From an optimization exercise on the open Yosys and OpenROAD flow, aimed at small area and a short achievable clock period; shortcuts taken in it are not production practice.
Function was checked by simulation only, so behaviour that the tests miss may differ from the original.
The series may have gaps, and a smaller design here may also do less where the tests do not look.

==> design.v <==
module top_32bit(
    input                           clk,                             
    input                           we,                              
    input                           reset,                           
    input       [31:0]              data,                            
    input       [1:0]               p_sel,
    input       [31:0]              P0,
    input       [31:0]              P1,
    output      [31:0]              P0_out,
    output      [31:0]              P1_out,
    output      [31:0]              data_out
  );
  wire          [4:0]               addr,addr_reg;
  wire          [31:0]              instr,instr_reg;
  wire          [3:0]               op;
  wire          [2:0]               rs,rA,rB;
  wire                              jz;
  wire          [4:0]               start,end_addr;
  wire          [31:0]              out_ALU,out_A,out_B;
  AddrGen  U1(
             .clk(clk),
             .reset(reset),
             .jz(1'b0),
             .start(5'd0),
             .end_addr(5'd31),
             .count(addr)
           );
  register_5bit  U2 (
                   .clk(clk),
                   .rst(reset),
                   .din(addr),
                   .en(1'b1),
                   .dout(addr_reg)
                 );
  ProgramMem  U3(
                .clk(clk),
                .we(we),
                .data(data),
                .addr(addr_reg),
                .data_out(instr)
              );
  register_32bit  U4 (
                    .clk(clk),
                    .reset(reset),
                    .enable(1'b1),
                    .data_in(instr),
                    .data_out(instr_reg)
                  );
  inst_fetch  U5 (
                .instr(instr_reg),
                .op(op),
                .rs(rs),
                .rA(rA),
                .rB(rB),
                .jz(jz),
                .start(start),
                .end_addr(end_addr)
              );
  RegBank  U7 (
             .clk(clk),
             .reset(reset),
             .data_in(out_ALU),
             .p_sel(p_sel),
             .sel(rs),
             .sel_A(rA),
             .sel_B(rB),
             .P0(P0),
             .P1(P1),
             .out_A(out_A),
             .out_B(out_B),
             .P0_out(P0_out),
             .P1_out(P1_out)
           );
  ALU_32bit  U6 (
               .A(out_A),
               .B(out_B),
               .opcode(op),
               .result(out_ALU)
             );
  assign data_out = out_ALU;
endmodule
module ProgramMem (
    input                           clk,                             
    input                           we,                              
    input [31:0]                    data,                            
    input [4:0]                     addr,                            
    output [31:0]                   data_out                         
  );
  reg [31:0] memory [31:0];                                          
  reg [4:0] addr_reg;
  always @(posedge clk)
  begin
    if(we)
      memory[addr] <= data;
    addr_reg <= addr;
  end
  assign data_out = memory[addr_reg];
endmodule
module AddrGen (
    input clk,                                                       
    input reset,                                                     
    input jz,
    input [4:0]start,
    input [4:0]end_addr,
    output [4:0] count                                               
  );
  reg [4:0] counter;
  reg [4:0] R0;
  reg [4:0] R1;
  always @(posedge clk)
  begin
    if (reset)
      counter <= 5'b00000;
    else
      counter <= counter + 5'd1;
    if (reset)
    begin
      R0 <= end_addr;
      R1 <= start;
    end
    else if(jz)
    begin
      counter <= start;
      R0 <= end_addr;
      R1 <= counter;
    end
    if(counter == R0)
    begin
      counter <= R1;
    end
  end
  assign count = counter;
endmodule
module register_5bit(
    input clk,        
    input rst,        
    input [4:0] din,  
    input en,         
    output [4:0] dout  
  );
  reg [4:0] reg_data;
  always @(posedge clk or posedge rst)
  begin
    if (rst)
    begin
      reg_data <= 5'd0;  
    end
    else if (en)
    begin
      reg_data <= din;  
    end
  end
  assign dout = reg_data;
endmodule
module register_32bit (
    input wire clk,          
    input wire reset,        
    input wire enable,       
    input wire [31:0] data_in,  
    output [31:0] data_out  
  );
  reg [31:0] reg_data;
  always @(posedge clk or posedge reset)
  begin
    if (reset)
    begin
      reg_data <= 32'b0;
    end
    else if (enable)
    begin
      reg_data <= data_in;
    end
  end
  assign data_out = reg_data;
endmodule
module inst_fetch(
    input [31:0] instr,
    output [3:0] op,
    output [2:0] rs, rA, rB,
    output jz,
    output [4:0] start, end_addr
  );
  assign op = instr[31:28];
  assign rs = instr[27:25];
  assign rA = instr[24:22];
  assign rB = instr[21:19];
  assign jz = instr[0];
  assign start = instr[5:1];
  assign end_addr = instr[10:6];
endmodule
module ALU_32bit(
    input [31:0] A,                
    input [31:0] B,                
    input [3:0] opcode,
    output reg [31:0] result
  );
  wire [31:0] w2;
  vedic_multiplier_16bit n0(
              .A(A[15:0]),
              .B(B[15:0]),
              .product(w2)
  );
  always @(*)
  begin
    case(opcode)
      4'b0000:
        result = A + B;
      4'b0001:
        result = A - B;
      4'b0010:
        result = w2;
      4'b0011:
        result = A & B;
      4'b0100:
        result = A | B;
      4'b0101:
        result = A ^ B;
      4'b0110:
        result = (A>B)?1:0;
      4'b0111:
        result = (A<B)?1:0;
      4'b1001:
        result = A;
      default:
        result = 32'd0;
    endcase
  end
endmodule
module RegBank(
    input clk,
    input reset,
    input [31:0] data_in,     
    input [1:0] p_sel,
    input [2:0] sel,
    input [2:0] sel_A,
    input [2:0] sel_B,
    input [31:0] P0,
    input [31:0] P1,
    output [31:0] out_A,      
    output [31:0] out_B,      
    output [31:0] P0_out,    
    output [31:0] P1_out    
  );
  wire [31:0]w0,w1,w2,w3,w4,w5,w6,w7,w0_p0,w1_p1;   
  wire [7:
        0]Reg_EN;
  decoder_3to8  decoder_3to8_inst (
                  .input_A(sel),
                  .y(Reg_EN)
                );
  assign w0_p0 = p_sel[0] ? data_in : P0;
  assign w1_p1 = p_sel[1] ? data_in : P1;
  register_32bit  R0 (
                    .clk(clk),
                    .reset(reset),
                    .enable(Reg_EN[0]),
                    .data_in(w0_p0),
                    .data_out(w0)
                  );
  register_32bit  R1 (
                    .clk(clk),
                    .reset(reset),
                    .enable(Reg_EN[1]),
                    .data_in(w1_p1),
                    .data_out(w1)
                  );
  register_32bit  R2 (
                    .clk(clk),
                    .reset(reset),
                    .enable(Reg_EN[2]),
                    .data_in(data_in),
                    .data_out(w2)
                  );
  register_32bit  R3 (
                    .clk(clk),
                    .reset(reset),
                    .enable(Reg_EN[3]),
                    .data_in(data_in),
                    .data_out(w3)
                  );
  register_32bit  R4 (
                    .clk(clk),
                    .reset(reset),
                    .enable(Reg_EN[4]),
                    .data_in(data_in),
                    .data_out(w4)
                  );
  register_32bit  R5 (
                    .clk(clk),
                    .reset(reset),
                    .enable(Reg_EN[5]),
                    .data_in(data_in),
                    .data_out(w5)
                  );
  register_32bit  R6 (
                    .clk(clk),
                    .reset(reset),
                    .enable(Reg_EN[6]),
                    .data_in(data_in),
                    .data_out(w6)
                  );
  register_32bit  R7 (
                    .clk(clk),
                    .reset(reset),
                    .enable(Reg_EN[7]),
                    .data_in(data_in),
                    .data_out(w7)
                  );
  mux_8to1  U0 (
              .input_0(w0),
              .input_1(w1),
              .input_2(w2),
              .input_3(w3),
              .input_4(w4),
              .input_5(w5),
              .input_6(w6),
              .input_7(w7),
              .select(sel_A),
              .output_Y(out_A)
            );
  mux_8to1  U1 (
              .input_0(w0),
              .input_1(w1),
              .input_2(w2),
              .input_3(w3),
              .input_4(w4),
              .input_5(w5),
              .input_6(w6),
              .input_7(w7),
              .select(sel_B),
              .output_Y(out_B)
            );
  assign P0_out = w0;
  assign P1_out = w1;
endmodule
module mux_8to1 (
    input [31:0] input_0,
    input [31:0] input_1,
    input [31:0] input_2,
    input [31:0] input_3,
    input [31:0] input_4,
    input [31:0] input_5,
    input [31:0] input_6,
    input [31:0] input_7,
    input [2:0] select,
    output reg [31:0] output_Y
  );
  always @*
  begin
    case(select)
      3'b000:
        output_Y = input_0;
      3'b001:
        output_Y = input_1;
      3'b010:
        output_Y = input_2;
      3'b011:
        output_Y = input_3;
      3'b100:
        output_Y = input_4;
      3'b101:
        output_Y = input_5;
      3'b110:
        output_Y = input_6;
      3'b111:
        output_Y = input_7;
      default:
        output_Y = 8'b0;
    endcase
  end
endmodule
module decoder_3to8 (
    input wire [2:0] input_A,          
    output reg [7:0] y                 
  );
  always @*
  begin
    case(input_A)
      3'b000:
        y = 8'b00000001;
      3'b001:
        y = 8'b00000010;
      3'b010:
        y = 8'b00000100;
      3'b011:
        y = 8'b00001000;
      3'b100:
        y = 8'b00010000;
      3'b101:
        y = 8'b00100000;
      3'b110:
        y = 8'b01000000;
      3'b111:
        y = 8'b10000000;
      default:
        y = 8'b00000000;  
    endcase
  end
endmodule
module Reg_16_bit (
    input clk,                       
    input reset,                     
    input enable,                    
    input [15:0] data_in,            
    output [15:0] data_out           
  );
  reg [15:
       0] reg_data;               
  always @(posedge clk or posedge reset)
  begin
    if (reset)
      reg_data <= 16'd0;   
    else if (enable)
      reg_data <= data_in;
  end
  assign data_out = reg_data;
endmodule
module vedic_multiplier_16bit(
    input [15:0] A,  
    input [15:0] B,  
    output [31:0] product  
);
    wire [15:0] p0, p1, p2, p3;
    wire [7:0] A1, A0, B1, B0;
    assign A1 = A[15:8];
    assign A0 = A[7:0];
    assign B1 = B[15:8];
    assign B0 = B[7:0];
    vedic_multiplier_8bit VM0 (.A(A0), .B(B0), .product(p0));
    vedic_multiplier_8bit VM1 (.A(A1), .B(B0), .product(p1));
    vedic_multiplier_8bit VM2 (.A(A0), .B(B1), .product(p2));
    vedic_multiplier_8bit VM3 (.A(A1), .B(B1), .product(p3));
    wire [31:0] sum1, sum2, sum3;
    assign sum1 = {8'b0, p0[15:0]};
    assign sum2 = {p1[15:0], 8'b0} + {p2[15:0], 8'b0};
    assign sum3 = {p3[15:0], 16'b0};
    assign product = sum1 + sum2 + sum3;
endmodule
module vedic_multiplier_8bit(
    input [7:0] A,  
    input [7:0] B,  
    output [15:0] product  
);
    wire [7:0] p0, p1, p2, p3;
    wire [3:0] A1, A0, B1, B0;
    assign A1 = A[7:4];
    assign A0 = A[3:0];
    assign B1 = B[7:4];
    assign B0 = B[3:0];
    vedic_multiplier_4bit VM0 (.A(A0), .B(B0), .product(p0));
    vedic_multiplier_4bit VM1 (.A(A1), .B(B0), .product(p1));
    vedic_multiplier_4bit VM2 (.A(A0), .B(B1), .product(p2));
    vedic_multiplier_4bit VM3 (.A(A1), .B(B1), .product(p3));
    wire [15:0] sum1, sum2, sum3;
    assign sum1 = {4'b0, p0[7:0]};
    assign sum2 = {p1[7:0], 4'b0} + {p2[7:0], 4'b0};
    assign sum3 = {p3[7:0], 8'b0};
    assign product = sum1 + sum2 + sum3;
endmodule
module vedic_multiplier_4bit(
    input [3:0] A,  
    input [3:0] B,  
    output [7:0] product  
);
    wire [3:0] p0, p1, p2, p3;
    wire [1:0] A1, A0, B1, B0;
    assign A1 = A[3:2];
    assign A0 = A[1:0];
    assign B1 = B[3:2];
    assign B0 = B[1:0];
    vedic_multiplier_2bit VM0 (.A(A0), .B(B0), .product(p0));
    vedic_multiplier_2bit VM1 (.A(A1), .B(B0), .product(p1));
    vedic_multiplier_2bit VM2 (.A(A0), .B(B1), .product(p2));
    vedic_multiplier_2bit VM3 (.A(A1), .B(B1), .product(p3));
    wire [7:0] sum1, sum2, sum3;
    assign sum1 = {2'b0, p0[3:0]};
    assign sum2 = {p1[3:0], 2'b0} + {p2[3:0], 2'b0};
    assign sum3 = {p3[3:0], 4'b0};
    assign product = sum1 + sum2 + sum3;
endmodule
module vedic_multiplier_2bit(
    input [1:0] A,  
    input [1:0] B,  
    output [3:0] product  
);
    assign product = A * B;  
endmodule
==> run.sh <==
#!/bin/bash
# synth_recipe.tcl (not shown) runs the flow's synth.tcl, then flattens the netlist and writes it again
# the make line also repeats each setting of config.mk as NAME=value (left out here)
make -C /OpenROAD-flow-scripts/flow DESIGN_CONFIG=/design/flow/config.mk WORK_HOME=/design/flow/orfs CLKGATE_MAP_FILE= SYNTH_SCRIPT=/design/flow/synth_recipe.tcl finish
==> config.mk <==
export PLATFORM = sky130hd
export DESIGN_NAME = top_32bit
export DESIGN_NICKNAME = top_32bit
export VERILOG_FILES = /design/flow/design.v
export SDC_FILE = /design/flow/constraint.sdc
export NUM_CORES = 4
export LEC_CHECK = 0
export CAP_MARGIN = 20
export CORE_MARGIN = 2
export CORE_UTILIZATION = 40
export SLEW_MARGIN = 20
==> constraint.sdc <==
create_clock -name core_clock -period 12.0 [get_ports {clk}]
set_input_delay 2.4000 -clock core_clock [delete_from_list [all_inputs] [get_ports {clk}]]
set_output_delay 2.4000 -clock core_clock [all_outputs]
set_load 0.01 [all_outputs]
run_1/closeup.png
Window x 159 to 189, y 229 to 259 um. Cells in gray, sequential cells in the stronger gray; small squares are vias.
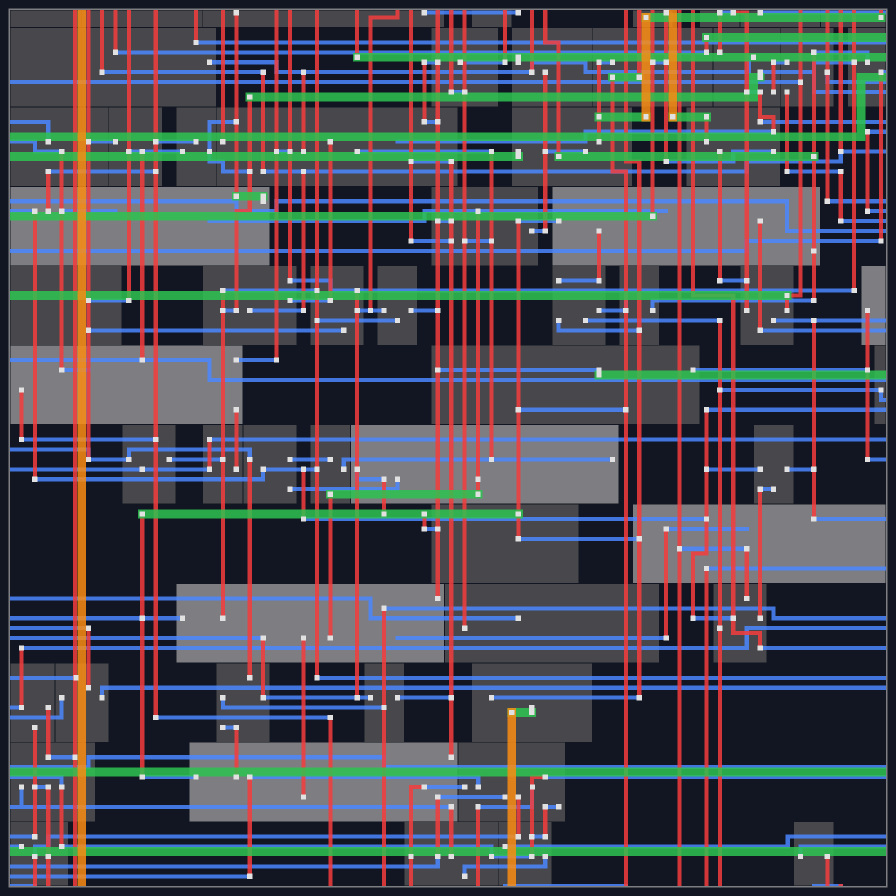
- M4: orange
- M2: red
- M1: blue
- M3: green
- cells with their middle in the window: 46
- netlist names of flops here include: U7.R4.reg_data (2), U7.R5.reg_data (2)
- most frequent: dfrtp_1 (7), a21oi_1 (6), nand2_1 (5)
- sequential cells in the window: 7

run_1/ff_map.png
Bar = 100 um. Other sequential cells in the stronger gray, the rest of the logic in the fainter gray.
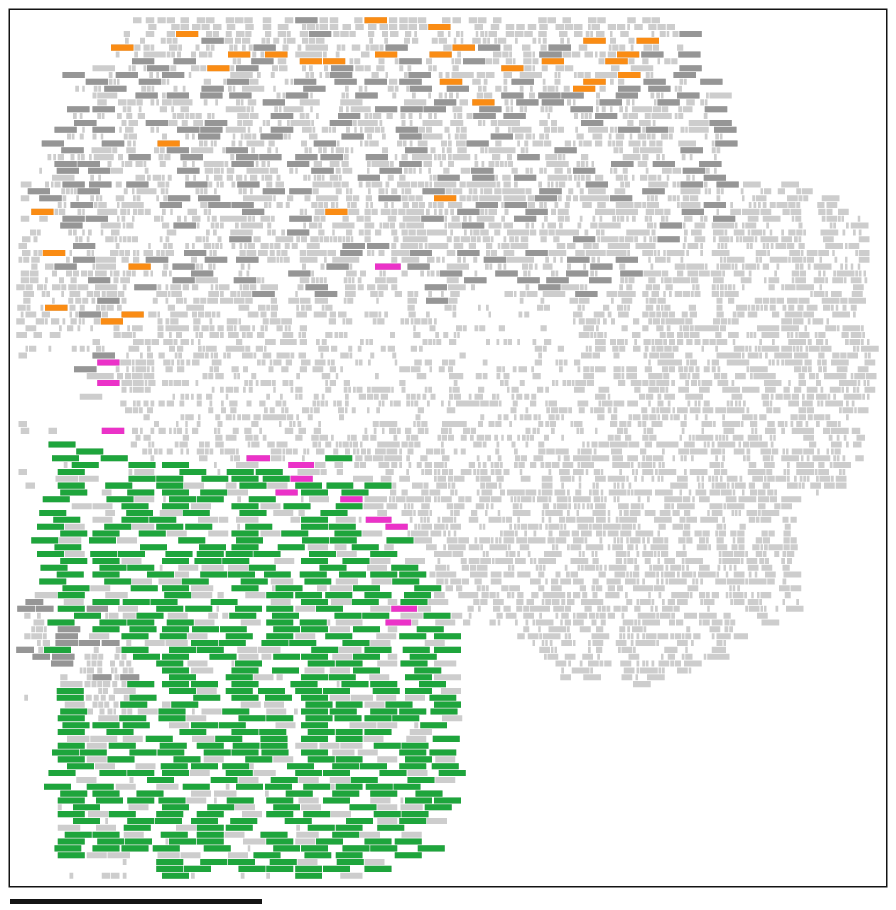
- U3.memory: green (placed flops 416)
- U4.reg_data: magenta (placed flops 13)
- U7.R0.reg_data: orange (placed flops 32)
Finished Core Util: 0.478
sequential cell area share: 0.348
Seq. cell area: 19600 um^2

run_1/class_map.png
Bar = 100 um.
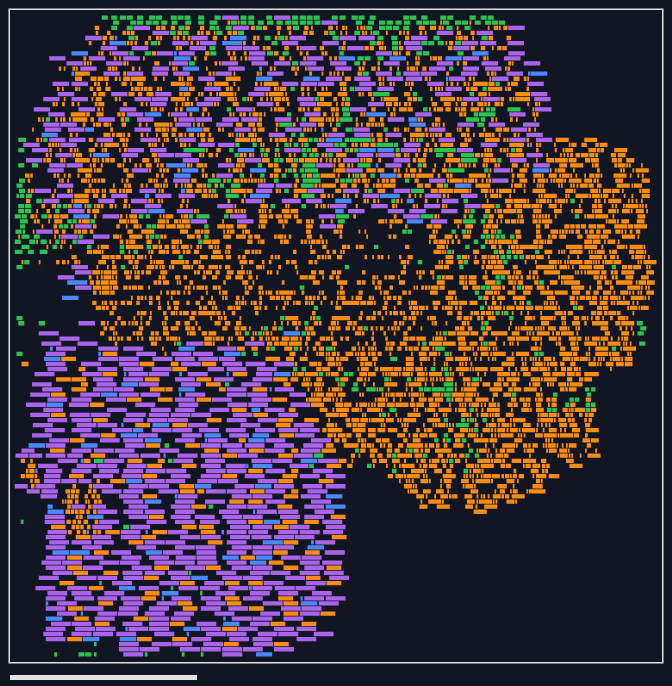
- clock drivers and dummy loads: blue (cells 134; share of their area 4.5%)
- registers: purple (cells 700; share of their area 36%)
- remaining logic cells: orange (cells 3529; share of their area 51%)
- remaining buffers and delay cells: green (cells 479; share of their area 8.3%)
final std cell area, no fill: 56200 um^2
# rows: 126
CORE AREA: 118000 um^2

run_1/clock_wires.png
Bar = 100 um.
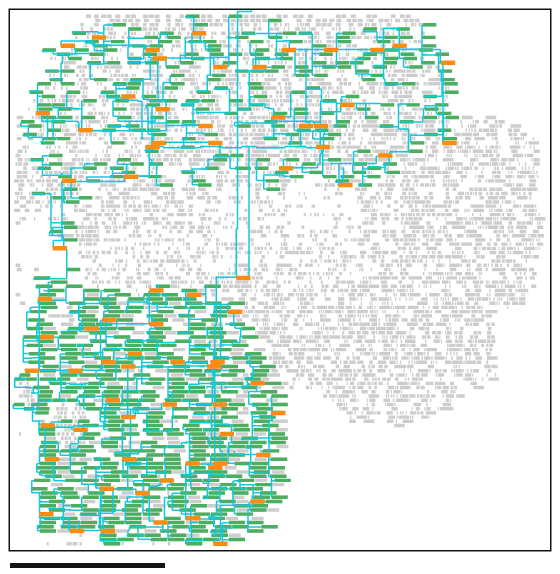
- clock wires: cyan (length 8420 um)
- clock-net drivers: orange (count 74)
- flip-flops: green (count 700)
- routed clock nets: 75
Post-Route Skew: 59.3 ps
Clock Latency Late Sink: 670 ps

==> impl_results.md, run 1 <==
- Final Cycle Share: 0.987
- Critical Path Fanout Max: 8
- Critical path data arrival time: roughly 9500 ps
- Final Max Slew Viols: 0
- Via Count: approximately 37000
- Synth Register Bits: 700
- # placed instances: approximately 6200
- Dpl ws: -97.5 ps
- Die Footprint: ~120000 um^2
- Detail Route Antenna Nets: 0
- Slew headroom: 0.213
- Cell taking the most area after synthesis: edfxtp_1
- Warnings from Yosys: 7
- Max reg flops: between 400 and 500
- Hold Path Sink: U2.reg_data[4]$_DFF_PP0_
- Top FF cell, synth: edfxtp_1
- Fin crit period: ~12000 ps
- Flop-to-flop setup slack: between 3000 and 4000 ps
- Reg clk slew, reported paths: around 60 ps
- IO Count: approximately 200
- Fraction of layout instances using a drive strength above 1: 0.178
- Fin. Hold Viols: 0
- Clk Tree Root Cell: clkbuf_16
- GRT Util Overall: 0.253
- Worst Setup End Kind: output port
- Fin worst setup slack: approximately 150 ps
- Slowest library cell on the worst path: dfrtp_4
- Final setup viols: 0
- CTS sink cnt: 700
- Placed cell area: roughly 52000 um^2
- Hold/Removal Path Class: reg -> reg
- Worst R2R Start: U4.reg_data[21]$_DFF_PP0_
- H-tree depth: 3
- Routed vias/inst: just under 6
- Outcome: complete, no violations
- CP delay by family, top: adder cells
- Crit-path max cell delay: approximately 580 ps
- GPL Wtd Cong: 0.974
- Crit path buffers/inverters: 15
- Die Height: around 350 um
- DPL Wire Length: around 110000 um
## run 1: final cells by class
type,instances,share of cell area
clock buffers,96,0.0355
well taps,1536,0.0342
clock inverters,38,0.00836
inverters,480,0.0323
diodes,1,0.0000445
repair buffers,479,0.0802
multi-input cells,3049,0.461
flip-flops and latches,700,0.348
## run 1: per-layer routing
metal | track usage | vias up | part of all wire
met4 | 0.0904 | 2 | 0.037
li1 | - | 16700 | -
met5 | 0 | - | 0.000083
met3 | 0.0358 | 264 | 0.075
met1 | 0.364 | 18500 | 0.44
met2 | 0.388 | 1472 | 0.45
## run 1: cell families after synthesis
kind of cell / Yosys count / share of synthesized area
xor+xnor: 124 / 0.0229
compound gates: 1110 / 0.150
flops: 700 / 0.413
mux: 273 / 0.103
simple gates: 1029 / 0.0967
fa+ha+maj: 513 / 0.155
buf+inv: 738 / 0.0599
## run 1: what timing repair did
action / CTS / global route
buffers inserted: 34 / 46
pin swaps: 23 / 50
cloned: 3 / 3
endpoints found under the setup margin: 16 / 16
gates resized for setup: 112 / 120
## run 1: worst register-to-register path, delay by kind of cell, from the launching register on
kind	cells	cell delay, ps
adders and majority gates	10	3400
AOI/OAI and AO/OA	14	2430
buffers and inverters	13	1660
DFF	1	580
xor gates and xnor gates	3	410
and+or+nand+nor	3	390
## run 1: placed cells by master, fill, tap and decap left out, drive strengths merged, types with 21 or more instances in the layout
master and count:
mux2i 75, o211ai 21, a22oi 39, clkinv 32, o21bai 39, clkdlybuf4s50 153
mux4 167, nand2 276, xor2 44, nor3b 33, dfrtp 274, nand2b 34
mux2 31, a221oi 28, o21ai 313, edfxtp 416, inv 477, fa 123
nor3 38, o21a 21, o22ai 37, xnor2 80, ha 390, buf 307
a211oi 46, clkbuf 102, o221ai 33, nor2 488, a21o 69, a31oi 25
nor2b 30, a21oi 310
## run 1: how the worst max path moves through the flow
stage	startpoint	end	depth (start not counted)	slack, ps
2_1_floorplan	U4.reg_data[19]$_DFF_PP0_	data_out[31]	36	560
3_3_place_gp	U4.reg_data[21]$_DFF_PP0_	data_out[26]	40	-80
3_5_place_dp	U4.reg_data[21]$_DFF_PP0_	data_out[26]	42	-100
4_1_cts	U4.reg_data[22]$_DFF_PP0_	data_out[29]	40	10
5_1_grt	U4.reg_data[21]$_DFF_PP0_	data_out[26]	44	-170
6_report	U4.reg_data[21]$_DFF_PP0_	data_out[26]	44	150
## run 1: stage by stage
step	hold slack (ps)
finish	359
CTS	359
global route	365
floorplan	336
global placement	346
detailed placement	350
--- run 2 (changed files replaced; the others as in run 1) ---
==> design.v <==
module top_32bit(
    input               clk,
    input               we,
    input               reset,
    input      [31:0]   data,
    input      [1:0]    p_sel,
    input      [31:0]   P0,
    input      [31:0]   P1,
    output     [31:0]   P0_out,
    output     [31:0]   P1_out,
    output     [31:0]   data_out
  );
  localparam [2:0] OP_ADD = 3'd0, OP_SUB = 3'd1, OP_MUL = 3'd2, OP_AND = 3'd3,
                   OP_OR  = 3'd4, OP_XOR = 3'd5, OP_LT  = 3'd6;
  reg  [4:0]  a1;
  reg         first;
  always @(posedge clk or posedge reset)
    if (reset) a1 <= 5'd0;
    else       a1 <= first ? 5'd0 : a1 + 5'd1;
  always @(posedge clk)
    first <= reset;
  wire [3:0] d_op = data[31:28];
  wire [2:0] d_rs = data[27:25];
  wire [2:0] d_rA = data[24:22];
  wire [2:0] d_rB = data[21:19];
  reg  [2:0] e_op, e_A, e_B;
  always @* begin
    e_A = d_rA;
    e_B = d_rB;
    case (d_op)
      4'b0000: e_op = OP_ADD;
      4'b0001: e_op = OP_SUB;
      4'b0010: e_op = OP_MUL;
      4'b0011: e_op = OP_AND;
      4'b0100: e_op = OP_OR;
      4'b0101: e_op = OP_XOR;
      4'b0110: begin e_op = OP_LT; e_A = d_rB; e_B = d_rA; end
      4'b0111: e_op = OP_LT;
      4'b1001: begin e_op = OP_AND; e_B = d_rA; end
      default: begin e_op = OP_XOR; e_B = d_rA; end
    endcase
  end
  wire [11:0] enc = {e_op, d_rs, e_A, e_B};
  reg  [11:0] mem [0:31];
  always @(posedge clk)
    if (we) mem[a1] <= enc;
  reg  [11:0] J;
  always @(posedge clk)
    J <= we ? enc : mem[a1];
  wire [2:0] j_op = J[11:9];
  wire [2:0] j_rs = J[8:6];
  wire [2:0] j_A  = J[5:3];
  wire [2:0] j_B  = J[2:0];
  reg  [255:0] R;
  reg  [2:0]   rs_cur;    
  reg  [31:0]  Y;         
  wire [31:0] wb0 = p_sel[0] ? Y : P0;
  wire [31:0] wb1 = p_sel[1] ? Y : P1;
  wire [31:0] wb  = (rs_cur == 3'd0) ? wb0 : (rs_cur == 3'd1) ? wb1 : Y;
  genvar k;
  generate
    for (k = 0; k < 8; k = k + 1) begin : g_reg
      always @(posedge clk or posedge reset)
        if (reset)
          R[32*k +: 32] <= 32'd0;
        else if (rs_cur == k)
          R[32*k +: 32] <= (k == 0) ? wb0 : (k == 1) ? wb1 : Y;
    end
  endgenerate
  wire [31:0] rA_val = R[32*j_A +: 32];
  wire [31:0] rB_val = R[32*j_B +: 32];
  wire [31:0] A = (j_A == rs_cur) ? wb : rA_val;
  wire [31:0] B = (j_B == rs_cur) ? wb : rB_val;
  wire        sub  = (j_op == OP_SUB) | (j_op == OP_LT);
  wire [32:0] sum  = {1'b0, A} + {1'b0, B ^ {32{sub}}} + {32'd0, sub};
  wire [31:0] prod;
  mul16 u_mul (.a(A[15:0]), .b(B[15:0]), .p(prod));
  reg  [31:0] alu;
  always @* begin
    case (j_op)
      OP_ADD, OP_SUB: alu = sum[31:0];
      OP_MUL:         alu = prod;
      OP_OR:          alu = A | B;
      OP_XOR:         alu = A ^ B;
      OP_LT:          alu = {31'd0, ~sum[32]};
      default:        alu = A & B;
    endcase
  end
  always @(posedge clk or posedge reset)
    if (reset) begin
      Y      <= 32'd0;
      rs_cur <= 3'd0;
    end else begin
      Y      <= alu;
      rs_cur <= j_rs;
    end
  assign P0_out   = R[31:0];
  assign P1_out   = R[63:32];
  assign data_out = Y;
endmodule
module mul16(input [15:0] a, input [15:0] b, output [31:0] p);
  wire one1;
  wire two2;
  wire neg3;
  wire pp4;
  wire pp5;
  wire pp6;
  wire pp7;
  wire pp8;
  wire pp9;
  wire pp10;
  wire pp11;
  wire pp12;
  wire pp13;
  wire pp14;
  wire pp15;
  wire pp16;
  wire pp17;
  wire pp18;
  wire pp19;
  wire pp20;
  wire ns21;
  wire one22;
  wire two23;
  wire neg24;
  wire pp25;
  wire pp26;
  wire pp27;
  wire pp28;
  wire pp29;
  wire pp30;
  wire pp31;
  wire pp32;
  wire pp33;
  wire pp34;
  wire pp35;
  wire pp36;
  wire pp37;
  wire pp38;
  wire pp39;
  wire pp40;
  wire pp41;
  wire ns42;
  wire one43;
  wire two44;
  wire neg45;
  wire pp46;
  wire pp47;
  wire pp48;
  wire pp49;
  wire pp50;
  wire pp51;
  wire pp52;
  wire pp53;
  wire pp54;
  wire pp55;
  wire pp56;
  wire pp57;
  wire pp58;
  wire pp59;
  wire pp60;
  wire pp61;
  wire pp62;
  wire ns63;
  wire one64;
  wire two65;
  wire neg66;
  wire pp67;
  wire pp68;
  wire pp69;
  wire pp70;
  wire pp71;
  wire pp72;
  wire pp73;
  wire pp74;
  wire pp75;
  wire pp76;
  wire pp77;
  wire pp78;
  wire pp79;
  wire pp80;
  wire pp81;
  wire pp82;
  wire pp83;
  wire ns84;
  wire one85;
  wire two86;
  wire neg87;
  wire pp88;
  wire pp89;
  wire pp90;
  wire pp91;
  wire pp92;
  wire pp93;
  wire pp94;
  wire pp95;
  wire pp96;
  wire pp97;
  wire pp98;
  wire pp99;
  wire pp100;
  wire pp101;
  wire pp102;
  wire pp103;
  wire pp104;
  wire ns105;
  wire one106;
  wire two107;
  wire neg108;
  wire pp109;
  wire pp110;
  wire pp111;
  wire pp112;
  wire pp113;
  wire pp114;
  wire pp115;
  wire pp116;
  wire pp117;
  wire pp118;
  wire pp119;
  wire pp120;
  wire pp121;
  wire pp122;
  wire pp123;
  wire pp124;
  wire pp125;
  wire ns126;
  wire one127;
  wire two128;
  wire neg129;
  wire pp130;
  wire pp131;
  wire pp132;
  wire pp133;
  wire pp134;
  wire pp135;
  wire pp136;
  wire pp137;
  wire pp138;
  wire pp139;
  wire pp140;
  wire pp141;
  wire pp142;
  wire pp143;
  wire pp144;
  wire pp145;
  wire pp146;
  wire ns147;
  wire one148;
  wire two149;
  wire neg150;
  wire pp151;
  wire pp152;
  wire pp153;
  wire pp154;
  wire pp155;
  wire pp156;
  wire pp157;
  wire pp158;
  wire pp159;
  wire pp160;
  wire pp161;
  wire pp162;
  wire pp163;
  wire pp164;
  wire pp165;
  wire pp166;
  wire pp167;
  wire ns168;
  wire one169;
  wire two170;
  wire neg171;
  wire pp172;
  wire pp173;
  wire pp174;
  wire pp175;
  wire pp176;
  wire pp177;
  wire pp178;
  wire pp179;
  wire pp180;
  wire pp181;
  wire pp182;
  wire pp183;
  wire pp184;
  wire pp185;
  wire pp186;
  wire pp187;
  wire s188;
  wire c189;
  wire s190;
  wire c191;
  wire s192;
  wire c193;
  wire s194;
  wire c195;
  wire s196;
  wire c197;
  wire s198;
  wire c199;
  wire s200;
  wire c201;
  wire s202;
  wire c203;
  wire s204;
  wire c205;
  wire s206;
  wire c207;
  wire s208;
  wire c209;
  wire s210;
  wire c211;
  wire s212;
  wire c213;
  wire s214;
  wire c215;
  wire s216;
  wire c217;
  wire s218;
  wire c219;
  wire s220;
  wire c221;
  wire s222;
  wire c223;
  wire s224;
  wire c225;
  wire s226;
  wire c227;
  wire s228;
  wire c229;
  wire s230;
  wire c231;
  wire s232;
  wire c233;
  wire s234;
  wire c235;
  wire s236;
  wire c237;
  wire s238;
  wire c239;
  wire s240;
  wire c241;
  wire s242;
  wire c243;
  wire s244;
  wire c245;
  wire s246;
  wire c247;
  wire s248;
  wire c249;
  wire s250;
  wire c251;
  wire s252;
  wire c253;
  wire s254;
  wire c255;
  wire s256;
  wire c257;
  wire s258;
  wire c259;
  wire s260;
  wire c261;
  wire s262;
  wire c263;
  wire s264;
  wire c265;
  wire s266;
  wire c267;
  wire s268;
  wire c269;
  wire s270;
  wire c271;
  wire s272;
  wire c273;
  wire s274;
  wire c275;
  wire s276;
  wire c277;
  wire s278;
  wire c279;
  wire s280;
  wire c281;
  wire s282;
  wire c283;
  wire s284;
  wire c285;
  wire s286;
  wire c287;
  wire s288;
  wire c289;
  wire s290;
  wire c291;
  wire s292;
  wire c293;
  wire s294;
  wire c295;
  wire s296;
  wire c297;
  wire s298;
  wire c299;
  wire s300;
  wire c301;
  wire s302;
  wire c303;
  wire s304;
  wire c305;
  wire s306;
  wire c307;
  wire s308;
  wire c309;
  wire s310;
  wire c311;
  wire s312;
  wire c313;
  wire s314;
  wire c315;
  wire s316;
  wire c317;
  wire s318;
  wire c319;
  wire s320;
  wire c321;
  wire s322;
  wire c323;
  wire s324;
  wire c325;
  wire s326;
  wire c327;
  wire s328;
  wire c329;
  wire s330;
  wire c331;
  wire s332;
  wire c333;
  wire s334;
  wire c335;
  wire s336;
  wire c337;
  wire s338;
  wire c339;
  wire s340;
  wire c341;
  wire s342;
  wire c343;
  wire s344;
  wire c345;
  wire s346;
  wire c347;
  wire s348;
  wire c349;
  wire s350;
  wire c351;
  wire s352;
  wire c353;
  wire s354;
  wire c355;
  wire s356;
  wire c357;
  wire s358;
  wire c359;
  wire s360;
  wire c361;
  wire s362;
  wire c363;
  wire s364;
  wire c365;
  wire s366;
  wire c367;
  wire s368;
  wire c369;
  wire s370;
  wire c371;
  wire s372;
  wire c373;
  wire s374;
  wire c375;
  wire s376;
  wire c377;
  wire s378;
  wire c379;
  wire s380;
  wire c381;
  wire s382;
  wire c383;
  wire s384;
  wire c385;
  wire s386;
  wire c387;
  wire s388;
  wire c389;
  wire s390;
  wire c391;
  wire s392;
  wire c393;
  wire s394;
  wire c395;
  wire s396;
  wire c397;
  wire s398;
  wire c399;
  wire s400;
  wire c401;
  wire s402;
  wire c403;
  wire s404;
  wire c405;
  wire s406;
  wire c407;
  wire s408;
  wire c409;
  wire s410;
  wire c411;
  wire s412;
  wire c413;
  wire s414;
  wire c415;
  wire s416;
  wire c417;
  wire s418;
  wire c419;
  wire s420;
  wire c421;
  wire s422;
  wire c423;
  wire s424;
  wire c425;
  wire s426;
  wire c427;
  wire s428;
  wire c429;
  wire s430;
  wire c431;
  wire s432;
  wire c433;
  wire s434;
  wire c435;
  wire s436;
  wire c437;
  wire s438;
  wire c439;
  wire s440;
  wire c441;
  wire s442;
  wire c443;
  wire s444;
  wire c445;
  wire s446;
  wire c447;
  wire s448;
  wire c449;
  wire s450;
  wire c451;
  assign one1 = b[0] ^ 1'b0;
  assign two2 = (b[1] & ~b[0] & ~1'b0) | (~b[1] & b[0] & 1'b0);
  assign neg3 = b[1];
  assign pp4 = ((one1 & a[0]) | (two2 & 1'b0)) ^ neg3;
  assign pp5 = ((one1 & a[1]) | (two2 & a[0])) ^ neg3;
  assign pp6 = ((one1 & a[2]) | (two2 & a[1])) ^ neg3;
  assign pp7 = ((one1 & a[3]) | (two2 & a[2])) ^ neg3;
  assign pp8 = ((one1 & a[4]) | (two2 & a[3])) ^ neg3;
  assign pp9 = ((one1 & a[5]) | (two2 & a[4])) ^ neg3;
  assign pp10 = ((one1 & a[6]) | (two2 & a[5])) ^ neg3;
  assign pp11 = ((one1 & a[7]) | (two2 & a[6])) ^ neg3;
  assign pp12 = ((one1 & a[8]) | (two2 & a[7])) ^ neg3;
  assign pp13 = ((one1 & a[9]) | (two2 & a[8])) ^ neg3;
  assign pp14 = ((one1 & a[10]) | (two2 & a[9])) ^ neg3;
  assign pp15 = ((one1 & a[11]) | (two2 & a[10])) ^ neg3;
  assign pp16 = ((one1 & a[12]) | (two2 & a[11])) ^ neg3;
  assign pp17 = ((one1 & a[13]) | (two2 & a[12])) ^ neg3;
  assign pp18 = ((one1 & a[14]) | (two2 & a[13])) ^ neg3;
  assign pp19 = ((one1 & a[15]) | (two2 & a[14])) ^ neg3;
  assign pp20 = ((one1 & 1'b0) | (two2 & a[15])) ^ neg3;
  assign ns21 = ~neg3;
  assign one22 = b[2] ^ b[1];
  assign two23 = (b[3] & ~b[2] & ~b[1]) | (~b[3] & b[2] & b[1]);
  assign neg24 = b[3];
  assign pp25 = ((one22 & a[0]) | (two23 & 1'b0)) ^ neg24;
  assign pp26 = ((one22 & a[1]) | (two23 & a[0])) ^ neg24;
  assign pp27 = ((one22 & a[2]) | (two23 & a[1])) ^ neg24;
  assign pp28 = ((one22 & a[3]) | (two23 & a[2])) ^ neg24;
  assign pp29 = ((one22 & a[4]) | (two23 & a[3])) ^ neg24;
  assign pp30 = ((one22 & a[5]) | (two23 & a[4])) ^ neg24;
  assign pp31 = ((one22 & a[6]) | (two23 & a[5])) ^ neg24;
  assign pp32 = ((one22 & a[7]) | (two23 & a[6])) ^ neg24;
  assign pp33 = ((one22 & a[8]) | (two23 & a[7])) ^ neg24;
  assign pp34 = ((one22 & a[9]) | (two23 & a[8])) ^ neg24;
  assign pp35 = ((one22 & a[10]) | (two23 & a[9])) ^ neg24;
  assign pp36 = ((one22 & a[11]) | (two23 & a[10])) ^ neg24;
  assign pp37 = ((one22 & a[12]) | (two23 & a[11])) ^ neg24;
  assign pp38 = ((one22 & a[13]) | (two23 & a[12])) ^ neg24;
  assign pp39 = ((one22 & a[14]) | (two23 & a[13])) ^ neg24;
  assign pp40 = ((one22 & a[15]) | (two23 & a[14])) ^ neg24;
  assign pp41 = ((one22 & 1'b0) | (two23 & a[15])) ^ neg24;
  assign ns42 = ~neg24;
  assign one43 = b[4] ^ b[3];
  assign two44 = (b[5] & ~b[4] & ~b[3]) | (~b[5] & b[4] & b[3]);
  assign neg45 = b[5];
  assign pp46 = ((one43 & a[0]) | (two44 & 1'b0)) ^ neg45;
  assign pp47 = ((one43 & a[1]) | (two44 & a[0])) ^ neg45;
  assign pp48 = ((one43 & a[2]) | (two44 & a[1])) ^ neg45;
  assign pp49 = ((one43 & a[3]) | (two44 & a[2])) ^ neg45;
  assign pp50 = ((one43 & a[4]) | (two44 & a[3])) ^ neg45;
  assign pp51 = ((one43 & a[5]) | (two44 & a[4])) ^ neg45;
  assign pp52 = ((one43 & a[6]) | (two44 & a[5])) ^ neg45;
  assign pp53 = ((one43 & a[7]) | (two44 & a[6])) ^ neg45;
  assign pp54 = ((one43 & a[8]) | (two44 & a[7])) ^ neg45;
  assign pp55 = ((one43 & a[9]) | (two44 & a[8])) ^ neg45;
  assign pp56 = ((one43 & a[10]) | (two44 & a[9])) ^ neg45;
  assign pp57 = ((one43 & a[11]) | (two44 & a[10])) ^ neg45;
  assign pp58 = ((one43 & a[12]) | (two44 & a[11])) ^ neg45;
  assign pp59 = ((one43 & a[13]) | (two44 & a[12])) ^ neg45;
  assign pp60 = ((one43 & a[14]) | (two44 & a[13])) ^ neg45;
  assign pp61 = ((one43 & a[15]) | (two44 & a[14])) ^ neg45;
  assign pp62 = ((one43 & 1'b0) | (two44 & a[15])) ^ neg45;
  assign ns63 = ~neg45;
  assign one64 = b[6] ^ b[5];
  assign two65 = (b[7] & ~b[6] & ~b[5]) | (~b[7] & b[6] & b[5]);
  assign neg66 = b[7];
  assign pp67 = ((one64 & a[0]) | (two65 & 1'b0)) ^ neg66;
  assign pp68 = ((one64 & a[1]) | (two65 & a[0])) ^ neg66;
  assign pp69 = ((one64 & a[2]) | (two65 & a[1])) ^ neg66;
  assign pp70 = ((one64 & a[3]) | (two65 & a[2])) ^ neg66;
  assign pp71 = ((one64 & a[4]) | (two65 & a[3])) ^ neg66;
  assign pp72 = ((one64 & a[5]) | (two65 & a[4])) ^ neg66;
  assign pp73 = ((one64 & a[6]) | (two65 & a[5])) ^ neg66;
  assign pp74 = ((one64 & a[7]) | (two65 & a[6])) ^ neg66;
  assign pp75 = ((one64 & a[8]) | (two65 & a[7])) ^ neg66;
  assign pp76 = ((one64 & a[9]) | (two65 & a[8])) ^ neg66;
  assign pp77 = ((one64 & a[10]) | (two65 & a[9])) ^ neg66;
  assign pp78 = ((one64 & a[11]) | (two65 & a[10])) ^ neg66;
  assign pp79 = ((one64 & a[12]) | (two65 & a[11])) ^ neg66;
  assign pp80 = ((one64 & a[13]) | (two65 & a[12])) ^ neg66;
  assign pp81 = ((one64 & a[14]) | (two65 & a[13])) ^ neg66;
  assign pp82 = ((one64 & a[15]) | (two65 & a[14])) ^ neg66;
  assign pp83 = ((one64 & 1'b0) | (two65 & a[15])) ^ neg66;
  assign ns84 = ~neg66;
  assign one85 = b[8] ^ b[7];
  assign two86 = (b[9] & ~b[8] & ~b[7]) | (~b[9] & b[8] & b[7]);
  assign neg87 = b[9];
  assign pp88 = ((one85 & a[0]) | (two86 & 1'b0)) ^ neg87;
  assign pp89 = ((one85 & a[1]) | (two86 & a[0])) ^ neg87;
  assign pp90 = ((one85 & a[2]) | (two86 & a[1])) ^ neg87;
  assign pp91 = ((one85 & a[3]) | (two86 & a[2])) ^ neg87;
  assign pp92 = ((one85 & a[4]) | (two86 & a[3])) ^ neg87;
  assign pp93 = ((one85 & a[5]) | (two86 & a[4])) ^ neg87;
  assign pp94 = ((one85 & a[6]) | (two86 & a[5])) ^ neg87;
  assign pp95 = ((one85 & a[7]) | (two86 & a[6])) ^ neg87;
  assign pp96 = ((one85 & a[8]) | (two86 & a[7])) ^ neg87;
  assign pp97 = ((one85 & a[9]) | (two86 & a[8])) ^ neg87;
  assign pp98 = ((one85 & a[10]) | (two86 & a[9])) ^ neg87;
  assign pp99 = ((one85 & a[11]) | (two86 & a[10])) ^ neg87;
  assign pp100 = ((one85 & a[12]) | (two86 & a[11])) ^ neg87;
  assign pp101 = ((one85 & a[13]) | (two86 & a[12])) ^ neg87;
  assign pp102 = ((one85 & a[14]) | (two86 & a[13])) ^ neg87;
  assign pp103 = ((one85 & a[15]) | (two86 & a[14])) ^ neg87;
  assign pp104 = ((one85 & 1'b0) | (two86 & a[15])) ^ neg87;
  assign ns105 = ~neg87;
  assign one106 = b[10] ^ b[9];
  assign two107 = (b[11] & ~b[10] & ~b[9]) | (~b[11] & b[10] & b[9]);
  assign neg108 = b[11];
  assign pp109 = ((one106 & a[0]) | (two107 & 1'b0)) ^ neg108;
  assign pp110 = ((one106 & a[1]) | (two107 & a[0])) ^ neg108;
  assign pp111 = ((one106 & a[2]) | (two107 & a[1])) ^ neg108;
  assign pp112 = ((one106 & a[3]) | (two107 & a[2])) ^ neg108;
  assign pp113 = ((one106 & a[4]) | (two107 & a[3])) ^ neg108;
  assign pp114 = ((one106 & a[5]) | (two107 & a[4])) ^ neg108;
  assign pp115 = ((one106 & a[6]) | (two107 & a[5])) ^ neg108;
  assign pp116 = ((one106 & a[7]) | (two107 & a[6])) ^ neg108;
  assign pp117 = ((one106 & a[8]) | (two107 & a[7])) ^ neg108;
  assign pp118 = ((one106 & a[9]) | (two107 & a[8])) ^ neg108;
  assign pp119 = ((one106 & a[10]) | (two107 & a[9])) ^ neg108;
  assign pp120 = ((one106 & a[11]) | (two107 & a[10])) ^ neg108;
  assign pp121 = ((one106 & a[12]) | (two107 & a[11])) ^ neg108;
  assign pp122 = ((one106 & a[13]) | (two107 & a[12])) ^ neg108;
  assign pp123 = ((one106 & a[14]) | (two107 & a[13])) ^ neg108;
  assign pp124 = ((one106 & a[15]) | (two107 & a[14])) ^ neg108;
  assign pp125 = ((one106 & 1'b0) | (two107 & a[15])) ^ neg108;
  assign ns126 = ~neg108;
  assign one127 = b[12] ^ b[11];
  assign two128 = (b[13] & ~b[12] & ~b[11]) | (~b[13] & b[12] & b[11]);
  assign neg129 = b[13];
  assign pp130 = ((one127 & a[0]) | (two128 & 1'b0)) ^ neg129;
  assign pp131 = ((one127 & a[1]) | (two128 & a[0])) ^ neg129;
  assign pp132 = ((one127 & a[2]) | (two128 & a[1])) ^ neg129;
  assign pp133 = ((one127 & a[3]) | (two128 & a[2])) ^ neg129;
  assign pp134 = ((one127 & a[4]) | (two128 & a[3])) ^ neg129;
  assign pp135 = ((one127 & a[5]) | (two128 & a[4])) ^ neg129;
  assign pp136 = ((one127 & a[6]) | (two128 & a[5])) ^ neg129;
  assign pp137 = ((one127 & a[7]) | (two128 & a[6])) ^ neg129;
  assign pp138 = ((one127 & a[8]) | (two128 & a[7])) ^ neg129;
  assign pp139 = ((one127 & a[9]) | (two128 & a[8])) ^ neg129;
  assign pp140 = ((one127 & a[10]) | (two128 & a[9])) ^ neg129;
  assign pp141 = ((one127 & a[11]) | (two128 & a[10])) ^ neg129;
  assign pp142 = ((one127 & a[12]) | (two128 & a[11])) ^ neg129;
  assign pp143 = ((one127 & a[13]) | (two128 & a[12])) ^ neg129;
  assign pp144 = ((one127 & a[14]) | (two128 & a[13])) ^ neg129;
  assign pp145 = ((one127 & a[15]) | (two128 & a[14])) ^ neg129;
  assign pp146 = ((one127 & 1'b0) | (two128 & a[15])) ^ neg129;
  assign ns147 = ~neg129;
  assign one148 = b[14] ^ b[13];
  assign two149 = (b[15] & ~b[14] & ~b[13]) | (~b[15] & b[14] & b[13]);
  assign neg150 = b[15];
  assign pp151 = ((one148 & a[0]) | (two149 & 1'b0)) ^ neg150;
  assign pp152 = ((one148 & a[1]) | (two149 & a[0])) ^ neg150;
  assign pp153 = ((one148 & a[2]) | (two149 & a[1])) ^ neg150;
  assign pp154 = ((one148 & a[3]) | (two149 & a[2])) ^ neg150;
  assign pp155 = ((one148 & a[4]) | (two149 & a[3])) ^ neg150;
  assign pp156 = ((one148 & a[5]) | (two149 & a[4])) ^ neg150;
  assign pp157 = ((one148 & a[6]) | (two149 & a[5])) ^ neg150;
  assign pp158 = ((one148 & a[7]) | (two149 & a[6])) ^ neg150;
  assign pp159 = ((one148 & a[8]) | (two149 & a[7])) ^ neg150;
  assign pp160 = ((one148 & a[9]) | (two149 & a[8])) ^ neg150;
  assign pp161 = ((one148 & a[10]) | (two149 & a[9])) ^ neg150;
  assign pp162 = ((one148 & a[11]) | (two149 & a[10])) ^ neg150;
  assign pp163 = ((one148 & a[12]) | (two149 & a[11])) ^ neg150;
  assign pp164 = ((one148 & a[13]) | (two149 & a[12])) ^ neg150;
  assign pp165 = ((one148 & a[14]) | (two149 & a[13])) ^ neg150;
  assign pp166 = ((one148 & a[15]) | (two149 & a[14])) ^ neg150;
  assign pp167 = ((one148 & 1'b0) | (two149 & a[15])) ^ neg150;
  assign ns168 = ~neg150;
  assign one169 = 1'b0 ^ b[15];
  assign two170 = (1'b0 & ~1'b0 & ~b[15]) | (~1'b0 & 1'b0 & b[15]);
  assign neg171 = 1'b0;
  assign pp172 = one169 & a[0];
  assign pp173 = one169 & a[1];
  assign pp174 = one169 & a[2];
  assign pp175 = one169 & a[3];
  assign pp176 = one169 & a[4];
  assign pp177 = one169 & a[5];
  assign pp178 = one169 & a[6];
  assign pp179 = one169 & a[7];
  assign pp180 = one169 & a[8];
  assign pp181 = one169 & a[9];
  assign pp182 = one169 & a[10];
  assign pp183 = one169 & a[11];
  assign pp184 = one169 & a[12];
  assign pp185 = one169 & a[13];
  assign pp186 = one169 & a[14];
  assign pp187 = one169 & a[15];
  assign {c189,s188} = pp14 + pp33;
  assign {c191,s190} = pp15 + pp34;
  assign {c193,s192} = pp16 + pp35 + pp54;
  assign {c195,s194} = pp73 + pp92;
  assign {c197,s196} = pp17 + pp36 + pp55;
  assign {c199,s198} = pp74 + pp93;
  assign {c201,s200} = pp18 + pp37 + pp56;
  assign {c203,s202} = pp75 + pp94 + pp113;
  assign {c205,s204} = pp132 + pp151;
  assign {c207,s206} = pp19 + pp38 + pp57;
  assign {c209,s208} = pp76 + pp95 + pp114;
  assign {c211,s210} = pp133 + pp152;
  assign {c213,s212} = pp20 + pp39 + pp58;
  assign {c215,s214} = pp77 + pp96 + pp115;
  assign {c217,s216} = pp134 + pp153 + pp172;
  assign {c219,s218} = neg3 + pp40 + pp59;
  assign {c221,s220} = pp78 + pp97 + pp116;
  assign {c223,s222} = pp135 + pp154 + pp173;
  assign {c225,s224} = neg3 + pp41 + pp60;
  assign {c227,s226} = pp79 + pp98 + pp117;
  assign {c229,s228} = pp136 + pp155 + pp174;
  assign {c231,s230} = ns21 + ns42 + pp61;
  assign {c233,s232} = pp80 + pp99 + pp118;
  assign {c235,s234} = pp137 + pp156 + pp175;
  assign {c237,s236} = 1'b1 + pp62 + pp81;
  assign {c239,s238} = pp100 + pp119 + pp138;
  assign {c241,s240} = pp157 + pp176;
  assign {c243,s242} = ns63 + pp82 + pp101;
  assign {c245,s244} = pp120 + pp139 + pp158;
  assign {c247,s246} = 1'b1 + pp83 + pp102;
  assign {c249,s248} = pp121 + pp140;
  assign {c251,s250} = ns84 + pp103 + pp122;
  assign {c253,s252} = 1'b1 + pp104;
  assign {c255,s254} = pp10 + pp29;
  assign {c257,s256} = pp11 + pp30;
  assign {c259,s258} = pp12 + pp31 + pp50;
  assign {c261,s260} = pp69 + pp88;
  assign {c263,s262} = pp13 + pp32 + pp51;
  assign {c265,s264} = pp70 + pp89;
  assign {c267,s266} = s188 + pp52 + pp71;
  assign {c269,s268} = pp90 + pp109 + neg108;
  assign {c271,s270} = c189 + s190 + pp53;
  assign {c273,s272} = pp72 + pp91 + pp110;
  assign {c275,s274} = c191 + s192 + s194;
  assign {c277,s276} = pp111 + pp130 + neg129;
  assign {c279,s278} = c193 + c195 + s196;
  assign {c281,s280} = s198 + pp112 + pp131;
  assign {c283,s282} = c197 + c199 + s200;
  assign {c285,s284} = s202 + s204 + neg150;
  assign {c287,s286} = c201 + c203 + c205;
  assign {c289,s288} = s206 + s208 + s210;
  assign {c291,s290} = c207 + c209 + c211;
  assign {c293,s292} = s212 + s214 + s216;
  assign {c295,s294} = c213 + c215 + c217;
  assign {c297,s296} = s218 + s220 + s222;
  assign {c299,s298} = c219 + c221 + c223;
  assign {c301,s300} = s224 + s226 + s228;
  assign {c303,s302} = c225 + c227 + c229;
  assign {c305,s304} = s230 + s232 + s234;
  assign {c307,s306} = c231 + c233 + c235;
  assign {c309,s308} = s236 + s238 + s240;
  assign {c311,s310} = c237 + c239 + c241;
  assign {c313,s312} = s242 + s244 + pp177;
  assign {c315,s314} = c243 + c245 + s246;
  assign {c317,s316} = s248 + pp159 + pp178;
  assign {c319,s318} = c247 + c249 + s250;
  assign {c321,s320} = pp141 + pp160 + pp179;
  assign {c323,s322} = c251 + s252 + pp123;
  assign {c325,s324} = pp142 + pp161 + pp180;
  assign {c327,s326} = c253 + ns105 + pp124;
  assign {c329,s328} = pp143 + pp162 + pp181;
  assign {c331,s330} = 1'b1 + pp125 + pp144;
  assign {c333,s332} = pp163 + pp182;
  assign {c335,s334} = ns126 + pp145 + pp164;
  assign {c337,s336} = 1'b1 + pp146;
  assign {c339,s338} = pp8 + pp27;
  assign {c341,s340} = pp9 + pp28;
  assign {c343,s342} = s254 + pp48 + pp67;
  assign {c345,s344} = c255 + s256 + pp49;
  assign {c347,s346} = c257 + s258 + s260;
  assign {c349,s348} = c259 + c261 + s262;
  assign {c351,s350} = c263 + c265 + s266;
  assign {c353,s352} = c267 + c269 + s270;
  assign {c355,s354} = c271 + c273 + s274;
  assign {c357,s356} = c275 + c277 + s278;
  assign {c359,s358} = c279 + c281 + s282;
  assign {c361,s360} = c283 + c285 + s286;
  assign {c363,s362} = c287 + c289 + s290;
  assign {c365,s364} = c291 + c293 + s294;
  assign {c367,s366} = c295 + c297 + s298;
  assign {c369,s368} = c299 + c301 + s302;
  assign {c371,s370} = c303 + c305 + s306;
  assign {c373,s372} = c307 + c309 + s310;
  assign {c375,s374} = c311 + c313 + s314;
  assign {c377,s376} = c315 + c317 + s318;
  assign {c379,s378} = c319 + c321 + s322;
  assign {c381,s380} = c323 + c325 + s326;
  assign {c383,s382} = c327 + c329 + s330;
  assign {c385,s384} = c331 + c333 + s334;
  assign {c387,s386} = c335 + s336 + pp165;
  assign {c389,s388} = c337 + ns147 + pp166;
  assign {c391,s390} = 1'b1 + pp167;
  assign {c393,s392} = pp6 + pp25;
  assign {c395,s394} = pp7 + pp26;
  assign {c397,s396} = s338 + pp46 + neg45;
  assign {c399,s398} = c339 + s340 + pp47;
  assign {c401,s400} = c341 + s342 + neg66;
  assign {c403,s402} = c343 + s344 + pp68;
  assign {c405,s404} = c345 + s346 + neg87;
  assign {c407,s406} = c347 + s348 + s264;
  assign {c409,s408} = c349 + s350 + s268;
  assign {c411,s410} = c351 + s352 + s272;
  assign {c413,s412} = c353 + s354 + s276;
  assign {c415,s414} = c355 + s356 + s280;
  assign {c417,s416} = c357 + s358 + s284;
  assign {c419,s418} = c359 + s360 + s288;
  assign {c421,s420} = c361 + s362 + s292;
  assign {c423,s422} = c363 + s364 + s296;
  assign {c425,s424} = c365 + s366 + s300;
  assign {c427,s426} = c367 + s368 + s304;
  assign {c429,s428} = c369 + s370 + s308;
  assign {c431,s430} = c371 + s372 + s312;
  assign {c433,s432} = c373 + s374 + s316;
  assign {c435,s434} = c375 + s376 + s320;
  assign {c437,s436} = c377 + s378 + s324;
  assign {c439,s438} = c379 + s380 + s328;
  assign {c441,s440} = c381 + s382 + s332;
  assign {c443,s442} = c383 + s384 + pp183;
  assign {c445,s444} = c385 + s386 + pp184;
  assign {c447,s446} = c387 + s388 + pp185;
  assign {c449,s448} = c389 + s390 + pp186;
  assign {c451,s450} = c391 + ns168 + pp187;
  wire [31:0] ra = {c449, c447, c445, c443, c441, c439, c437, c435, c433, c431, c429, c427, c425, c423, c421, c419, c417, c415, c413, c411, c409, c407, c405, c403, c401, c399, c397, c395, c393, s392, pp5, pp4};
  wire [31:0] rb = {s450, s448, s446, s444, s442, s440, s438, s436, s434, s432, s430, s428, s426, s424, s422, s420, s418, s416, s414, s412, s410, s408, s406, s404, s402, s400, s398, s396, s394, neg24, 1'b0, neg3};
  assign p = ra + rb;
endmodule
==> impl_results.md, run 2 <==
- Slew headroom: 0.199 (was 0.213)
- Critical path data arrival time: 10960 ps (was 9450 ps)
- Main combinational cell family by area after synthesis: compound AO/OA/AOI/OAI gates (was adder cells)
- Final setup viols: 0 (unchanged)
- Slowest library cell on the worst path: a211oi_1 (was dfrtp_4)
- Hold/Removal Path Class: reg -> reg (unchanged)
- Top FF cell, synth: edfxtp_1 (unchanged)
- Met3 Use GR: 0.0559 (was 0.0358)
- Crit-path max cell delay: 740 ps (was 580 ps)
- GRT Util Overall: 0.258 (was 0.253)
- Met1 Resource Use GR: 0.345 (was 0.364)
- Flop-to-flop setup slack: 1570 ps (was 3010 ps)
- Fraction of the mapped netlist area in adder cells: 0.0887 (was 0.155)
- Critical Path Fanout Max: 52 (was 8)
- Post-CTS Resized: 0 (was 112)
- IO Count: 197 (unchanged)
- Placed cell area: 48100 um^2 (was 52000 um^2)
- Via Count: 36400 (was 36900)
- Reg clk slew, reported paths: 60 ps (about the same)
- Fin. Hold Viols: 0 (unchanged)
- Die Footprint: 116000 um^2 (was 121000 um^2)
- Simple-gate area share of the yosys netlist: 0.133 (was 0.0967)
- Fin crit period: 10430 ps (was 11850 ps)
- Diode count: 0 (was 1)
- WHS: 460 ps (was 359 ps)
- Commonest non-fill, non-tap cells in the layout: nand2_1 (650), edfxtp_1 (384), nor2_1 (321) (was inv_1 (469), nor2_1 (448), edfxtp_1 (416))
- Max reg flops: 384 (was 416)
- Commonest non-fill, non-tap cell in the layout: nand2_1 (was inv_1)
- Die Height: 340 um (was 348 um)
- Worst Setup End Kind: flop (was output port)
- Routed vias/inst: 5.99 (was 5.79)
- Busiest grt layer: met2 (unchanged)
- # placed instances: 5954 (was 6156)
- Post-synthesis mux area share: 0.125 (was 0.103)
- H-tree depth: 3 (unchanged)
- Fraction of layout instances using a drive strength above 1: 0.137 (was 0.178)
- Outcome: complete, no violations (unchanged)
- Met2 usage: 0.406 (was 0.388)
- First-pass GRT wire length: 227000 um (was 231000 um)
- Warnings from Yosys: 1 (was 7)
- Postcts setup bufs: 0 (was 34)
- Synth Register Bits: 686 (was 700)
- XOR/XNOR Fraction of Synth Area: 0.0208 (was 0.0229)
- Final Cycle Share: 0.869 (was 0.987)
- Post-Route Skew: 27.3 ps (was 59.3 ps)
- DPL Wire Length: 101000 um (was 111000 um)
[run 2: cell types whose count changed after synthesis, moves of 91 or more]
| cell | previous run | this run |
|---|---|---|
| nor2_1 | 487 | 322 |
| mux4_2 | 167 | 76 |
| clkbuf_1 | 194 | 311 |
| mux2_2 | 31 | 210 |
| inv_1 | 474 | 181 |
| ha_1 | 390 | 151 |
| nand3_1 | 19 | 278 |
| nand2_1 | 276 | 650 |
[run 2: final cells by class]
class                      count  area [um^2]  share of cell area
inverter                     188          713              0.0141
clock buffer                 101         2000              0.0397
tap                         1500         1880              0.0372
timing repair buffer         343         3040              0.0604
clock inverter                23          303             0.00601
sequential                   686        19100               0.378
multi-input combinational   3237        23400               0.464
[run 2: through the flow]
step                worst slack, ps   util
finish                         1570  0.449
global route                   1000  0.449
CTS                            1650  0.449
detailed placement             1190  0.429
global placement               1230  0.429
floorplan                      1420      -
[run 2: layer usage]
| metal | up-vias | part of all wire |
|---|---|---|
| met5 | - | 0.000066 |
| met4 | 2 | 0.046 |
| met3 | 314 | 0.096 |
| met2 | 1853 | 0.46 |
| met1 | 17900 | 0.40 |
| li1 | 16300 | - |
[run 2: worst max-delay path by stage]
stage                   from          endpoint  slack (ps)  cells after the start
CTS                     flop   Y[26]$_DFF_PP0_        1650                     32
finish                  flop   Y[26]$_DFF_PP0_        1570                     34
floorplan              reset  R[0]$_DFFE_PP0P_        1420                      1
global placement    p_sel[1]   Y[30]$_DFF_PP0_        1230                     32
detailed placement  p_sel[1]   Y[26]$_DFF_PP0_        1190                     31
global route            flop   Y[30]$_DFF_PP0_        1000                     32
[run 2: worst max-delay path: cells and delay by family (launching register included)]
family | cells | cell delay (ps)
flops | 1 | 480
fa+ha+maj | 5 | 2510
compound gates | 15 | 3970
xor+xnor | 1 | 180
buf+inv | 5 | 1020
simple gates | 8 | 2110
[run 2: logic make-up after synthesis]
kind of cell / count (synthesis)
simple gates: 1390
compound gates: 1066
flops: 686
buf+inv: 645
mux: 416
fa+ha+maj: 258
xor+xnor: 107
run_2/closeup.png
Window x 155 to 185, y 223 to 253 um. Cells in gray, sequential cells in the stronger gray; small squares are vias.
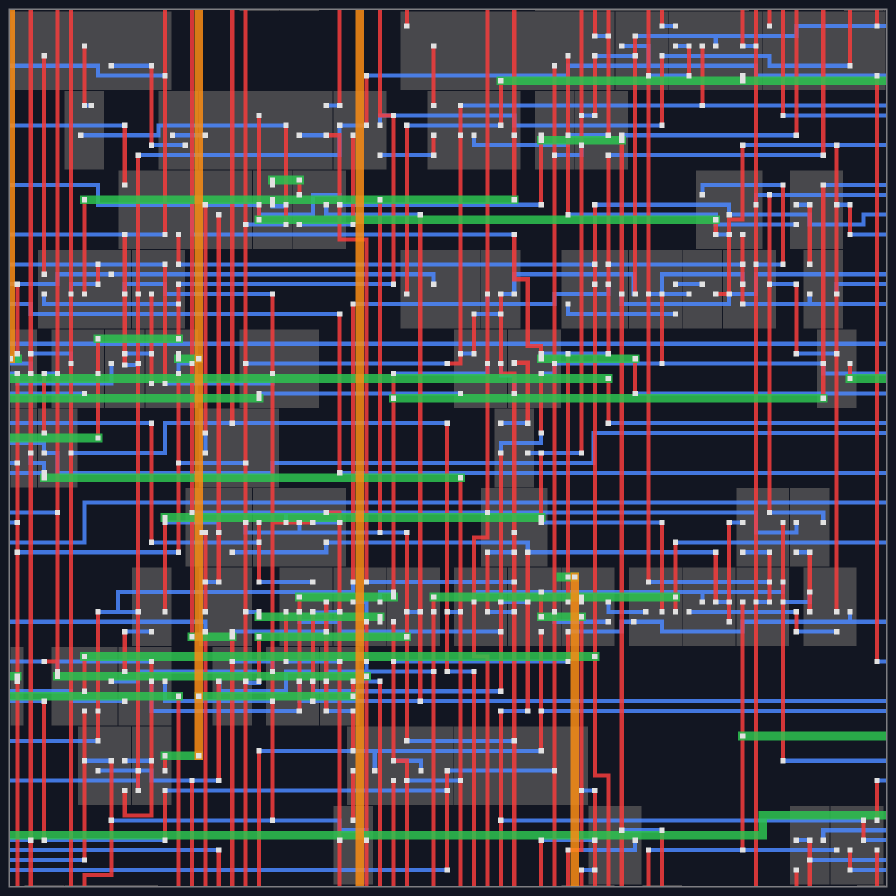
- M2: red
- M3: green
- M4: orange
- M1: blue
- most frequent: o21ai_0 (15), a21oi_1 (15), nor2_1 (14)
- sequential cells in the window: 0
- cells with their middle in the window: 68

run_2/clock_nets.png
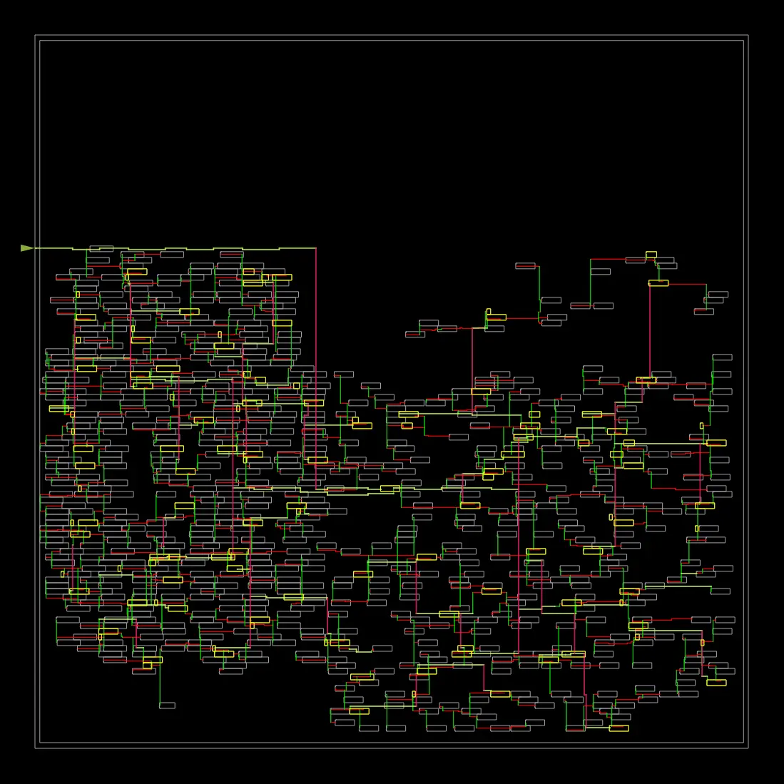
CTS sink cnt: 686
Clock Latency Late Sink: 650 ps
total CTS buffers: 72
Seq cells: 686

run_2/class_map.png
Bar = 100 um.
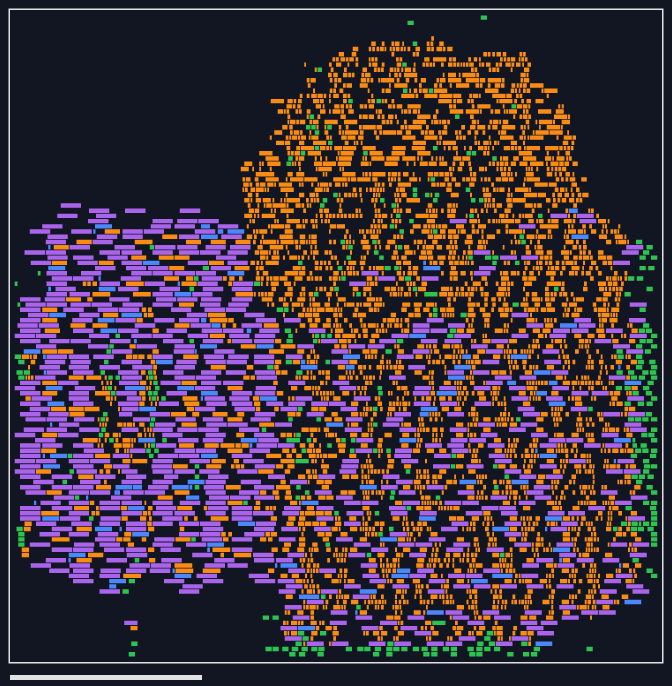
- registers: purple (cells 686; share of their area 39%)
- clock drivers and dummy loads: blue (cells 124; share of their area 4.7%)
- remaining buffers and delay cells: green (cells 343; share of their area 6.3%)
- remaining logic cells: orange (cells 3425; share of their area 50%)
CORE AREA: 112000 um^2
# rows: 123
final std cell area, no fill: 50400 um^2
Finished Core Util: 0.449
sequential cell area share: 0.378

## Run 3: what changed since run 2
--- a/config.mk
+++ b/config.mk
@@ -5,7 +5,9 @@
 export SDC_FILE = /design/flow/constraint.sdc
 export NUM_CORES = 4
 export LEC_CHECK = 0
+export ABC_CLOCK_PERIOD_IN_PS = 6000
 export CAP_MARGIN = 20
 export CORE_MARGIN = 2
 export CORE_UTILIZATION = 40
+export SETUP_SLACK_MARGIN = 5
 export SLEW_MARGIN = 20
==> impl_results.md, run 3 <==
- Outcome: complete, no violations (unchanged)
- CP delay by family, top: compound AO/OA/AOI/OAI gates (unchanged)
- Fraction of layout instances using a drive strength above 1: 0.253 (was 0.137)
- Via Count: 39400 (was 36400)
- Top FF cell, synth: edfxtp_1 (unchanged)
- Final Cycle Share: 0.697 (was 0.869)
- # rows: 123 (unchanged)
- First-pass GRT wire length: 251000 um (was 227000 um)
- Commonest non-fill, non-tap cells in the layout: nand2_1 (626), edfxtp_1 (384), buf_4 (315) (was nand2_1 (650), edfxtp_1 (384), nor2_1 (321))
- CORE AREA: 112000 um^2 (unchanged)
- Die Height: 340 um (unchanged)
- Critical path data arrival time: 8880 ps (was 10960 ps)
- Worst path depth: 34 (unchanged)
- IO Count: 197 (unchanged)
- Final Max Slew Viols: 0 (unchanged)
- Total CTS buffers: 72 (unchanged)
- Crit-path max cell delay: 600 ps (was 740 ps)
- Warnings from Yosys: 1 (unchanged)
- GPL Wtd Cong: 0.970 (was 0.952)
- Synth Register Bits: 686 (unchanged)
- Critical Path Fanout Max: 16 (was 52)
- Slew headroom: 0.302 (was 0.199)
- Final setup viols: 0 (unchanged)
- DPL Wire Length: 104000 um (was 101000 um)
- Slowest library cell on the worst path: fa_1 (was a211oi_1)
- Clock Latency Late Sink: 660 ps (was 650 ps)
- Reg clk slew, reported paths: 60 ps (about the same)
- Flop-to-flop setup slack: 3680 ps (was 1570 ps)
- Cell taking the most area after synthesis: edfxtp_1 (unchanged)
- CP startpoint: p_sel[1]
- H-tree depth: 3 (unchanged)
- Fin crit period: 8370 ps (was 10430 ps)
- Detail Route Antenna Nets: 0 (unchanged)
==> run 3: cell counts after synthesis <==
No cell type changed its count.
==> run 3: metrics by stage <==
step	cells	hold WS (ps)	worst slack, ps	cell area, um^2
5_1_grt	6386	515	3490	56200
2_1_floorplan	4568	345	3720	45500
6_report	6388	475	3630	56200
3_5_place_dp	5945	461	1890	48200
4_1_cts	6310	474	3830	54800
3_3_place_gp	5945	445	1910	48200
==> run 3: worst min-delay path by stage <==
| stage | cells past startpoint | start | slack [ps] | to |
|---|---|---|---|---|
| after floorplan | 0 | a1[3]$_DFF_PP0_ | 350 | flop |
| after global placement | 0 | a1[1]$_DFF_PP0_ | 450 | flop |
| after global routing | 1 | first$_DFF_P_ | 510 | a1[0]$_DFF_PP0_ |
| after detailed placement | 0 | a1[1]$_DFF_PP0_ | 460 | flop |
| after CTS | 0 | a1[1]$_DFF_PP0_ | 470 | flop |
| final | 0 | a1[1]$_DFF_PP0_ | 480 | flop |
==> run 3: cell families (layout without fill, tap and decap cells) <==
| logic type | count (synthesis) | in the layout | share of synthesized area |
|---|---|---|---|
| AND/OR/NAND/NOR | 1390 | 1400 | 0.133 |
| AO/OA/AOI/OAI | 1066 | 1067 | 0.148 |
| flip-flops | 686 | 686 | 0.422 |
| buffers and inverters | 645 | 952 | 0.0626 |
| multiplexers | 416 | 416 | 0.125 |
| adder cells (fa/ha/maj) | 258 | 258 | 0.0887 |
| XOR/XNOR | 107 | 107 | 0.0208 |
| other | 0 | 2 | 0 |
==> run 3: what timing repair did <==
| item | CTS | global route |
|---|---|---|
| buffers inserted | 210 | 66 |
| resized for setup | 433 | 145 |
| endpoints found under the setup margin | 30 | 27 |
| gates cloned | 29 | 8 |
| pin swaps | 116 | 113 |
==> run 3: final cells by class <==
cell class | instances | area [um^2] | area share
multi-input cells | 3248 | 25400 | 0.453
flip-flops and latches | 686 | 19100 | 0.340
repair buffers | 635 | 6650 | 0.118
clock buffers | 107 | 2050 | 0.0366
well taps | 1500 | 1880 | 0.0334
inverters | 188 | 786 | 0.0140
clock inverters | 19 | 284 | 0.00506
repair inverters | 3 | 20.0 | 0.000356
diodes | 2 | 5.00 | 0.0000891
==> run 3: worst reg2reg max path: cells and delay by family (launching register included) <==
kind	cells	cell delay [ps]
adder cells (fa/ha/maj)	5	2250
AO/OA/AOI/OAI	13	2180
buffers and inverters	11	1470
AND/OR/NAND/NOR	6	770
XOR/XNOR	3	560
multiplexers	1	550
flip-flops	1	420
==> run 3: metal layers <==
| metal | GRT usage | wire length [um] | share of wire |
|---|---|---|---|
| met5 | 0 | 40 | 0.00023 |
| met4 | 0.149 | 10800 | 0.063 |
| met3 | 0.0628 | 18100 | 0.11 |
| met2 | 0.450 | 77700 | 0.45 |
| met1 | 0.376 | 65900 | 0.38 |
run_3/class_map.png
Bar = 100 um.
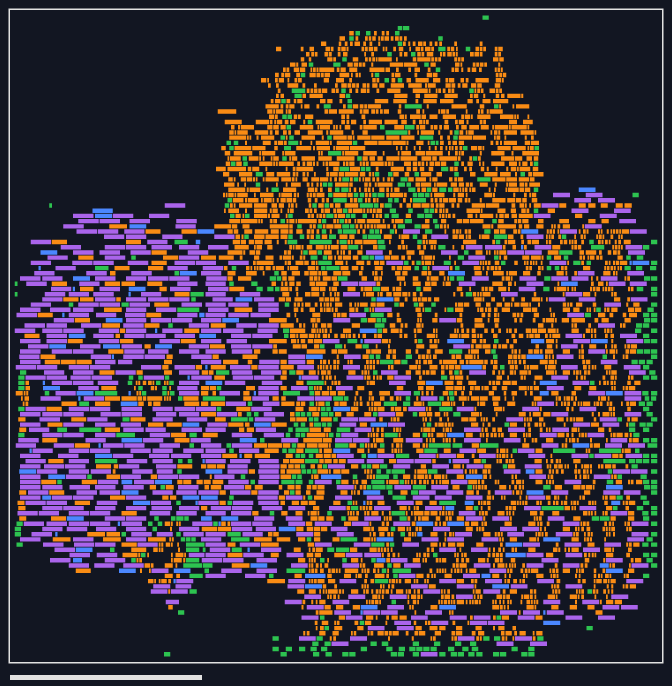
- clock drivers and dummy loads: blue (cells 126; share of their area 4.3%)
- remaining logic cells: orange (cells 3439; share of their area 48%)
- registers: purple (cells 686; share of their area 35%)
- remaining buffers and delay cells: green (cells 635; share of their area 12%)

run_3/ff_map.png
Bar = 100 um. Other sequential cells in the stronger gray, the rest of the logic in the fainter gray.
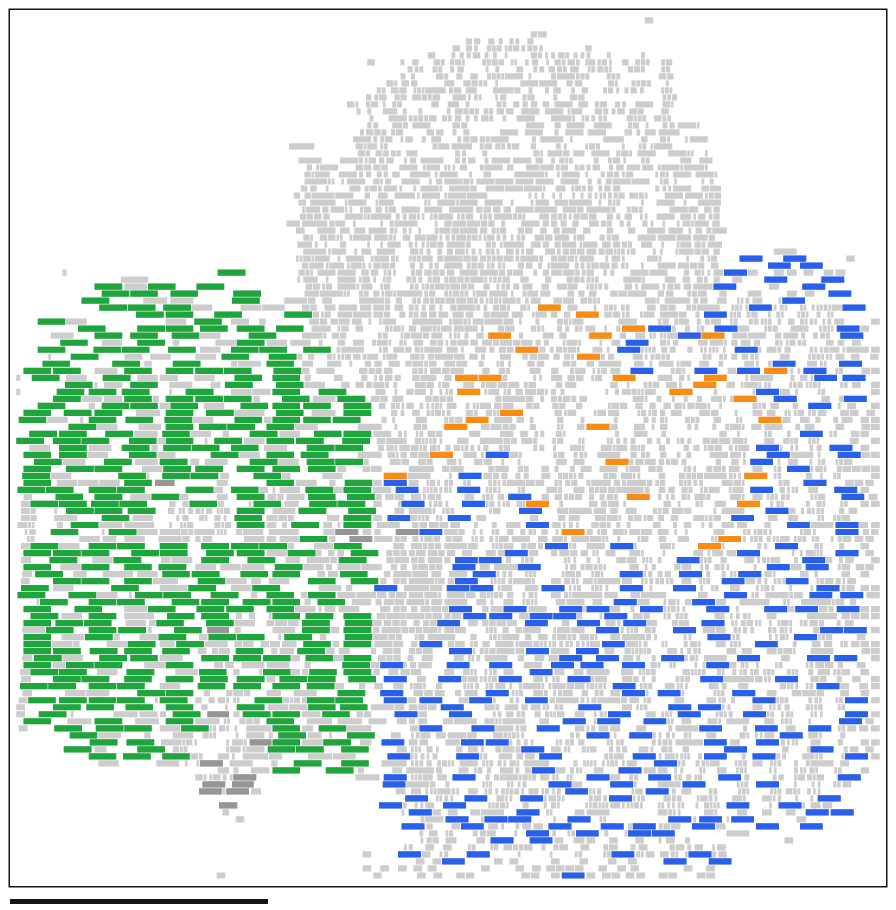
- mem: green (placed flops 384)
- R: blue (placed flops 256)
- Y: orange (placed flops 32)
- not colored: 14

run_3/clock_wires.png
Bar = 100 um.
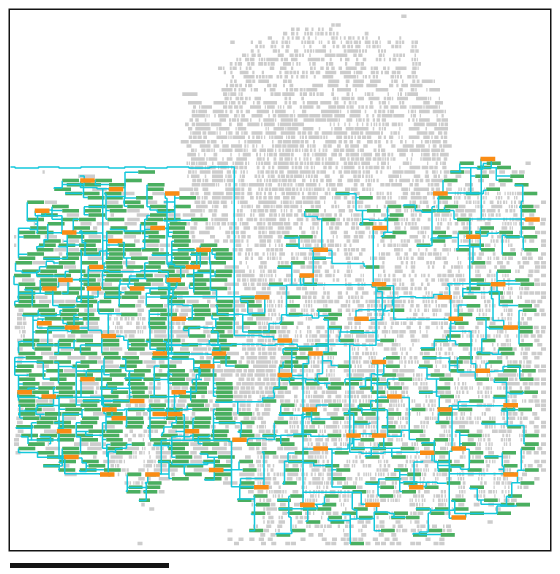
- flip-flops: green (count 686)
- clock wires: cyan (length 8750 um)
- clock-net drivers: orange (count 72)
- routed clock nets: 73

==> run 4: too many edits to list; what changed since run 3 <==
design.v: 875 -> 1133 lines; modules unchanged: 0
  top_32bit: edited, 100 -> 239 lines
  mulfront: new, 712 lines
  csaback: new, 182 lines
  removed: mul16
==> module top_32bit as of run 4 <==
module top_32bit(
    input               clk,
    input               we,
    input               reset,
    input      [31:0]   data,
    input      [1:0]    p_sel,
    input      [31:0]   P0,
    input      [31:0]   P1,
    output     [31:0]   P0_out,
    output     [31:0]   P1_out,
    output     [31:0]   data_out
  );
  localparam [2:0] OP_ADD = 3'd0, OP_SUB = 3'd1, OP_MUL = 3'd2, OP_AND = 3'd3,
                   OP_OR  = 3'd4, OP_XOR = 3'd5, OP_LT  = 3'd6;
  reg  [4:0]  a1;
  reg         first;
  always @(posedge clk or posedge reset)
    if (reset) a1 <= 5'd0;
    else       a1 <= first ? 5'd0 : a1 + 5'd1;
  always @(posedge clk)
    first <= reset;
  wire [3:0] d_op = data[31:28];
  wire [2:0] d_rs = data[27:25];
  wire [2:0] d_rA = data[24:22];
  wire [2:0] d_rB = data[21:19];
  reg  [2:0] e_op, e_A, e_B;
  always @* begin
    e_A = d_rA;
    e_B = d_rB;
    case (d_op)
      4'b0000: e_op = OP_ADD;
      4'b0001: e_op = OP_SUB;
      4'b0010: e_op = OP_MUL;
      4'b0011: e_op = OP_AND;
      4'b0100: e_op = OP_OR;
      4'b0101: e_op = OP_XOR;
      4'b0110: begin e_op = OP_LT; e_A = d_rB; e_B = d_rA; end
      4'b0111: e_op = OP_LT;
      4'b1001: begin e_op = OP_AND; e_B = d_rA; end
      default: begin e_op = OP_XOR; e_B = d_rA; end
    endcase
  end
  wire [11:0] enc = {e_op, d_rs, e_A, e_B};
  reg  [11:0] mem [0:31];
  always @(posedge clk)
    if (we) mem[a1] <= enc;
  reg  [11:0] J;
  always @(posedge clk)
    J <= we ? enc : mem[a1];
  wire [2:0] j_op = J[11:9];
  wire [2:0] j_rs = J[8:6];
  wire [2:0] j_A  = J[5:3];
  wire [2:0] j_B  = J[2:0];
  reg  [31:0]  R0, R1;
  reg  [191:0] Rh;         
  reg  [7:2]   valid;
  reg  [2:0]   rs_cur;     
  wire [31:0]  alu;        
  always @(posedge clk or posedge reset)
    if (reset) begin
      R0 <= 32'd0;
      R1 <= 32'd0;
    end else begin
      if (rs_cur == 3'd0) R0 <= p_sel[0] ? alu : P0;
      if (rs_cur == 3'd1) R1 <= p_sel[1] ? alu : P1;
    end
  genvar k;
  generate
    for (k = 2; k < 8; k = k + 1) begin : g_reg
      always @(posedge clk)
        if (rs_cur == k) Rh[32*(k-2) +: 32] <= alu;
      always @(posedge clk or posedge reset)
        if (reset)             valid[k] <= 1'b0;
        else if (rs_cur == k)  valid[k] <= 1'b1;
    end
  endgenerate
  wire [255:0] Rall = {Rh, R1, R0};
  wire [7:0]   vall = {valid, 2'b11};
  wire        fwdA = (j_A == rs_cur);
  wire        fwdB = (j_B == rs_cur);
  wire [31:0] rA_val = Rall[32*j_A +: 32];
  wire [31:0] rB_val = Rall[32*j_B +: 32];
  wire [31:0] A_reg = vall[j_A] ? rA_val : 32'd0;
  wire [31:0] B_reg = vall[j_B] ? rB_val : 32'd0;
  wire        sP0 = (rs_cur == 3'd0) & ~p_sel[0];
  wire        sP1 = (rs_cur == 3'd1) & ~p_sel[1];
  wire [31:0] wbv = sP0 ? P0 : sP1 ? P1 : alu;
  wire [31:0] A = fwdA ? wbv : A_reg;
  wire [31:0] B = fwdB ? wbv : B_reg;
  wire        is_mul = (j_op == OP_MUL);
  wire        is_add = (j_op == OP_ADD);
  wire        is_sub = (j_op == OP_SUB);
  reg  [31:0] ox;
  always @* begin
    case (j_op)
      OP_ADD, OP_SUB: ox = A;
      OP_OR:          ox = A | B;
      OP_XOR:         ox = A ^ B;
      OP_LT:          ox = {31'd0, A < B};
      default:        ox = A & B;
    endcase
  end
  wire [31:0] oy   = is_add ? B : is_sub ? ~B : 32'd0;
  wire        ocin = is_sub;
  wire [117:0] mid_next;
  reg  [117:0] mid;
  wire [114:0] t;
  assign mid_next[0] = is_mul ? t[0] : ox[0];
  assign mid_next[1] = is_mul ? t[1] : oy[0];
  assign mid_next[2] = is_mul ? 1'b0 : ocin;
  assign mid_next[3] = is_mul ? t[2] : ox[1];
  assign mid_next[4] = is_mul ? 1'b0 : oy[1];
  assign mid_next[5] = is_mul ? t[3] : ox[2];
  assign mid_next[6] = is_mul ? t[4] : oy[2];
  assign mid_next[7] = is_mul ? t[5] : 1'b0;
  assign mid_next[8] = is_mul ? t[6] : ox[3];
  assign mid_next[9] = is_mul ? t[7] : oy[3];
  assign mid_next[10] = is_mul ? t[8] : ox[4];
  assign mid_next[11] = is_mul ? t[9] : oy[4];
  assign mid_next[12] = is_mul ? t[10] : 1'b0;
  assign mid_next[13] = is_mul ? t[11] : 1'b0;
  assign mid_next[14] = is_mul ? t[12] : ox[5];
  assign mid_next[15] = is_mul ? t[13] : oy[5];
  assign mid_next[16] = is_mul ? t[14] : 1'b0;
  assign mid_next[17] = is_mul ? t[15] : ox[6];
  assign mid_next[18] = is_mul ? t[16] : oy[6];
  assign mid_next[19] = is_mul ? t[17] : 1'b0;
  assign mid_next[20] = is_mul ? t[18] : 1'b0;
  assign mid_next[21] = is_mul ? t[19] : ox[7];
  assign mid_next[22] = is_mul ? t[20] : oy[7];
  assign mid_next[23] = is_mul ? t[21] : 1'b0;
  assign mid_next[24] = is_mul ? t[22] : 1'b0;
  assign mid_next[25] = is_mul ? t[23] : ox[8];
  assign mid_next[26] = is_mul ? t[24] : oy[8];
  assign mid_next[27] = is_mul ? t[25] : 1'b0;
  assign mid_next[28] = is_mul ? t[26] : 1'b0;
  assign mid_next[29] = is_mul ? t[27] : ox[9];
  assign mid_next[30] = is_mul ? t[28] : oy[9];
  assign mid_next[31] = is_mul ? t[29] : 1'b0;
  assign mid_next[32] = is_mul ? t[30] : 1'b0;
  assign mid_next[33] = is_mul ? t[31] : ox[10];
  assign mid_next[34] = is_mul ? t[32] : oy[10];
  assign mid_next[35] = is_mul ? t[33] : 1'b0;
  assign mid_next[36] = is_mul ? t[34] : 1'b0;
  assign mid_next[37] = is_mul ? t[35] : ox[11];
  assign mid_next[38] = is_mul ? t[36] : oy[11];
  assign mid_next[39] = is_mul ? t[37] : 1'b0;
  assign mid_next[40] = is_mul ? t[38] : 1'b0;
  assign mid_next[41] = is_mul ? t[39] : ox[12];
  assign mid_next[42] = is_mul ? t[40] : oy[12];
  assign mid_next[43] = is_mul ? t[41] : 1'b0;
  assign mid_next[44] = is_mul ? t[42] : 1'b0;
  assign mid_next[45] = is_mul ? t[43] : ox[13];
  assign mid_next[46] = is_mul ? t[44] : oy[13];
  assign mid_next[47] = is_mul ? t[45] : 1'b0;
  assign mid_next[48] = is_mul ? t[46] : 1'b0;
  assign mid_next[49] = is_mul ? t[47] : ox[14];
  assign mid_next[50] = is_mul ? t[48] : oy[14];
  assign mid_next[51] = is_mul ? t[49] : 1'b0;
  assign mid_next[52] = is_mul ? t[50] : 1'b0;
  assign mid_next[53] = is_mul ? t[51] : ox[15];
  assign mid_next[54] = is_mul ? t[52] : oy[15];
  assign mid_next[55] = is_mul ? t[53] : 1'b0;
  assign mid_next[56] = is_mul ? t[54] : 1'b0;
  assign mid_next[57] = is_mul ? t[55] : ox[16];
  assign mid_next[58] = is_mul ? t[56] : oy[16];
  assign mid_next[59] = is_mul ? t[57] : 1'b0;
  assign mid_next[60] = is_mul ? t[58] : 1'b0;
  assign mid_next[61] = is_mul ? t[59] : ox[17];
  assign mid_next[62] = is_mul ? t[60] : oy[17];
  assign mid_next[63] = is_mul ? t[61] : 1'b0;
  assign mid_next[64] = is_mul ? t[62] : 1'b0;
  assign mid_next[65] = is_mul ? t[63] : ox[18];
  assign mid_next[66] = is_mul ? t[64] : oy[18];
  assign mid_next[67] = is_mul ? t[65] : 1'b0;
  assign mid_next[68] = is_mul ? t[66] : 1'b0;
  assign mid_next[69] = is_mul ? t[67] : ox[19];
  assign mid_next[70] = is_mul ? t[68] : oy[19];
  assign mid_next[71] = is_mul ? t[69] : 1'b0;
  assign mid_next[72] = is_mul ? t[70] : 1'b0;
  assign mid_next[73] = is_mul ? t[71] : ox[20];
  assign mid_next[74] = is_mul ? t[72] : oy[20];
  assign mid_next[75] = is_mul ? t[73] : 1'b0;
  assign mid_next[76] = is_mul ? t[74] : 1'b0;
  assign mid_next[77] = is_mul ? t[75] : ox[21];
  assign mid_next[78] = is_mul ? t[76] : oy[21];
  assign mid_next[79] = is_mul ? t[77] : 1'b0;
  assign mid_next[80] = is_mul ? t[78] : 1'b0;
  assign mid_next[81] = is_mul ? t[79] : ox[22];
  assign mid_next[82] = is_mul ? t[80] : oy[22];
  assign mid_next[83] = is_mul ? t[81] : 1'b0;
  assign mid_next[84] = is_mul ? t[82] : 1'b0;
  assign mid_next[85] = is_mul ? t[83] : ox[23];
  assign mid_next[86] = is_mul ? t[84] : oy[23];
  assign mid_next[87] = is_mul ? t[85] : 1'b0;
  assign mid_next[88] = is_mul ? t[86] : 1'b0;
  assign mid_next[89] = is_mul ? t[87] : ox[24];
  assign mid_next[90] = is_mul ? t[88] : oy[24];
  assign mid_next[91] = is_mul ? t[89] : 1'b0;
  assign mid_next[92] = is_mul ? t[90] : 1'b0;
  assign mid_next[93] = is_mul ? t[91] : ox[25];
  assign mid_next[94] = is_mul ? t[92] : oy[25];
  assign mid_next[95] = is_mul ? t[93] : 1'b0;
  assign mid_next[96] = is_mul ? t[94] : 1'b0;
  assign mid_next[97] = is_mul ? t[95] : ox[26];
  assign mid_next[98] = is_mul ? t[96] : oy[26];
  assign mid_next[99] = is_mul ? t[97] : 1'b0;
  assign mid_next[100] = is_mul ? t[98] : 1'b0;
  assign mid_next[101] = is_mul ? t[99] : ox[27];
  assign mid_next[102] = is_mul ? t[100] : oy[27];
  assign mid_next[103] = is_mul ? t[101] : 1'b0;
  assign mid_next[104] = is_mul ? t[102] : 1'b0;
  assign mid_next[105] = is_mul ? t[103] : ox[28];
  assign mid_next[106] = is_mul ? t[104] : oy[28];
  assign mid_next[107] = is_mul ? t[105] : 1'b0;
  assign mid_next[108] = is_mul ? t[106] : 1'b0;
  assign mid_next[109] = is_mul ? t[107] : ox[29];
  assign mid_next[110] = is_mul ? t[108] : oy[29];
  assign mid_next[111] = is_mul ? t[109] : 1'b0;
  assign mid_next[112] = is_mul ? t[110] : 1'b0;
  assign mid_next[113] = is_mul ? 1'b1 : ox[30];
  assign mid_next[114] = is_mul ? t[111] : oy[30];
  assign mid_next[115] = is_mul ? t[112] : 1'b0;
  assign mid_next[116] = is_mul ? t[113] : ox[31];
  assign mid_next[117] = is_mul ? t[114] : oy[31];
  mulfront u_front (.a(A[15:0]), .b(B[15:0]), .t(t));
  always @(posedge clk or posedge reset)
    if (reset) begin
      mid    <= 0;
      rs_cur <= 3'd0;
    end else begin
      mid    <= mid_next;
      rs_cur <= j_rs;
    end
  csaback u_back (.m(mid), .s(alu));
  assign P0_out   = R0;
  assign P1_out   = R1;
  assign data_out = alu;
endmodule
--- a/config.mk
+++ b/config.mk
@@ -6,5 +6,4 @@
 export NUM_CORES = 4
 export LEC_CHECK = 0
-export ABC_CLOCK_PERIOD_IN_PS = 6000
 export CAP_MARGIN = 20
 export CORE_MARGIN = 2
@@ -12,2 +11,3 @@
 export SETUP_SLACK_MARGIN = 5
 export SLEW_MARGIN = 20
+export SYNTH_HIERARCHICAL = 1
run_4/class_map.png
Bar = 100 um.
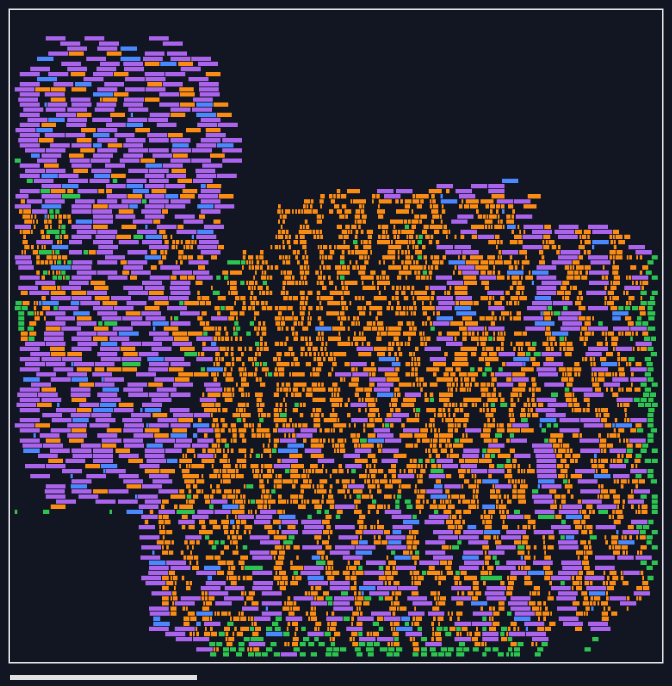
- registers: purple (cells 778; share of their area 43%)
- remaining logic cells: orange (cells 2866; share of their area 45%)
- remaining buffers and delay cells: green (cells 350; share of their area 6.5%)
- clock drivers and dummy loads: blue (cells 158; share of their area 5.7%)
CORE AREA: 118000 um^2
Finished Core Util: 0.457
sequential cell area share: 0.414
final std cell area, no fill: 53900 um^2

run_4/closeup.png
Window x 159 to 189, y 229 to 259 um. Cells in gray, sequential cells in the stronger gray; small squares are vias.
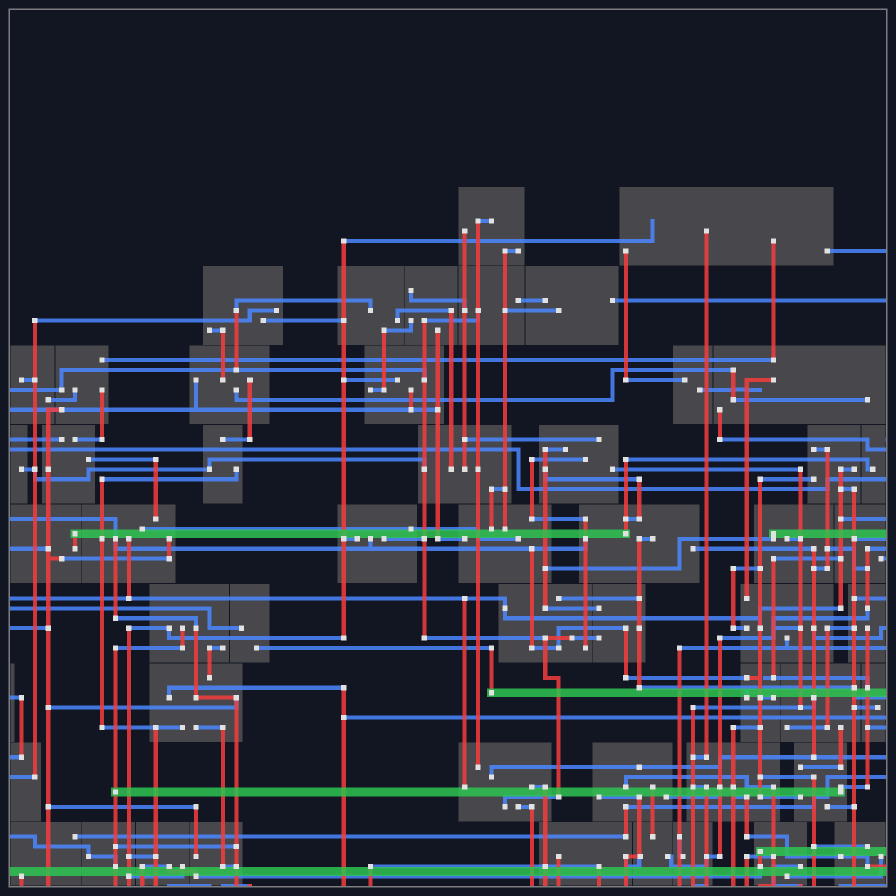
- M3: green
- M2: red
- M1: blue
- cells with their middle in the window: 45
- sequential cells in the window: 0
- most frequent: a21oi_1 (5)

==> impl_results.md, run 4 <==
- IO Count: 197 (unchanged)
- Number of global-route vias before repair: 32300 (was 37700)
- Max reg flops: 384 (unchanged)
- Slew headroom: 0.268 (was 0.302)
- Netlist cell types: 86 (was 88)
- CTS tree: done (unchanged)
- Chip Width: 348 um (was 340 um)
- Final setup viols: 0 (unchanged)
- Commonest non-fill, non-tap cell in the layout: edfxtp_1 (was nand2_1)
- Final Max Slew Viols: 0 (unchanged)
- Initial DRC count: 3029 (was 4951)
- Commonest non-fill, non-tap cells in the layout: edfxtp_1 (576), a21oi_1 (425), nor2_1 (317) (was nand2_1 (626), edfxtp_1 (384), buf_4 (315))
- Critical Path Fanout Max: 4 (was 16)
- Total CTS buffers: 87 (was 72)
- H-tree depth: 3 (unchanged)
- Fraction of layout instances using a drive strength above 1: 0.193 (was 0.253)
- Die Height: 348 um (was 340 um)
- Syn nets: 4443 (was 4924)
- Critical path data arrival time: 4550 ps (was 8880 ps)
- Routed vias/inst: 5.85 (was 6.17)
- Share of the synthesized area in the top cell type: 0.365 (was 0.255)
- Fin crit period: 6950 ps (was 8370 ps)
- DPL Wire Length: 91700 um (was 104000 um)
- Clk Tree Root Cell: clkbuf_16 (unchanged)
- Detail Route Antenna Nets: 0 (unchanged)
- Synth Register Bits: 778 (was 686)
- Outcome: complete, no violations (unchanged)
- Syn Area/Cell: 11.6 um^2 (was 9.88 um^2)
- Via Count: 33300 (was 39400)
- Top FF cell, synth: edfxtp_1 (unchanged)
- Warnings from Yosys: 7 (was 1)
- Hold/Removal Path Class: reg -> reg (unchanged)
- Final Cycle Share: 0.579 (was 0.697)
- # rows: 126 (was 123)
- Reg clk slew, reported paths: 60 ps (about the same)
- GRT Util Overall: 0.228 (was 0.288)
- Worst setup path class: reg -> out (was in -> reg)
- Worst Setup End Kind: output port (was flop)
- CTS sink cnt: 778 (was 686)
- First-pass GRT wire length: 210000 um (was 251000 um)
- Cell taking the most area after synthesis: edfxtp_1 (unchanged)
- GPL Wtd Cong: 0.926 (was 0.970)
- Crit path required time: 9600 ps (was 12520 ps)
- Die Footprint: 121000 um^2 (was 116000 um^2)
- Post-synthesis sequential area ratio: 0.470 (was 0.422)
run_4/clock_wires.png
Bar = 100 um.
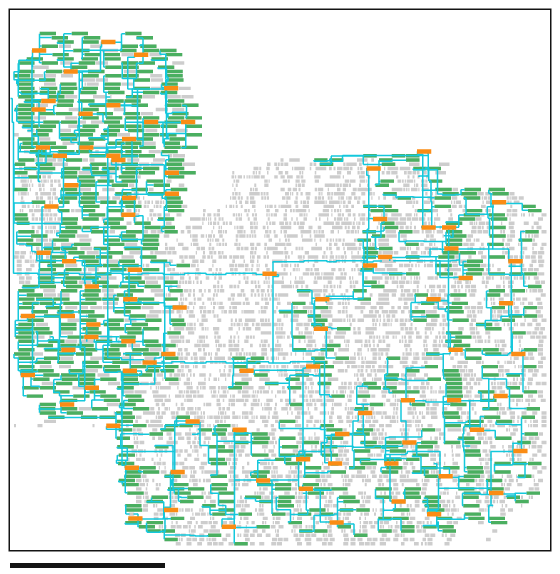
- clock wires: cyan (length 10000 um)
- clock-net drivers: orange (count 87)
- flip-flops: green (count 778)
- flops lie: all over the die
Clock Latency Late Sink: 710 ps
Post-Route Skew: 63.1 ps

[run 4: cell count changes in the layout (fill, tap and decap cells not counted), moves of 142 or more]
| cell | before | now |
|---|---|---|
| nand2_1 | 626 | 190 |
| nand3_1 | 275 | 21 |
| edfxtp_1 | 384 | 576 |
| buf_4 | 315 | 138 |
| a21oi_1 | 267 | 425 |
| mux2i_1 | 110 | 252 |
[run 4: routing by layer]
layer	vias up	share of wire	GRT usage
met2	1297	0.48	0.382
met3	248	0.061	0.0326
met4	0	0.037	0.0865
li1	15000	-	-
met5	-	0	0
met1	16700	0.42	0.301
[run 4: area by class of cell]
type	count	area (um^2)	area share
repair inverters	2	10.0	0.000186
clock inverters	36	524	0.00972
flip-flops and latches	778	22300	0.414
multi-input cells	2702	22700	0.421
inverters	162	649	0.0120
well taps	1536	1920	0.0356
repair buffers	350	3360	0.0624
clock buffers	122	2450	0.0454
diodes	2	5.00	0.0000928
[run 4: critical path, cell delays in order (launching register included)]
cell	delay [ps]
dfrtp_1	380
fa_1	560
inv_2	60
fa_1	490
inv_2	50
ha_4	230
a21o_1	180
a21oi_4	250
o21ai_4	150
a21oi_4	220
a31oi_4	140
a31oi_4	210
buf_4	140
xnor2_1	100
buf_4	160
clkdlybuf4s50_1	540
[run 4: per-module statistics from Yosys, one instance, submodules excluded]
module,area [um^2],flip-flops and latches,cells,times used
mulfront,6520,0,986,1
csaback,2810,0,301,1
top_32bit,38100,778,2796,1
[run 4: worst paths after layout]
kind | startpoint | endpoint | slack, ps | depth (start not counted)
max | mid[18]$_DFF_PP0_ | data_out[24] | 5050 | 15
min | a1[1]$_DFF_PP0_ | flop | 450 | 0
max reg2reg | flop | mid[69]$_DFF_PP0_ | 5220 | 22
min reg2reg | a1[1]$_DFF_PP0_ | flop | 450 | 0
max in group asynchronous | reset | mid[80]$_DFF_PP0_ | 8080 | 4
min in group asynchronous | reset | a1[1]$_DFF_PP0_ | 2000 | 2
[run 4: cells by family after synthesis]
logic type | Yosys count | share of synthesized area
xor+xnor | 102 | 0.0188
fa+ha+maj | 265 | 0.0865
mux | 527 | 0.145
compound gates | 1075 | 0.147
simple gates | 733 | 0.0685
flops | 778 | 0.470
buf+inv | 603 | 0.0636
[run 4: repair_timing]
action / CTS / global route
endpoints found under the setup margin: 107 / 58
pin swaps: 11 / 14
cloned: 1 / 4
resized for setup: 73 / 73
endpoints found under the hold margin: 0 / 0
setup buffers: 17 / 38
[run 4: per-stage QoR]
stage          area, um^2  hold WS (ps)  worst slack, ps  cells
5_1_grt             53900           471             4900   5689
6_report            53900           453             5050   5690
2_1_floorplan       47400           345             5380   4083
3_3_place_gp        49900           440             3730   5470
3_5_place_dp        49900           444             3630   5470
4_1_cts             53300           458             4900   5646
## Run 5: what changed since run 4
--- a/config.mk
+++ b/config.mk
@@ -10,4 +10,3 @@
 export CORE_UTILIZATION = 40
 export SETUP_SLACK_MARGIN = 5
 export SLEW_MARGIN = 20
-export SYNTH_HIERARCHICAL = 1
run_5/ff_map.png
Bar = 100 um. Other sequential cells in the stronger gray, the rest of the logic in the fainter gray.
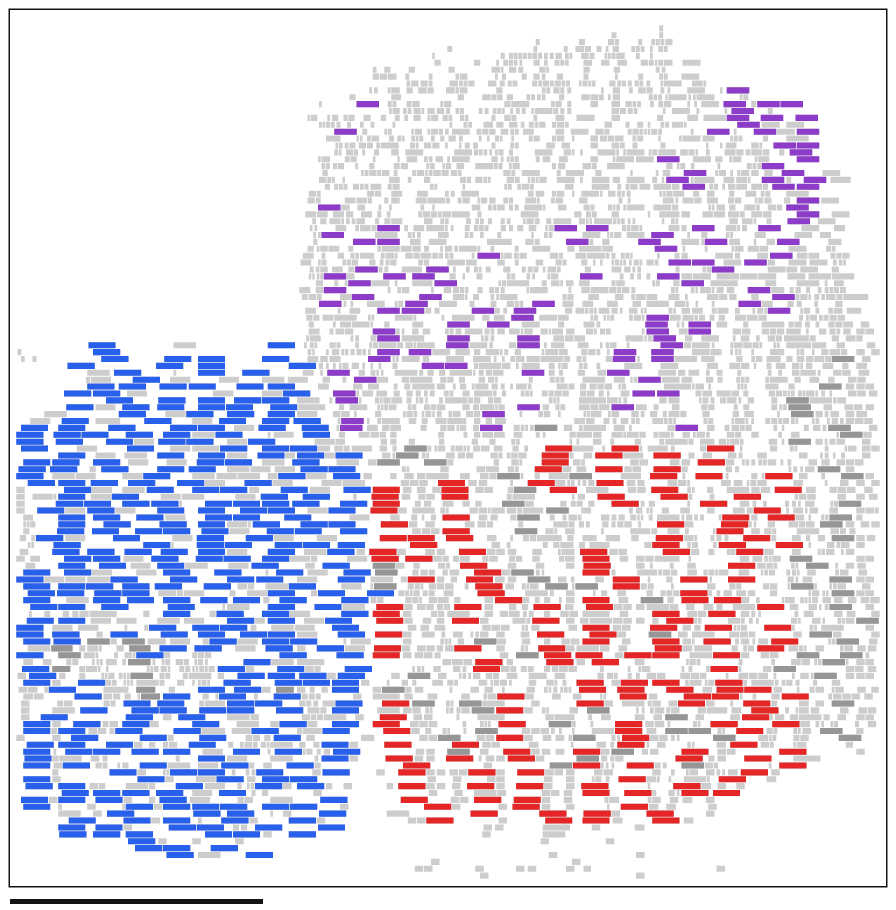
- mid: purple (placed flops 118)
- Rh: red (placed flops 192)
- mem: blue (placed flops 384)
Finished Core Util: 0.465
Seq. cell area: 22300 um^2
sequential cell area share: 0.414

run_5/clock_nets.png
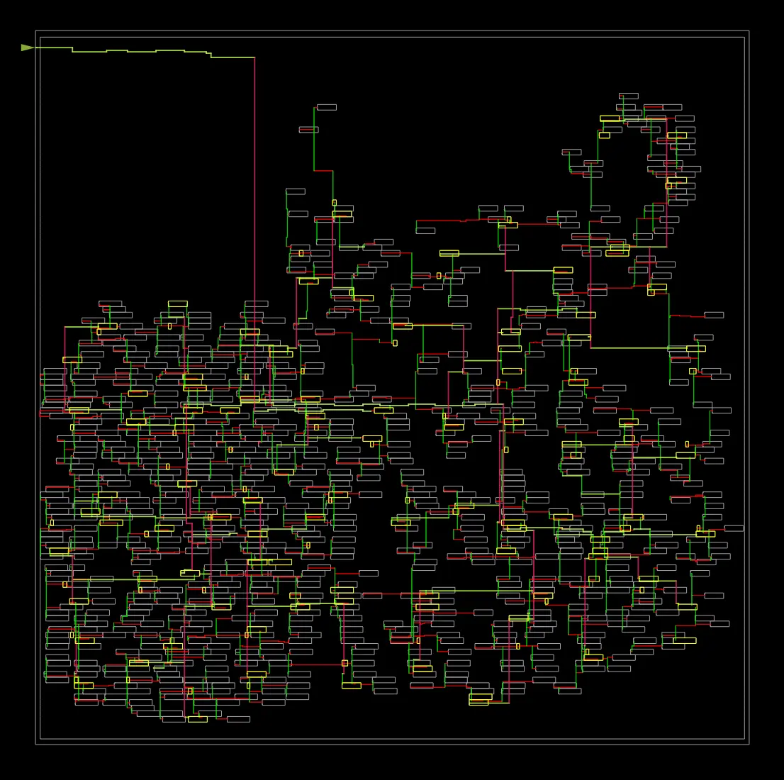
Clock Latency Late Sink: 690 ps
total CTS buffers: 82
final-layout clock buffer total: 104

==> impl_results.md, run 5 <==
- Cell taking the most area after synthesis: edfxtp_1 (unchanged)
- Share of the synthesized area in the top cell type: 0.370 (was 0.365)
- Hold/Removal Path Class: reg -> reg (unchanged)
- CTS sink cnt: 778 (unchanged)
- Fin crit period: 7120 ps (was 6950 ps)
- CTS tree: done (unchanged)
- Die Height: 346 um (was 348 um)
- Highest routed layer: met5 (was met4)
- Commonest non-fill, non-tap cell in the layout: edfxtp_1 (unchanged)
- Syn Area/Cell: 11.7 um^2 (was 11.6 um^2)
- Fin. Hold Viols: 0 (unchanged)
- Met3 WL post-DR: 16500 um (was 8730 um)
- Flop-to-flop setup slack: 4990 ps (was 5220 ps)
- Worst path cell trace: fa_1 -> fa_1 -> ha_4 -> and3_1 -> nand4_1 -> o21ai_4 -> and3_4 -> o211ai_1 -> buf_4 -> a2111oi_2 -> or3_4 -> clkinvlp_4 -> buf_6 (was fa_1 -> inv_2 -> fa_1 -> inv_2 -> ha_4 -> a21o_1 -> a21oi_4 -> o21ai_4 -> a21oi_4 -> a31oi_4 -> a31oi_4 -> buf_4 -> xnor2_1 -> buf_4 -> clkdlybuf4s50_1)
- Routed vias/inst: 6.21 (was 5.85)
- GPL Wtd Cong: 0.946 (was 0.926)
- DPL Wire Length: 109000 um (was 91700 um)
- Outcome: complete, no violations (unchanged)
- Hold depth: 0 (unchanged)
- Slowest library cell on the worst path: fa_1 (unchanged)
- Worst-case reg-to-reg path depth: 25 (was 22)
- RR Endpoint: mid[66]$_DFF_PP0_ (was mid[69]$_DFF_PP0_)
- Chip Width: 346 um (was 348 um)
- Number of global-route vias before repair: 34000 (was 32300)
- H-tree depth: 3 (unchanged)
run_5/closeup.png
Window x 158 to 188, y 227 to 257 um. Cells in gray, sequential cells in the stronger gray; small squares are vias.
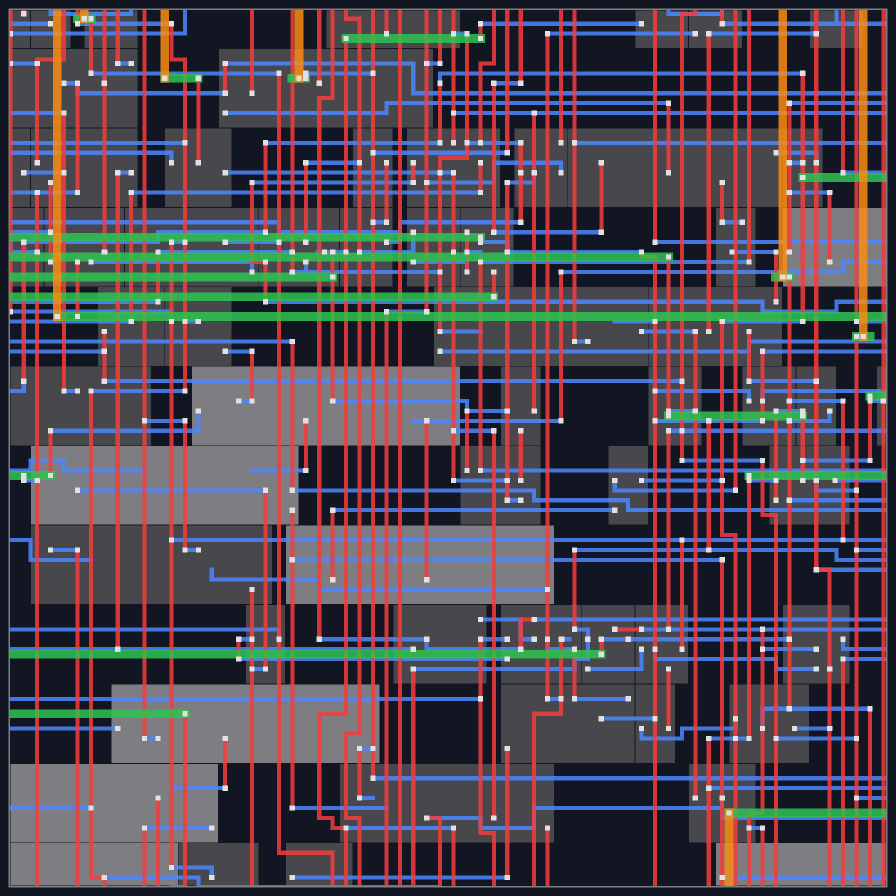
- M1: blue
- M3: green
- M2: red
- M4: orange
- sequential cells in the window: 7
- cells with their middle in the window: 49
- most frequent: dfrtp_1 (7), a22oi_1 (5)
- netlist names of flops here include: mid (7)

==> run 5: changes by cell type after synthesis, sizes merged, moves of 39 or more <==
cell    previous run  this run
o21ai            154       273
nand2            193       236
mux2i            258       407
mux2             160        90
a21oi            437       258
buf              259       207
nor2             346       251
a211oi            78        39
and3              54        14
==> run 5: metal layers <==
metal	GRT usage	vias up
li1	-	15200
met3	0.0611	376
met2	0.428	1940
met4	0.107	6
met5	0	-
met1	0.354	17700
==> run 5: kinds of logic (layout without fill, tap and decap cells) <==
family / after synthesis / count (layout) / synth area share
buf+inv: 519 / 685 / 0.0518
fa+ha+maj: 274 / 274 / 0.0898
other cells: 0 / 2 / 0
mux: 587 / 589 / 0.153
simple gates: 704 / 704 / 0.0668
xor+xnor: 62 / 62 / 0.0116
compound gates: 1064 / 1064 / 0.150
flops: 778 / 778 / 0.477
==> run 5: what timing repair did <==
action,CTS,global route
gates cloned,8,5
pin swaps,25,27
resized for setup,157,61
setup endpoints to repair,95,69
setup buffers,35,35
==> run 5: how the worst max path moves through the flow <==
| stage | from | end | slack, ps | cells after the start |
|---|---|---|---|---|
| floorplan | mid[45]$_DFF_PP0_ | data_out[30] | 5770 | 12 |
| global placement | flop | mid[66]$_DFF_PP0_ | 3730 | 19 |
| detailed placement | flop | mid[66]$_DFF_PP0_ | 3760 | 19 |
| CTS | mid[65]$_DFF_PP0_ | data_out[31] | 4760 | 13 |
| global route | mid[17]$_DFF_PP0_ | data_out[31] | 4780 | 16 |
| finish | mid[37]$_DFF_PP0_ | data_out[31] | 4880 | 13 |
==> run 5: through the flow <==
step / area [um^2] / hold slack (ps)
3_3_place_gp: 49800 / 453
4_1_cts: 53500 / 472
5_1_grt: 54000 / 508
2_1_floorplan: 46800 / 345
6_report: 54000 / 458
3_5_place_dp: 49800 / 450
==> run 5: area by class of cell <==
type,instances,share of cell area
Timing Repair inverter,8,0.000834
Sequential cell,778,0.414
Clock inverter,46,0.0102
Antenna cell,2,0.0000927
Timing Repair Buffer,391,0.0662
Multi-Input combinational cell,2693,0.423
Clock buffer,104,0.0406
Tap cell,1524,0.0353
Inverter,136,0.0103
==> run 5: worst reg2reg max path: cells and delay by family (launching register included) <==
| kind | cells | cell delay (ps) |
|---|---|---|
| AO/OA/AOI/OAI | 8 | 2170 |
| XOR/XNOR | 1 | 110 |
| adder cells (fa/ha/maj) | 5 | 2250 |
| buffers and inverters | 7 | 1090 |
| flip-flops | 1 | 390 |
| AND/OR/NAND/NOR | 4 | 810 |
## Run 6: what changed since run 5
--- a/config.mk
+++ b/config.mk
@@ -7,6 +7,7 @@
 export LEC_CHECK = 0
 export CAP_MARGIN = 20
 export CORE_MARGIN = 2
-export CORE_UTILIZATION = 40
+export CORE_UTILIZATION = 60
 export SETUP_SLACK_MARGIN = 5
 export SLEW_MARGIN = 20
+export SYNTH_HIERARCHICAL = 1
==> impl_results.md, run 6 <==
- Diode count: 0 (was 2)
- Worst-case reg-to-reg path depth: 31 (was 25)
- H-tree depth: 3 (unchanged)
- Reg clk slew, reported paths: 60 ps (was 70 ps)
- Post-synthesis sequential area ratio: 0.470 (was 0.477)
- WHS: 466 ps (was 458 ps)
- Warnings from Yosys: 7 (was 1)
- Max reg flops: 384 (unchanged)
- CORE AREA: 78600 um^2 (was 116000 um^2)
- GPL Wtd Cong: 0.881 (was 0.946)
- Initial DRC count: 4251 (was 4500)
- Crit-path max cell delay: 550 ps (was 560 ps)
- Final std cell area, no fill: 52900 um^2 (was 54000 um^2)
- Number of global-route vias before repair: 33900 (was 34000)
- Hold/Removal Path Class: reg -> reg (unchanged)
- Most Frequent Cell on Critical Path: buf_4 (was fa_1)
- IO Count: 197 (unchanged)
- Detail Route Antenna Nets: 0 (unchanged)
- Chip Width: 285 um (was 346 um)
- Outcome: complete, no violations (unchanged)
- Total CTS buffers: 86 (was 82)
- CTS sink cnt: 778 (unchanged)
- Final Max Slew Viols: 0 (unchanged)
- Crit path required time: 9600 ps (about the same)
- Die Height: 285 um (was 346 um)
- Critical Path Fanout Max: 10 (was 9)
- Fin. Hold Viols: 0 (unchanged)
- Fraction of layout instances using a drive strength above 1: 0.183 (was 0.176)
- Clk Tree Root Cell: clkbuf_16 (unchanged)
- Worst Setup End Kind: output port (unchanged)
- Netlist cell types: 86 (was 96)
- Die Footprint: 81300 um^2 (was 120000 um^2)
- Worst path depth: 17 (was 13)
- Via Count: 34600 (was 35300)
- Cell taking the most area after synthesis: edfxtp_1 (unchanged)
- Hold depth: 0 (unchanged)
- Final Cycle Share: 0.575 (was 0.594)
- Fin crit period: 6900 ps (was 7120 ps)
- DPL Wire Length: 92800 um (was 109000 um)
- First-pass GRT wire length: 214000 um (was 238000 um)
- # rows: 103 (was 125)
- Worst setup path class: reg -> out (unchanged)
- Dpl ws: 2890 ps (was 3760 ps)
- Commonest non-fill, non-tap cell in the layout: edfxtp_1 (unchanged)
- Share of the synthesized area in the top cell type: 0.365 (was 0.370)
- Slew headroom: 0.317 (was 0.248)
-- run 6: changes by cell type after synthesis, moves of 43 or more --
cell     before  now
a21oi_1     258  434
o21ai_0     267  106
mux2i_1     405  254
nor2_1      251  345
mux2_2       90  153
nand2_1     236  193
o21ai_1       4   47
-- run 6: metal layers --
layer / share of wire / GRT usage / vias to the layer above
met1: 0.42 / 0.518 / 17400
met4: 0.027 / 0.106 / 4
li1: - / - / 15000
met2: 0.45 / 0.537 / 1941
met5: 0.00017 / 0 / -
met3: 0.10 / 0.0584 / 271
-- run 6: kinds of logic after synthesis --
| logic type | synth area share |
|---|---|
| adder cells (fa/ha/maj) | 0.0865 |
| multiplexers | 0.145 |
| flip-flops | 0.470 |
| AO/OA/AOI/OAI | 0.147 |
| XOR/XNOR | 0.0188 |
| buffers and inverters | 0.0636 |
| AND/OR/NAND/NOR | 0.0685 |
-- run 6: through the flow --
step	util	cells
final	0.672	5187
after global routing	0.672	5187
after CTS	0.668	5169
after detailed placement	0.626	4987
after global placement	0.626	4987
after floorplan	-	4083
-- run 6: final cells by class --
type	instances	area, um^2	share of cell area
repair buffers	334	3180	0.0602
clock buffers	108	2260	0.0428
repair inverters	2	10.0	0.000189
clock inverters	51	500	0.00947
flip-flops and latches	778	22300	0.423
multi-input cells	2702	22600	0.428
well taps	1050	1310	0.0249
inverters	162	643	0.0122
-- run 6: final timing paths --
kind	start	end	slack [ps]
max in group asynchronous	reset	R0[20]$_DFFE_PP0N_	7760
worst min register to register	a1[1]$_DFF_PP0_	flop	470
worst min-delay path	a1[1]$_DFF_PP0_	flop	470
min in group asynchronous	reset	a1[2]$_DFF_PP0_	2120
worst max-delay path	mid[17]$_DFF_PP0_	data_out[31]	5100
worst max register to register	mid[17]$_DFF_PP0_	mid[77]$_DFF_PP0_	5210
-- run 6: timing repair --
item | 4_1_cts | 5_1_grt
setup buffers | 19 | 17
resized for setup | 77 | 42
hold buffers | 0 | 0
pin swaps | 13 | 8
setup endpoints to repair | 121 | 54
cloned | 4 | 1
-- run 6: worst reg2reg max path, delay by kind of cell (launching register included) --
kind / cells / cell delay (ps)
compound gates: 12 / 2040
xor+xnor: 1 / 100
fa+ha+maj: 5 / 2200
buf+inv: 7 / 910
flops: 1 / 380
mux: 2 / 520
simple gates: 4 / 500
-- run 6: per-module statistics from Yosys (local to each module, per instance) --
module     cell area [um^2]  flops+latches
top_32bit             38100            778
csaback                2810              0
mulfront               6520              0
run_6/ff_map.png
Bar = 100 um. Other sequential cells in the stronger gray, the rest of the logic in the fainter gray.
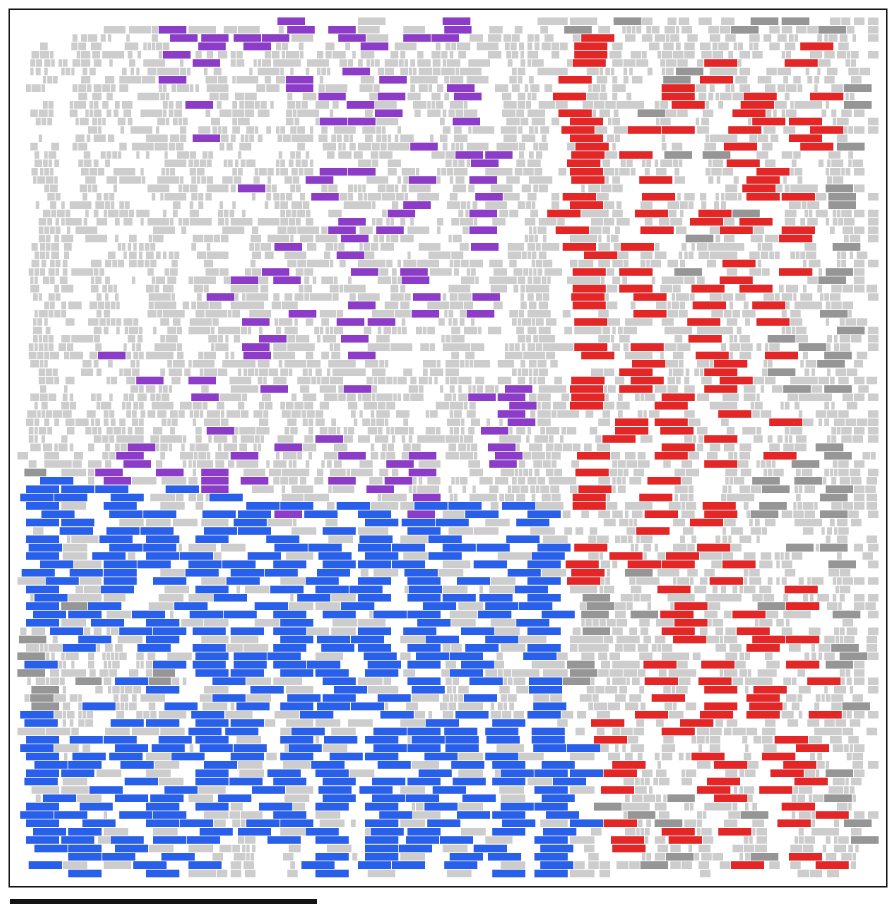
- mid: purple (placed flops 118)
- Rh: red (placed flops 192; where a column on the right)
- mem: blue (placed flops 384)
- not colored: 84

run_6/clock_wires.png
Bar = 100 um.
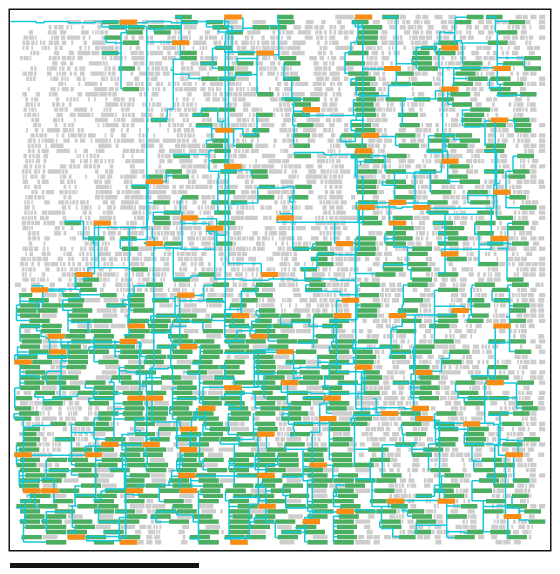
- clock wires: cyan (length 9520 um)
- clock-net drivers: orange (count 86)
- flip-flops: green (count 778)
- routed clock nets: 87
Post-Route Skew: 42.1 ps
Clock Latency Late Sink: 660 ps

run_6/closeup.png
Window x 128 to 158, y 185 to 215 um. Cells in gray, sequential cells in the stronger gray; small squares are vias.
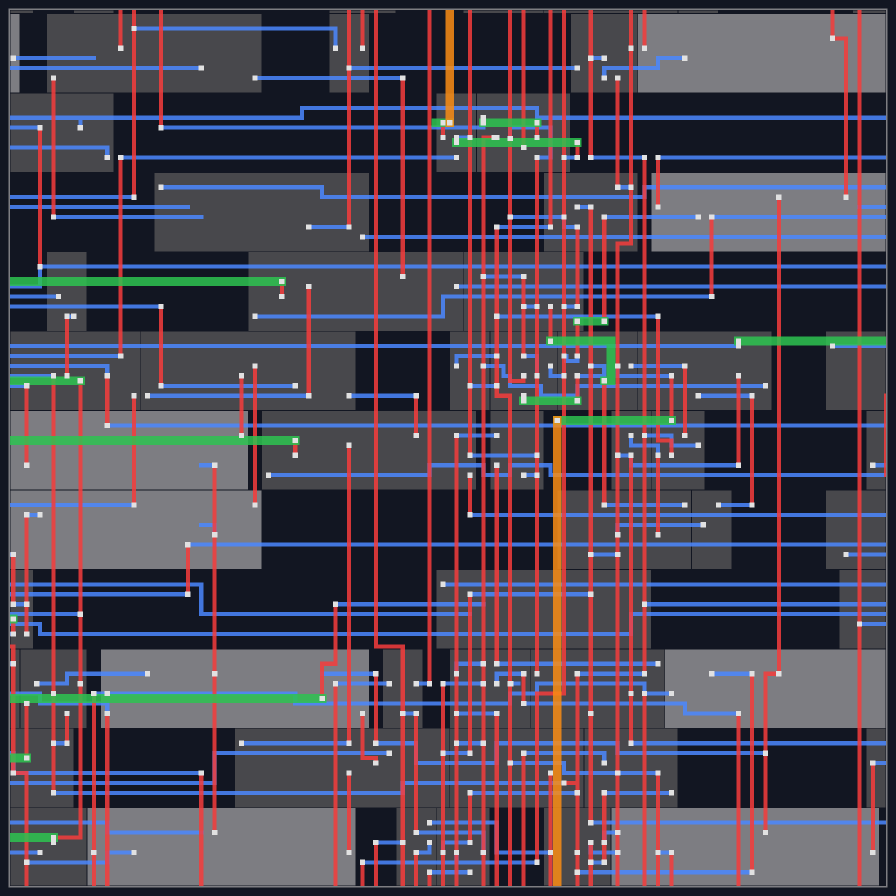
- M4: orange
- M2: red
- M1: blue
- M3: green
- sequential cells in the window: 8
- netlist names of flops here include: mid (8)
- cells with their middle in the window: 43
- most frequent: dfrtp_1 (8), fa_1 (7), ha_1 (6)


## Gallery

Clock nets.
image #1
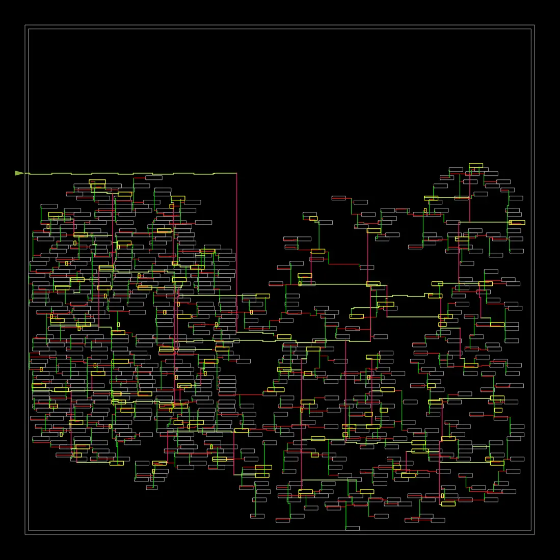
image #2
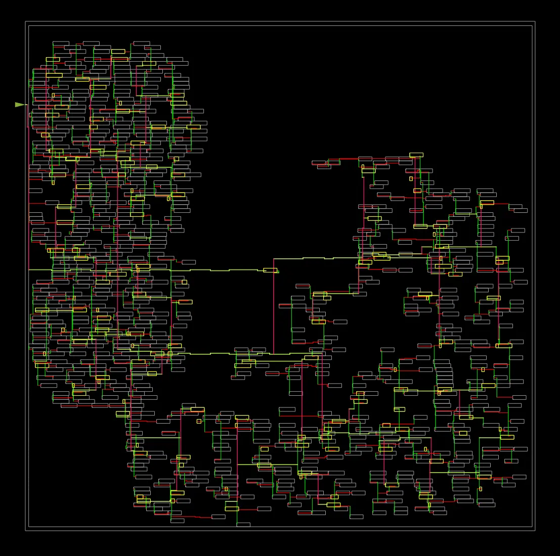
image #3
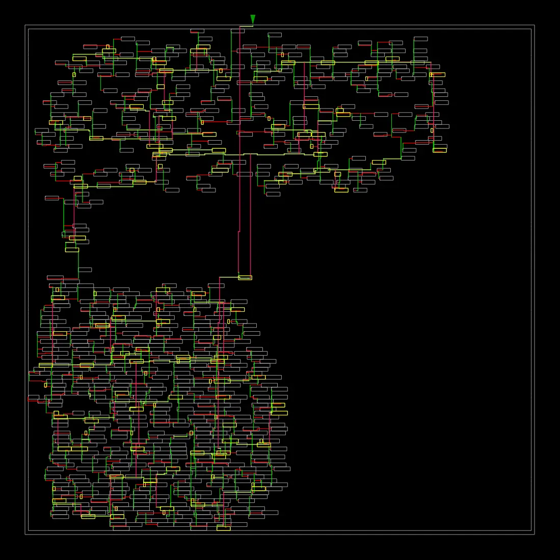
image #4
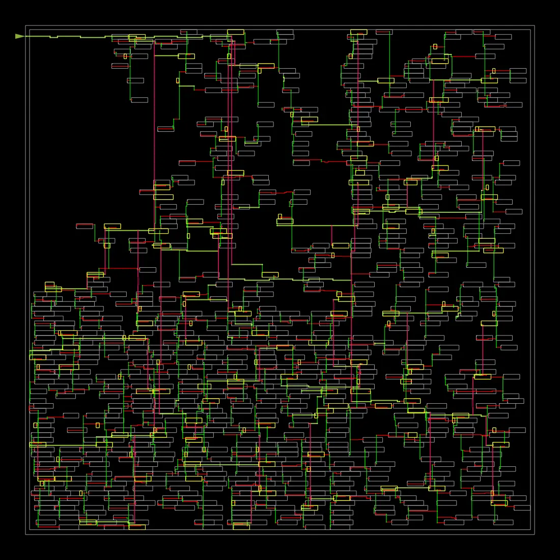
| picture | from |
|---|---|
| image #3 | run 1 |
| image #4 | run 6 |
| image #2 | run 4 |
| image #1 | run 3 |

## separate check: timing with driven ports
How much do the figures lean on ideal ports? The routed layouts below were timed once more, with nothing changed but the port constraints.
Step 1 sets driving cells, clkbuf_16 on the clock port and buf_2 on the other inputs (assumed; they add their load-dependent delay and slew).
Step 2, shift: input delay + t, output delay - t, t = (earliest + latest rising clock arrival at the registers) / 2. This alone moves slack from input paths to output paths.
Slacks: ideal ports / drivers / drivers and shift; pairs: ideal ports / drivers.
run | t, ns | setup WS [ns] | hold WS [ns] | slew at the worst register clock pin (ns) | cell pins on the clock port's net
run 1 | 0.693 | 0.151 / 0.095 / 0.788 | 0.359 / 0.359 / 0.359 | 0.07 / 0.07 | 1
run 2 | 0.699 | 1.569 / 1.569 / 1.005 | 0.460 / 0.460 / 0.460 | 0.07 / 0.07 | 1
run 3 | 0.710 | 3.635 / 3.673 / 2.963 | 0.475 / 0.475 / 0.475 | 0.07 / 0.07 | 1
run 4 | 0.746 | 5.054 / 4.984 / 4.719 | 0.453 / 0.453 / 0.453 | 0.07 / 0.07 | 1
run 5 | 0.732 | 4.878 / 4.808 / 4.435 | 0.458 / 0.458 / 0.458 | 0.07 / 0.07 | 1
run 6 | 0.712 | 5.104 / 5.034 / 4.596 | 0.466 / 0.466 / 0.466 | 0.06 / 0.06 | 1
After both steps every run listed still meets setup and hold. The setup slack of run 3, which loses most, moves by +0.038 ns with the drivers and by -0.672 ns with both steps.
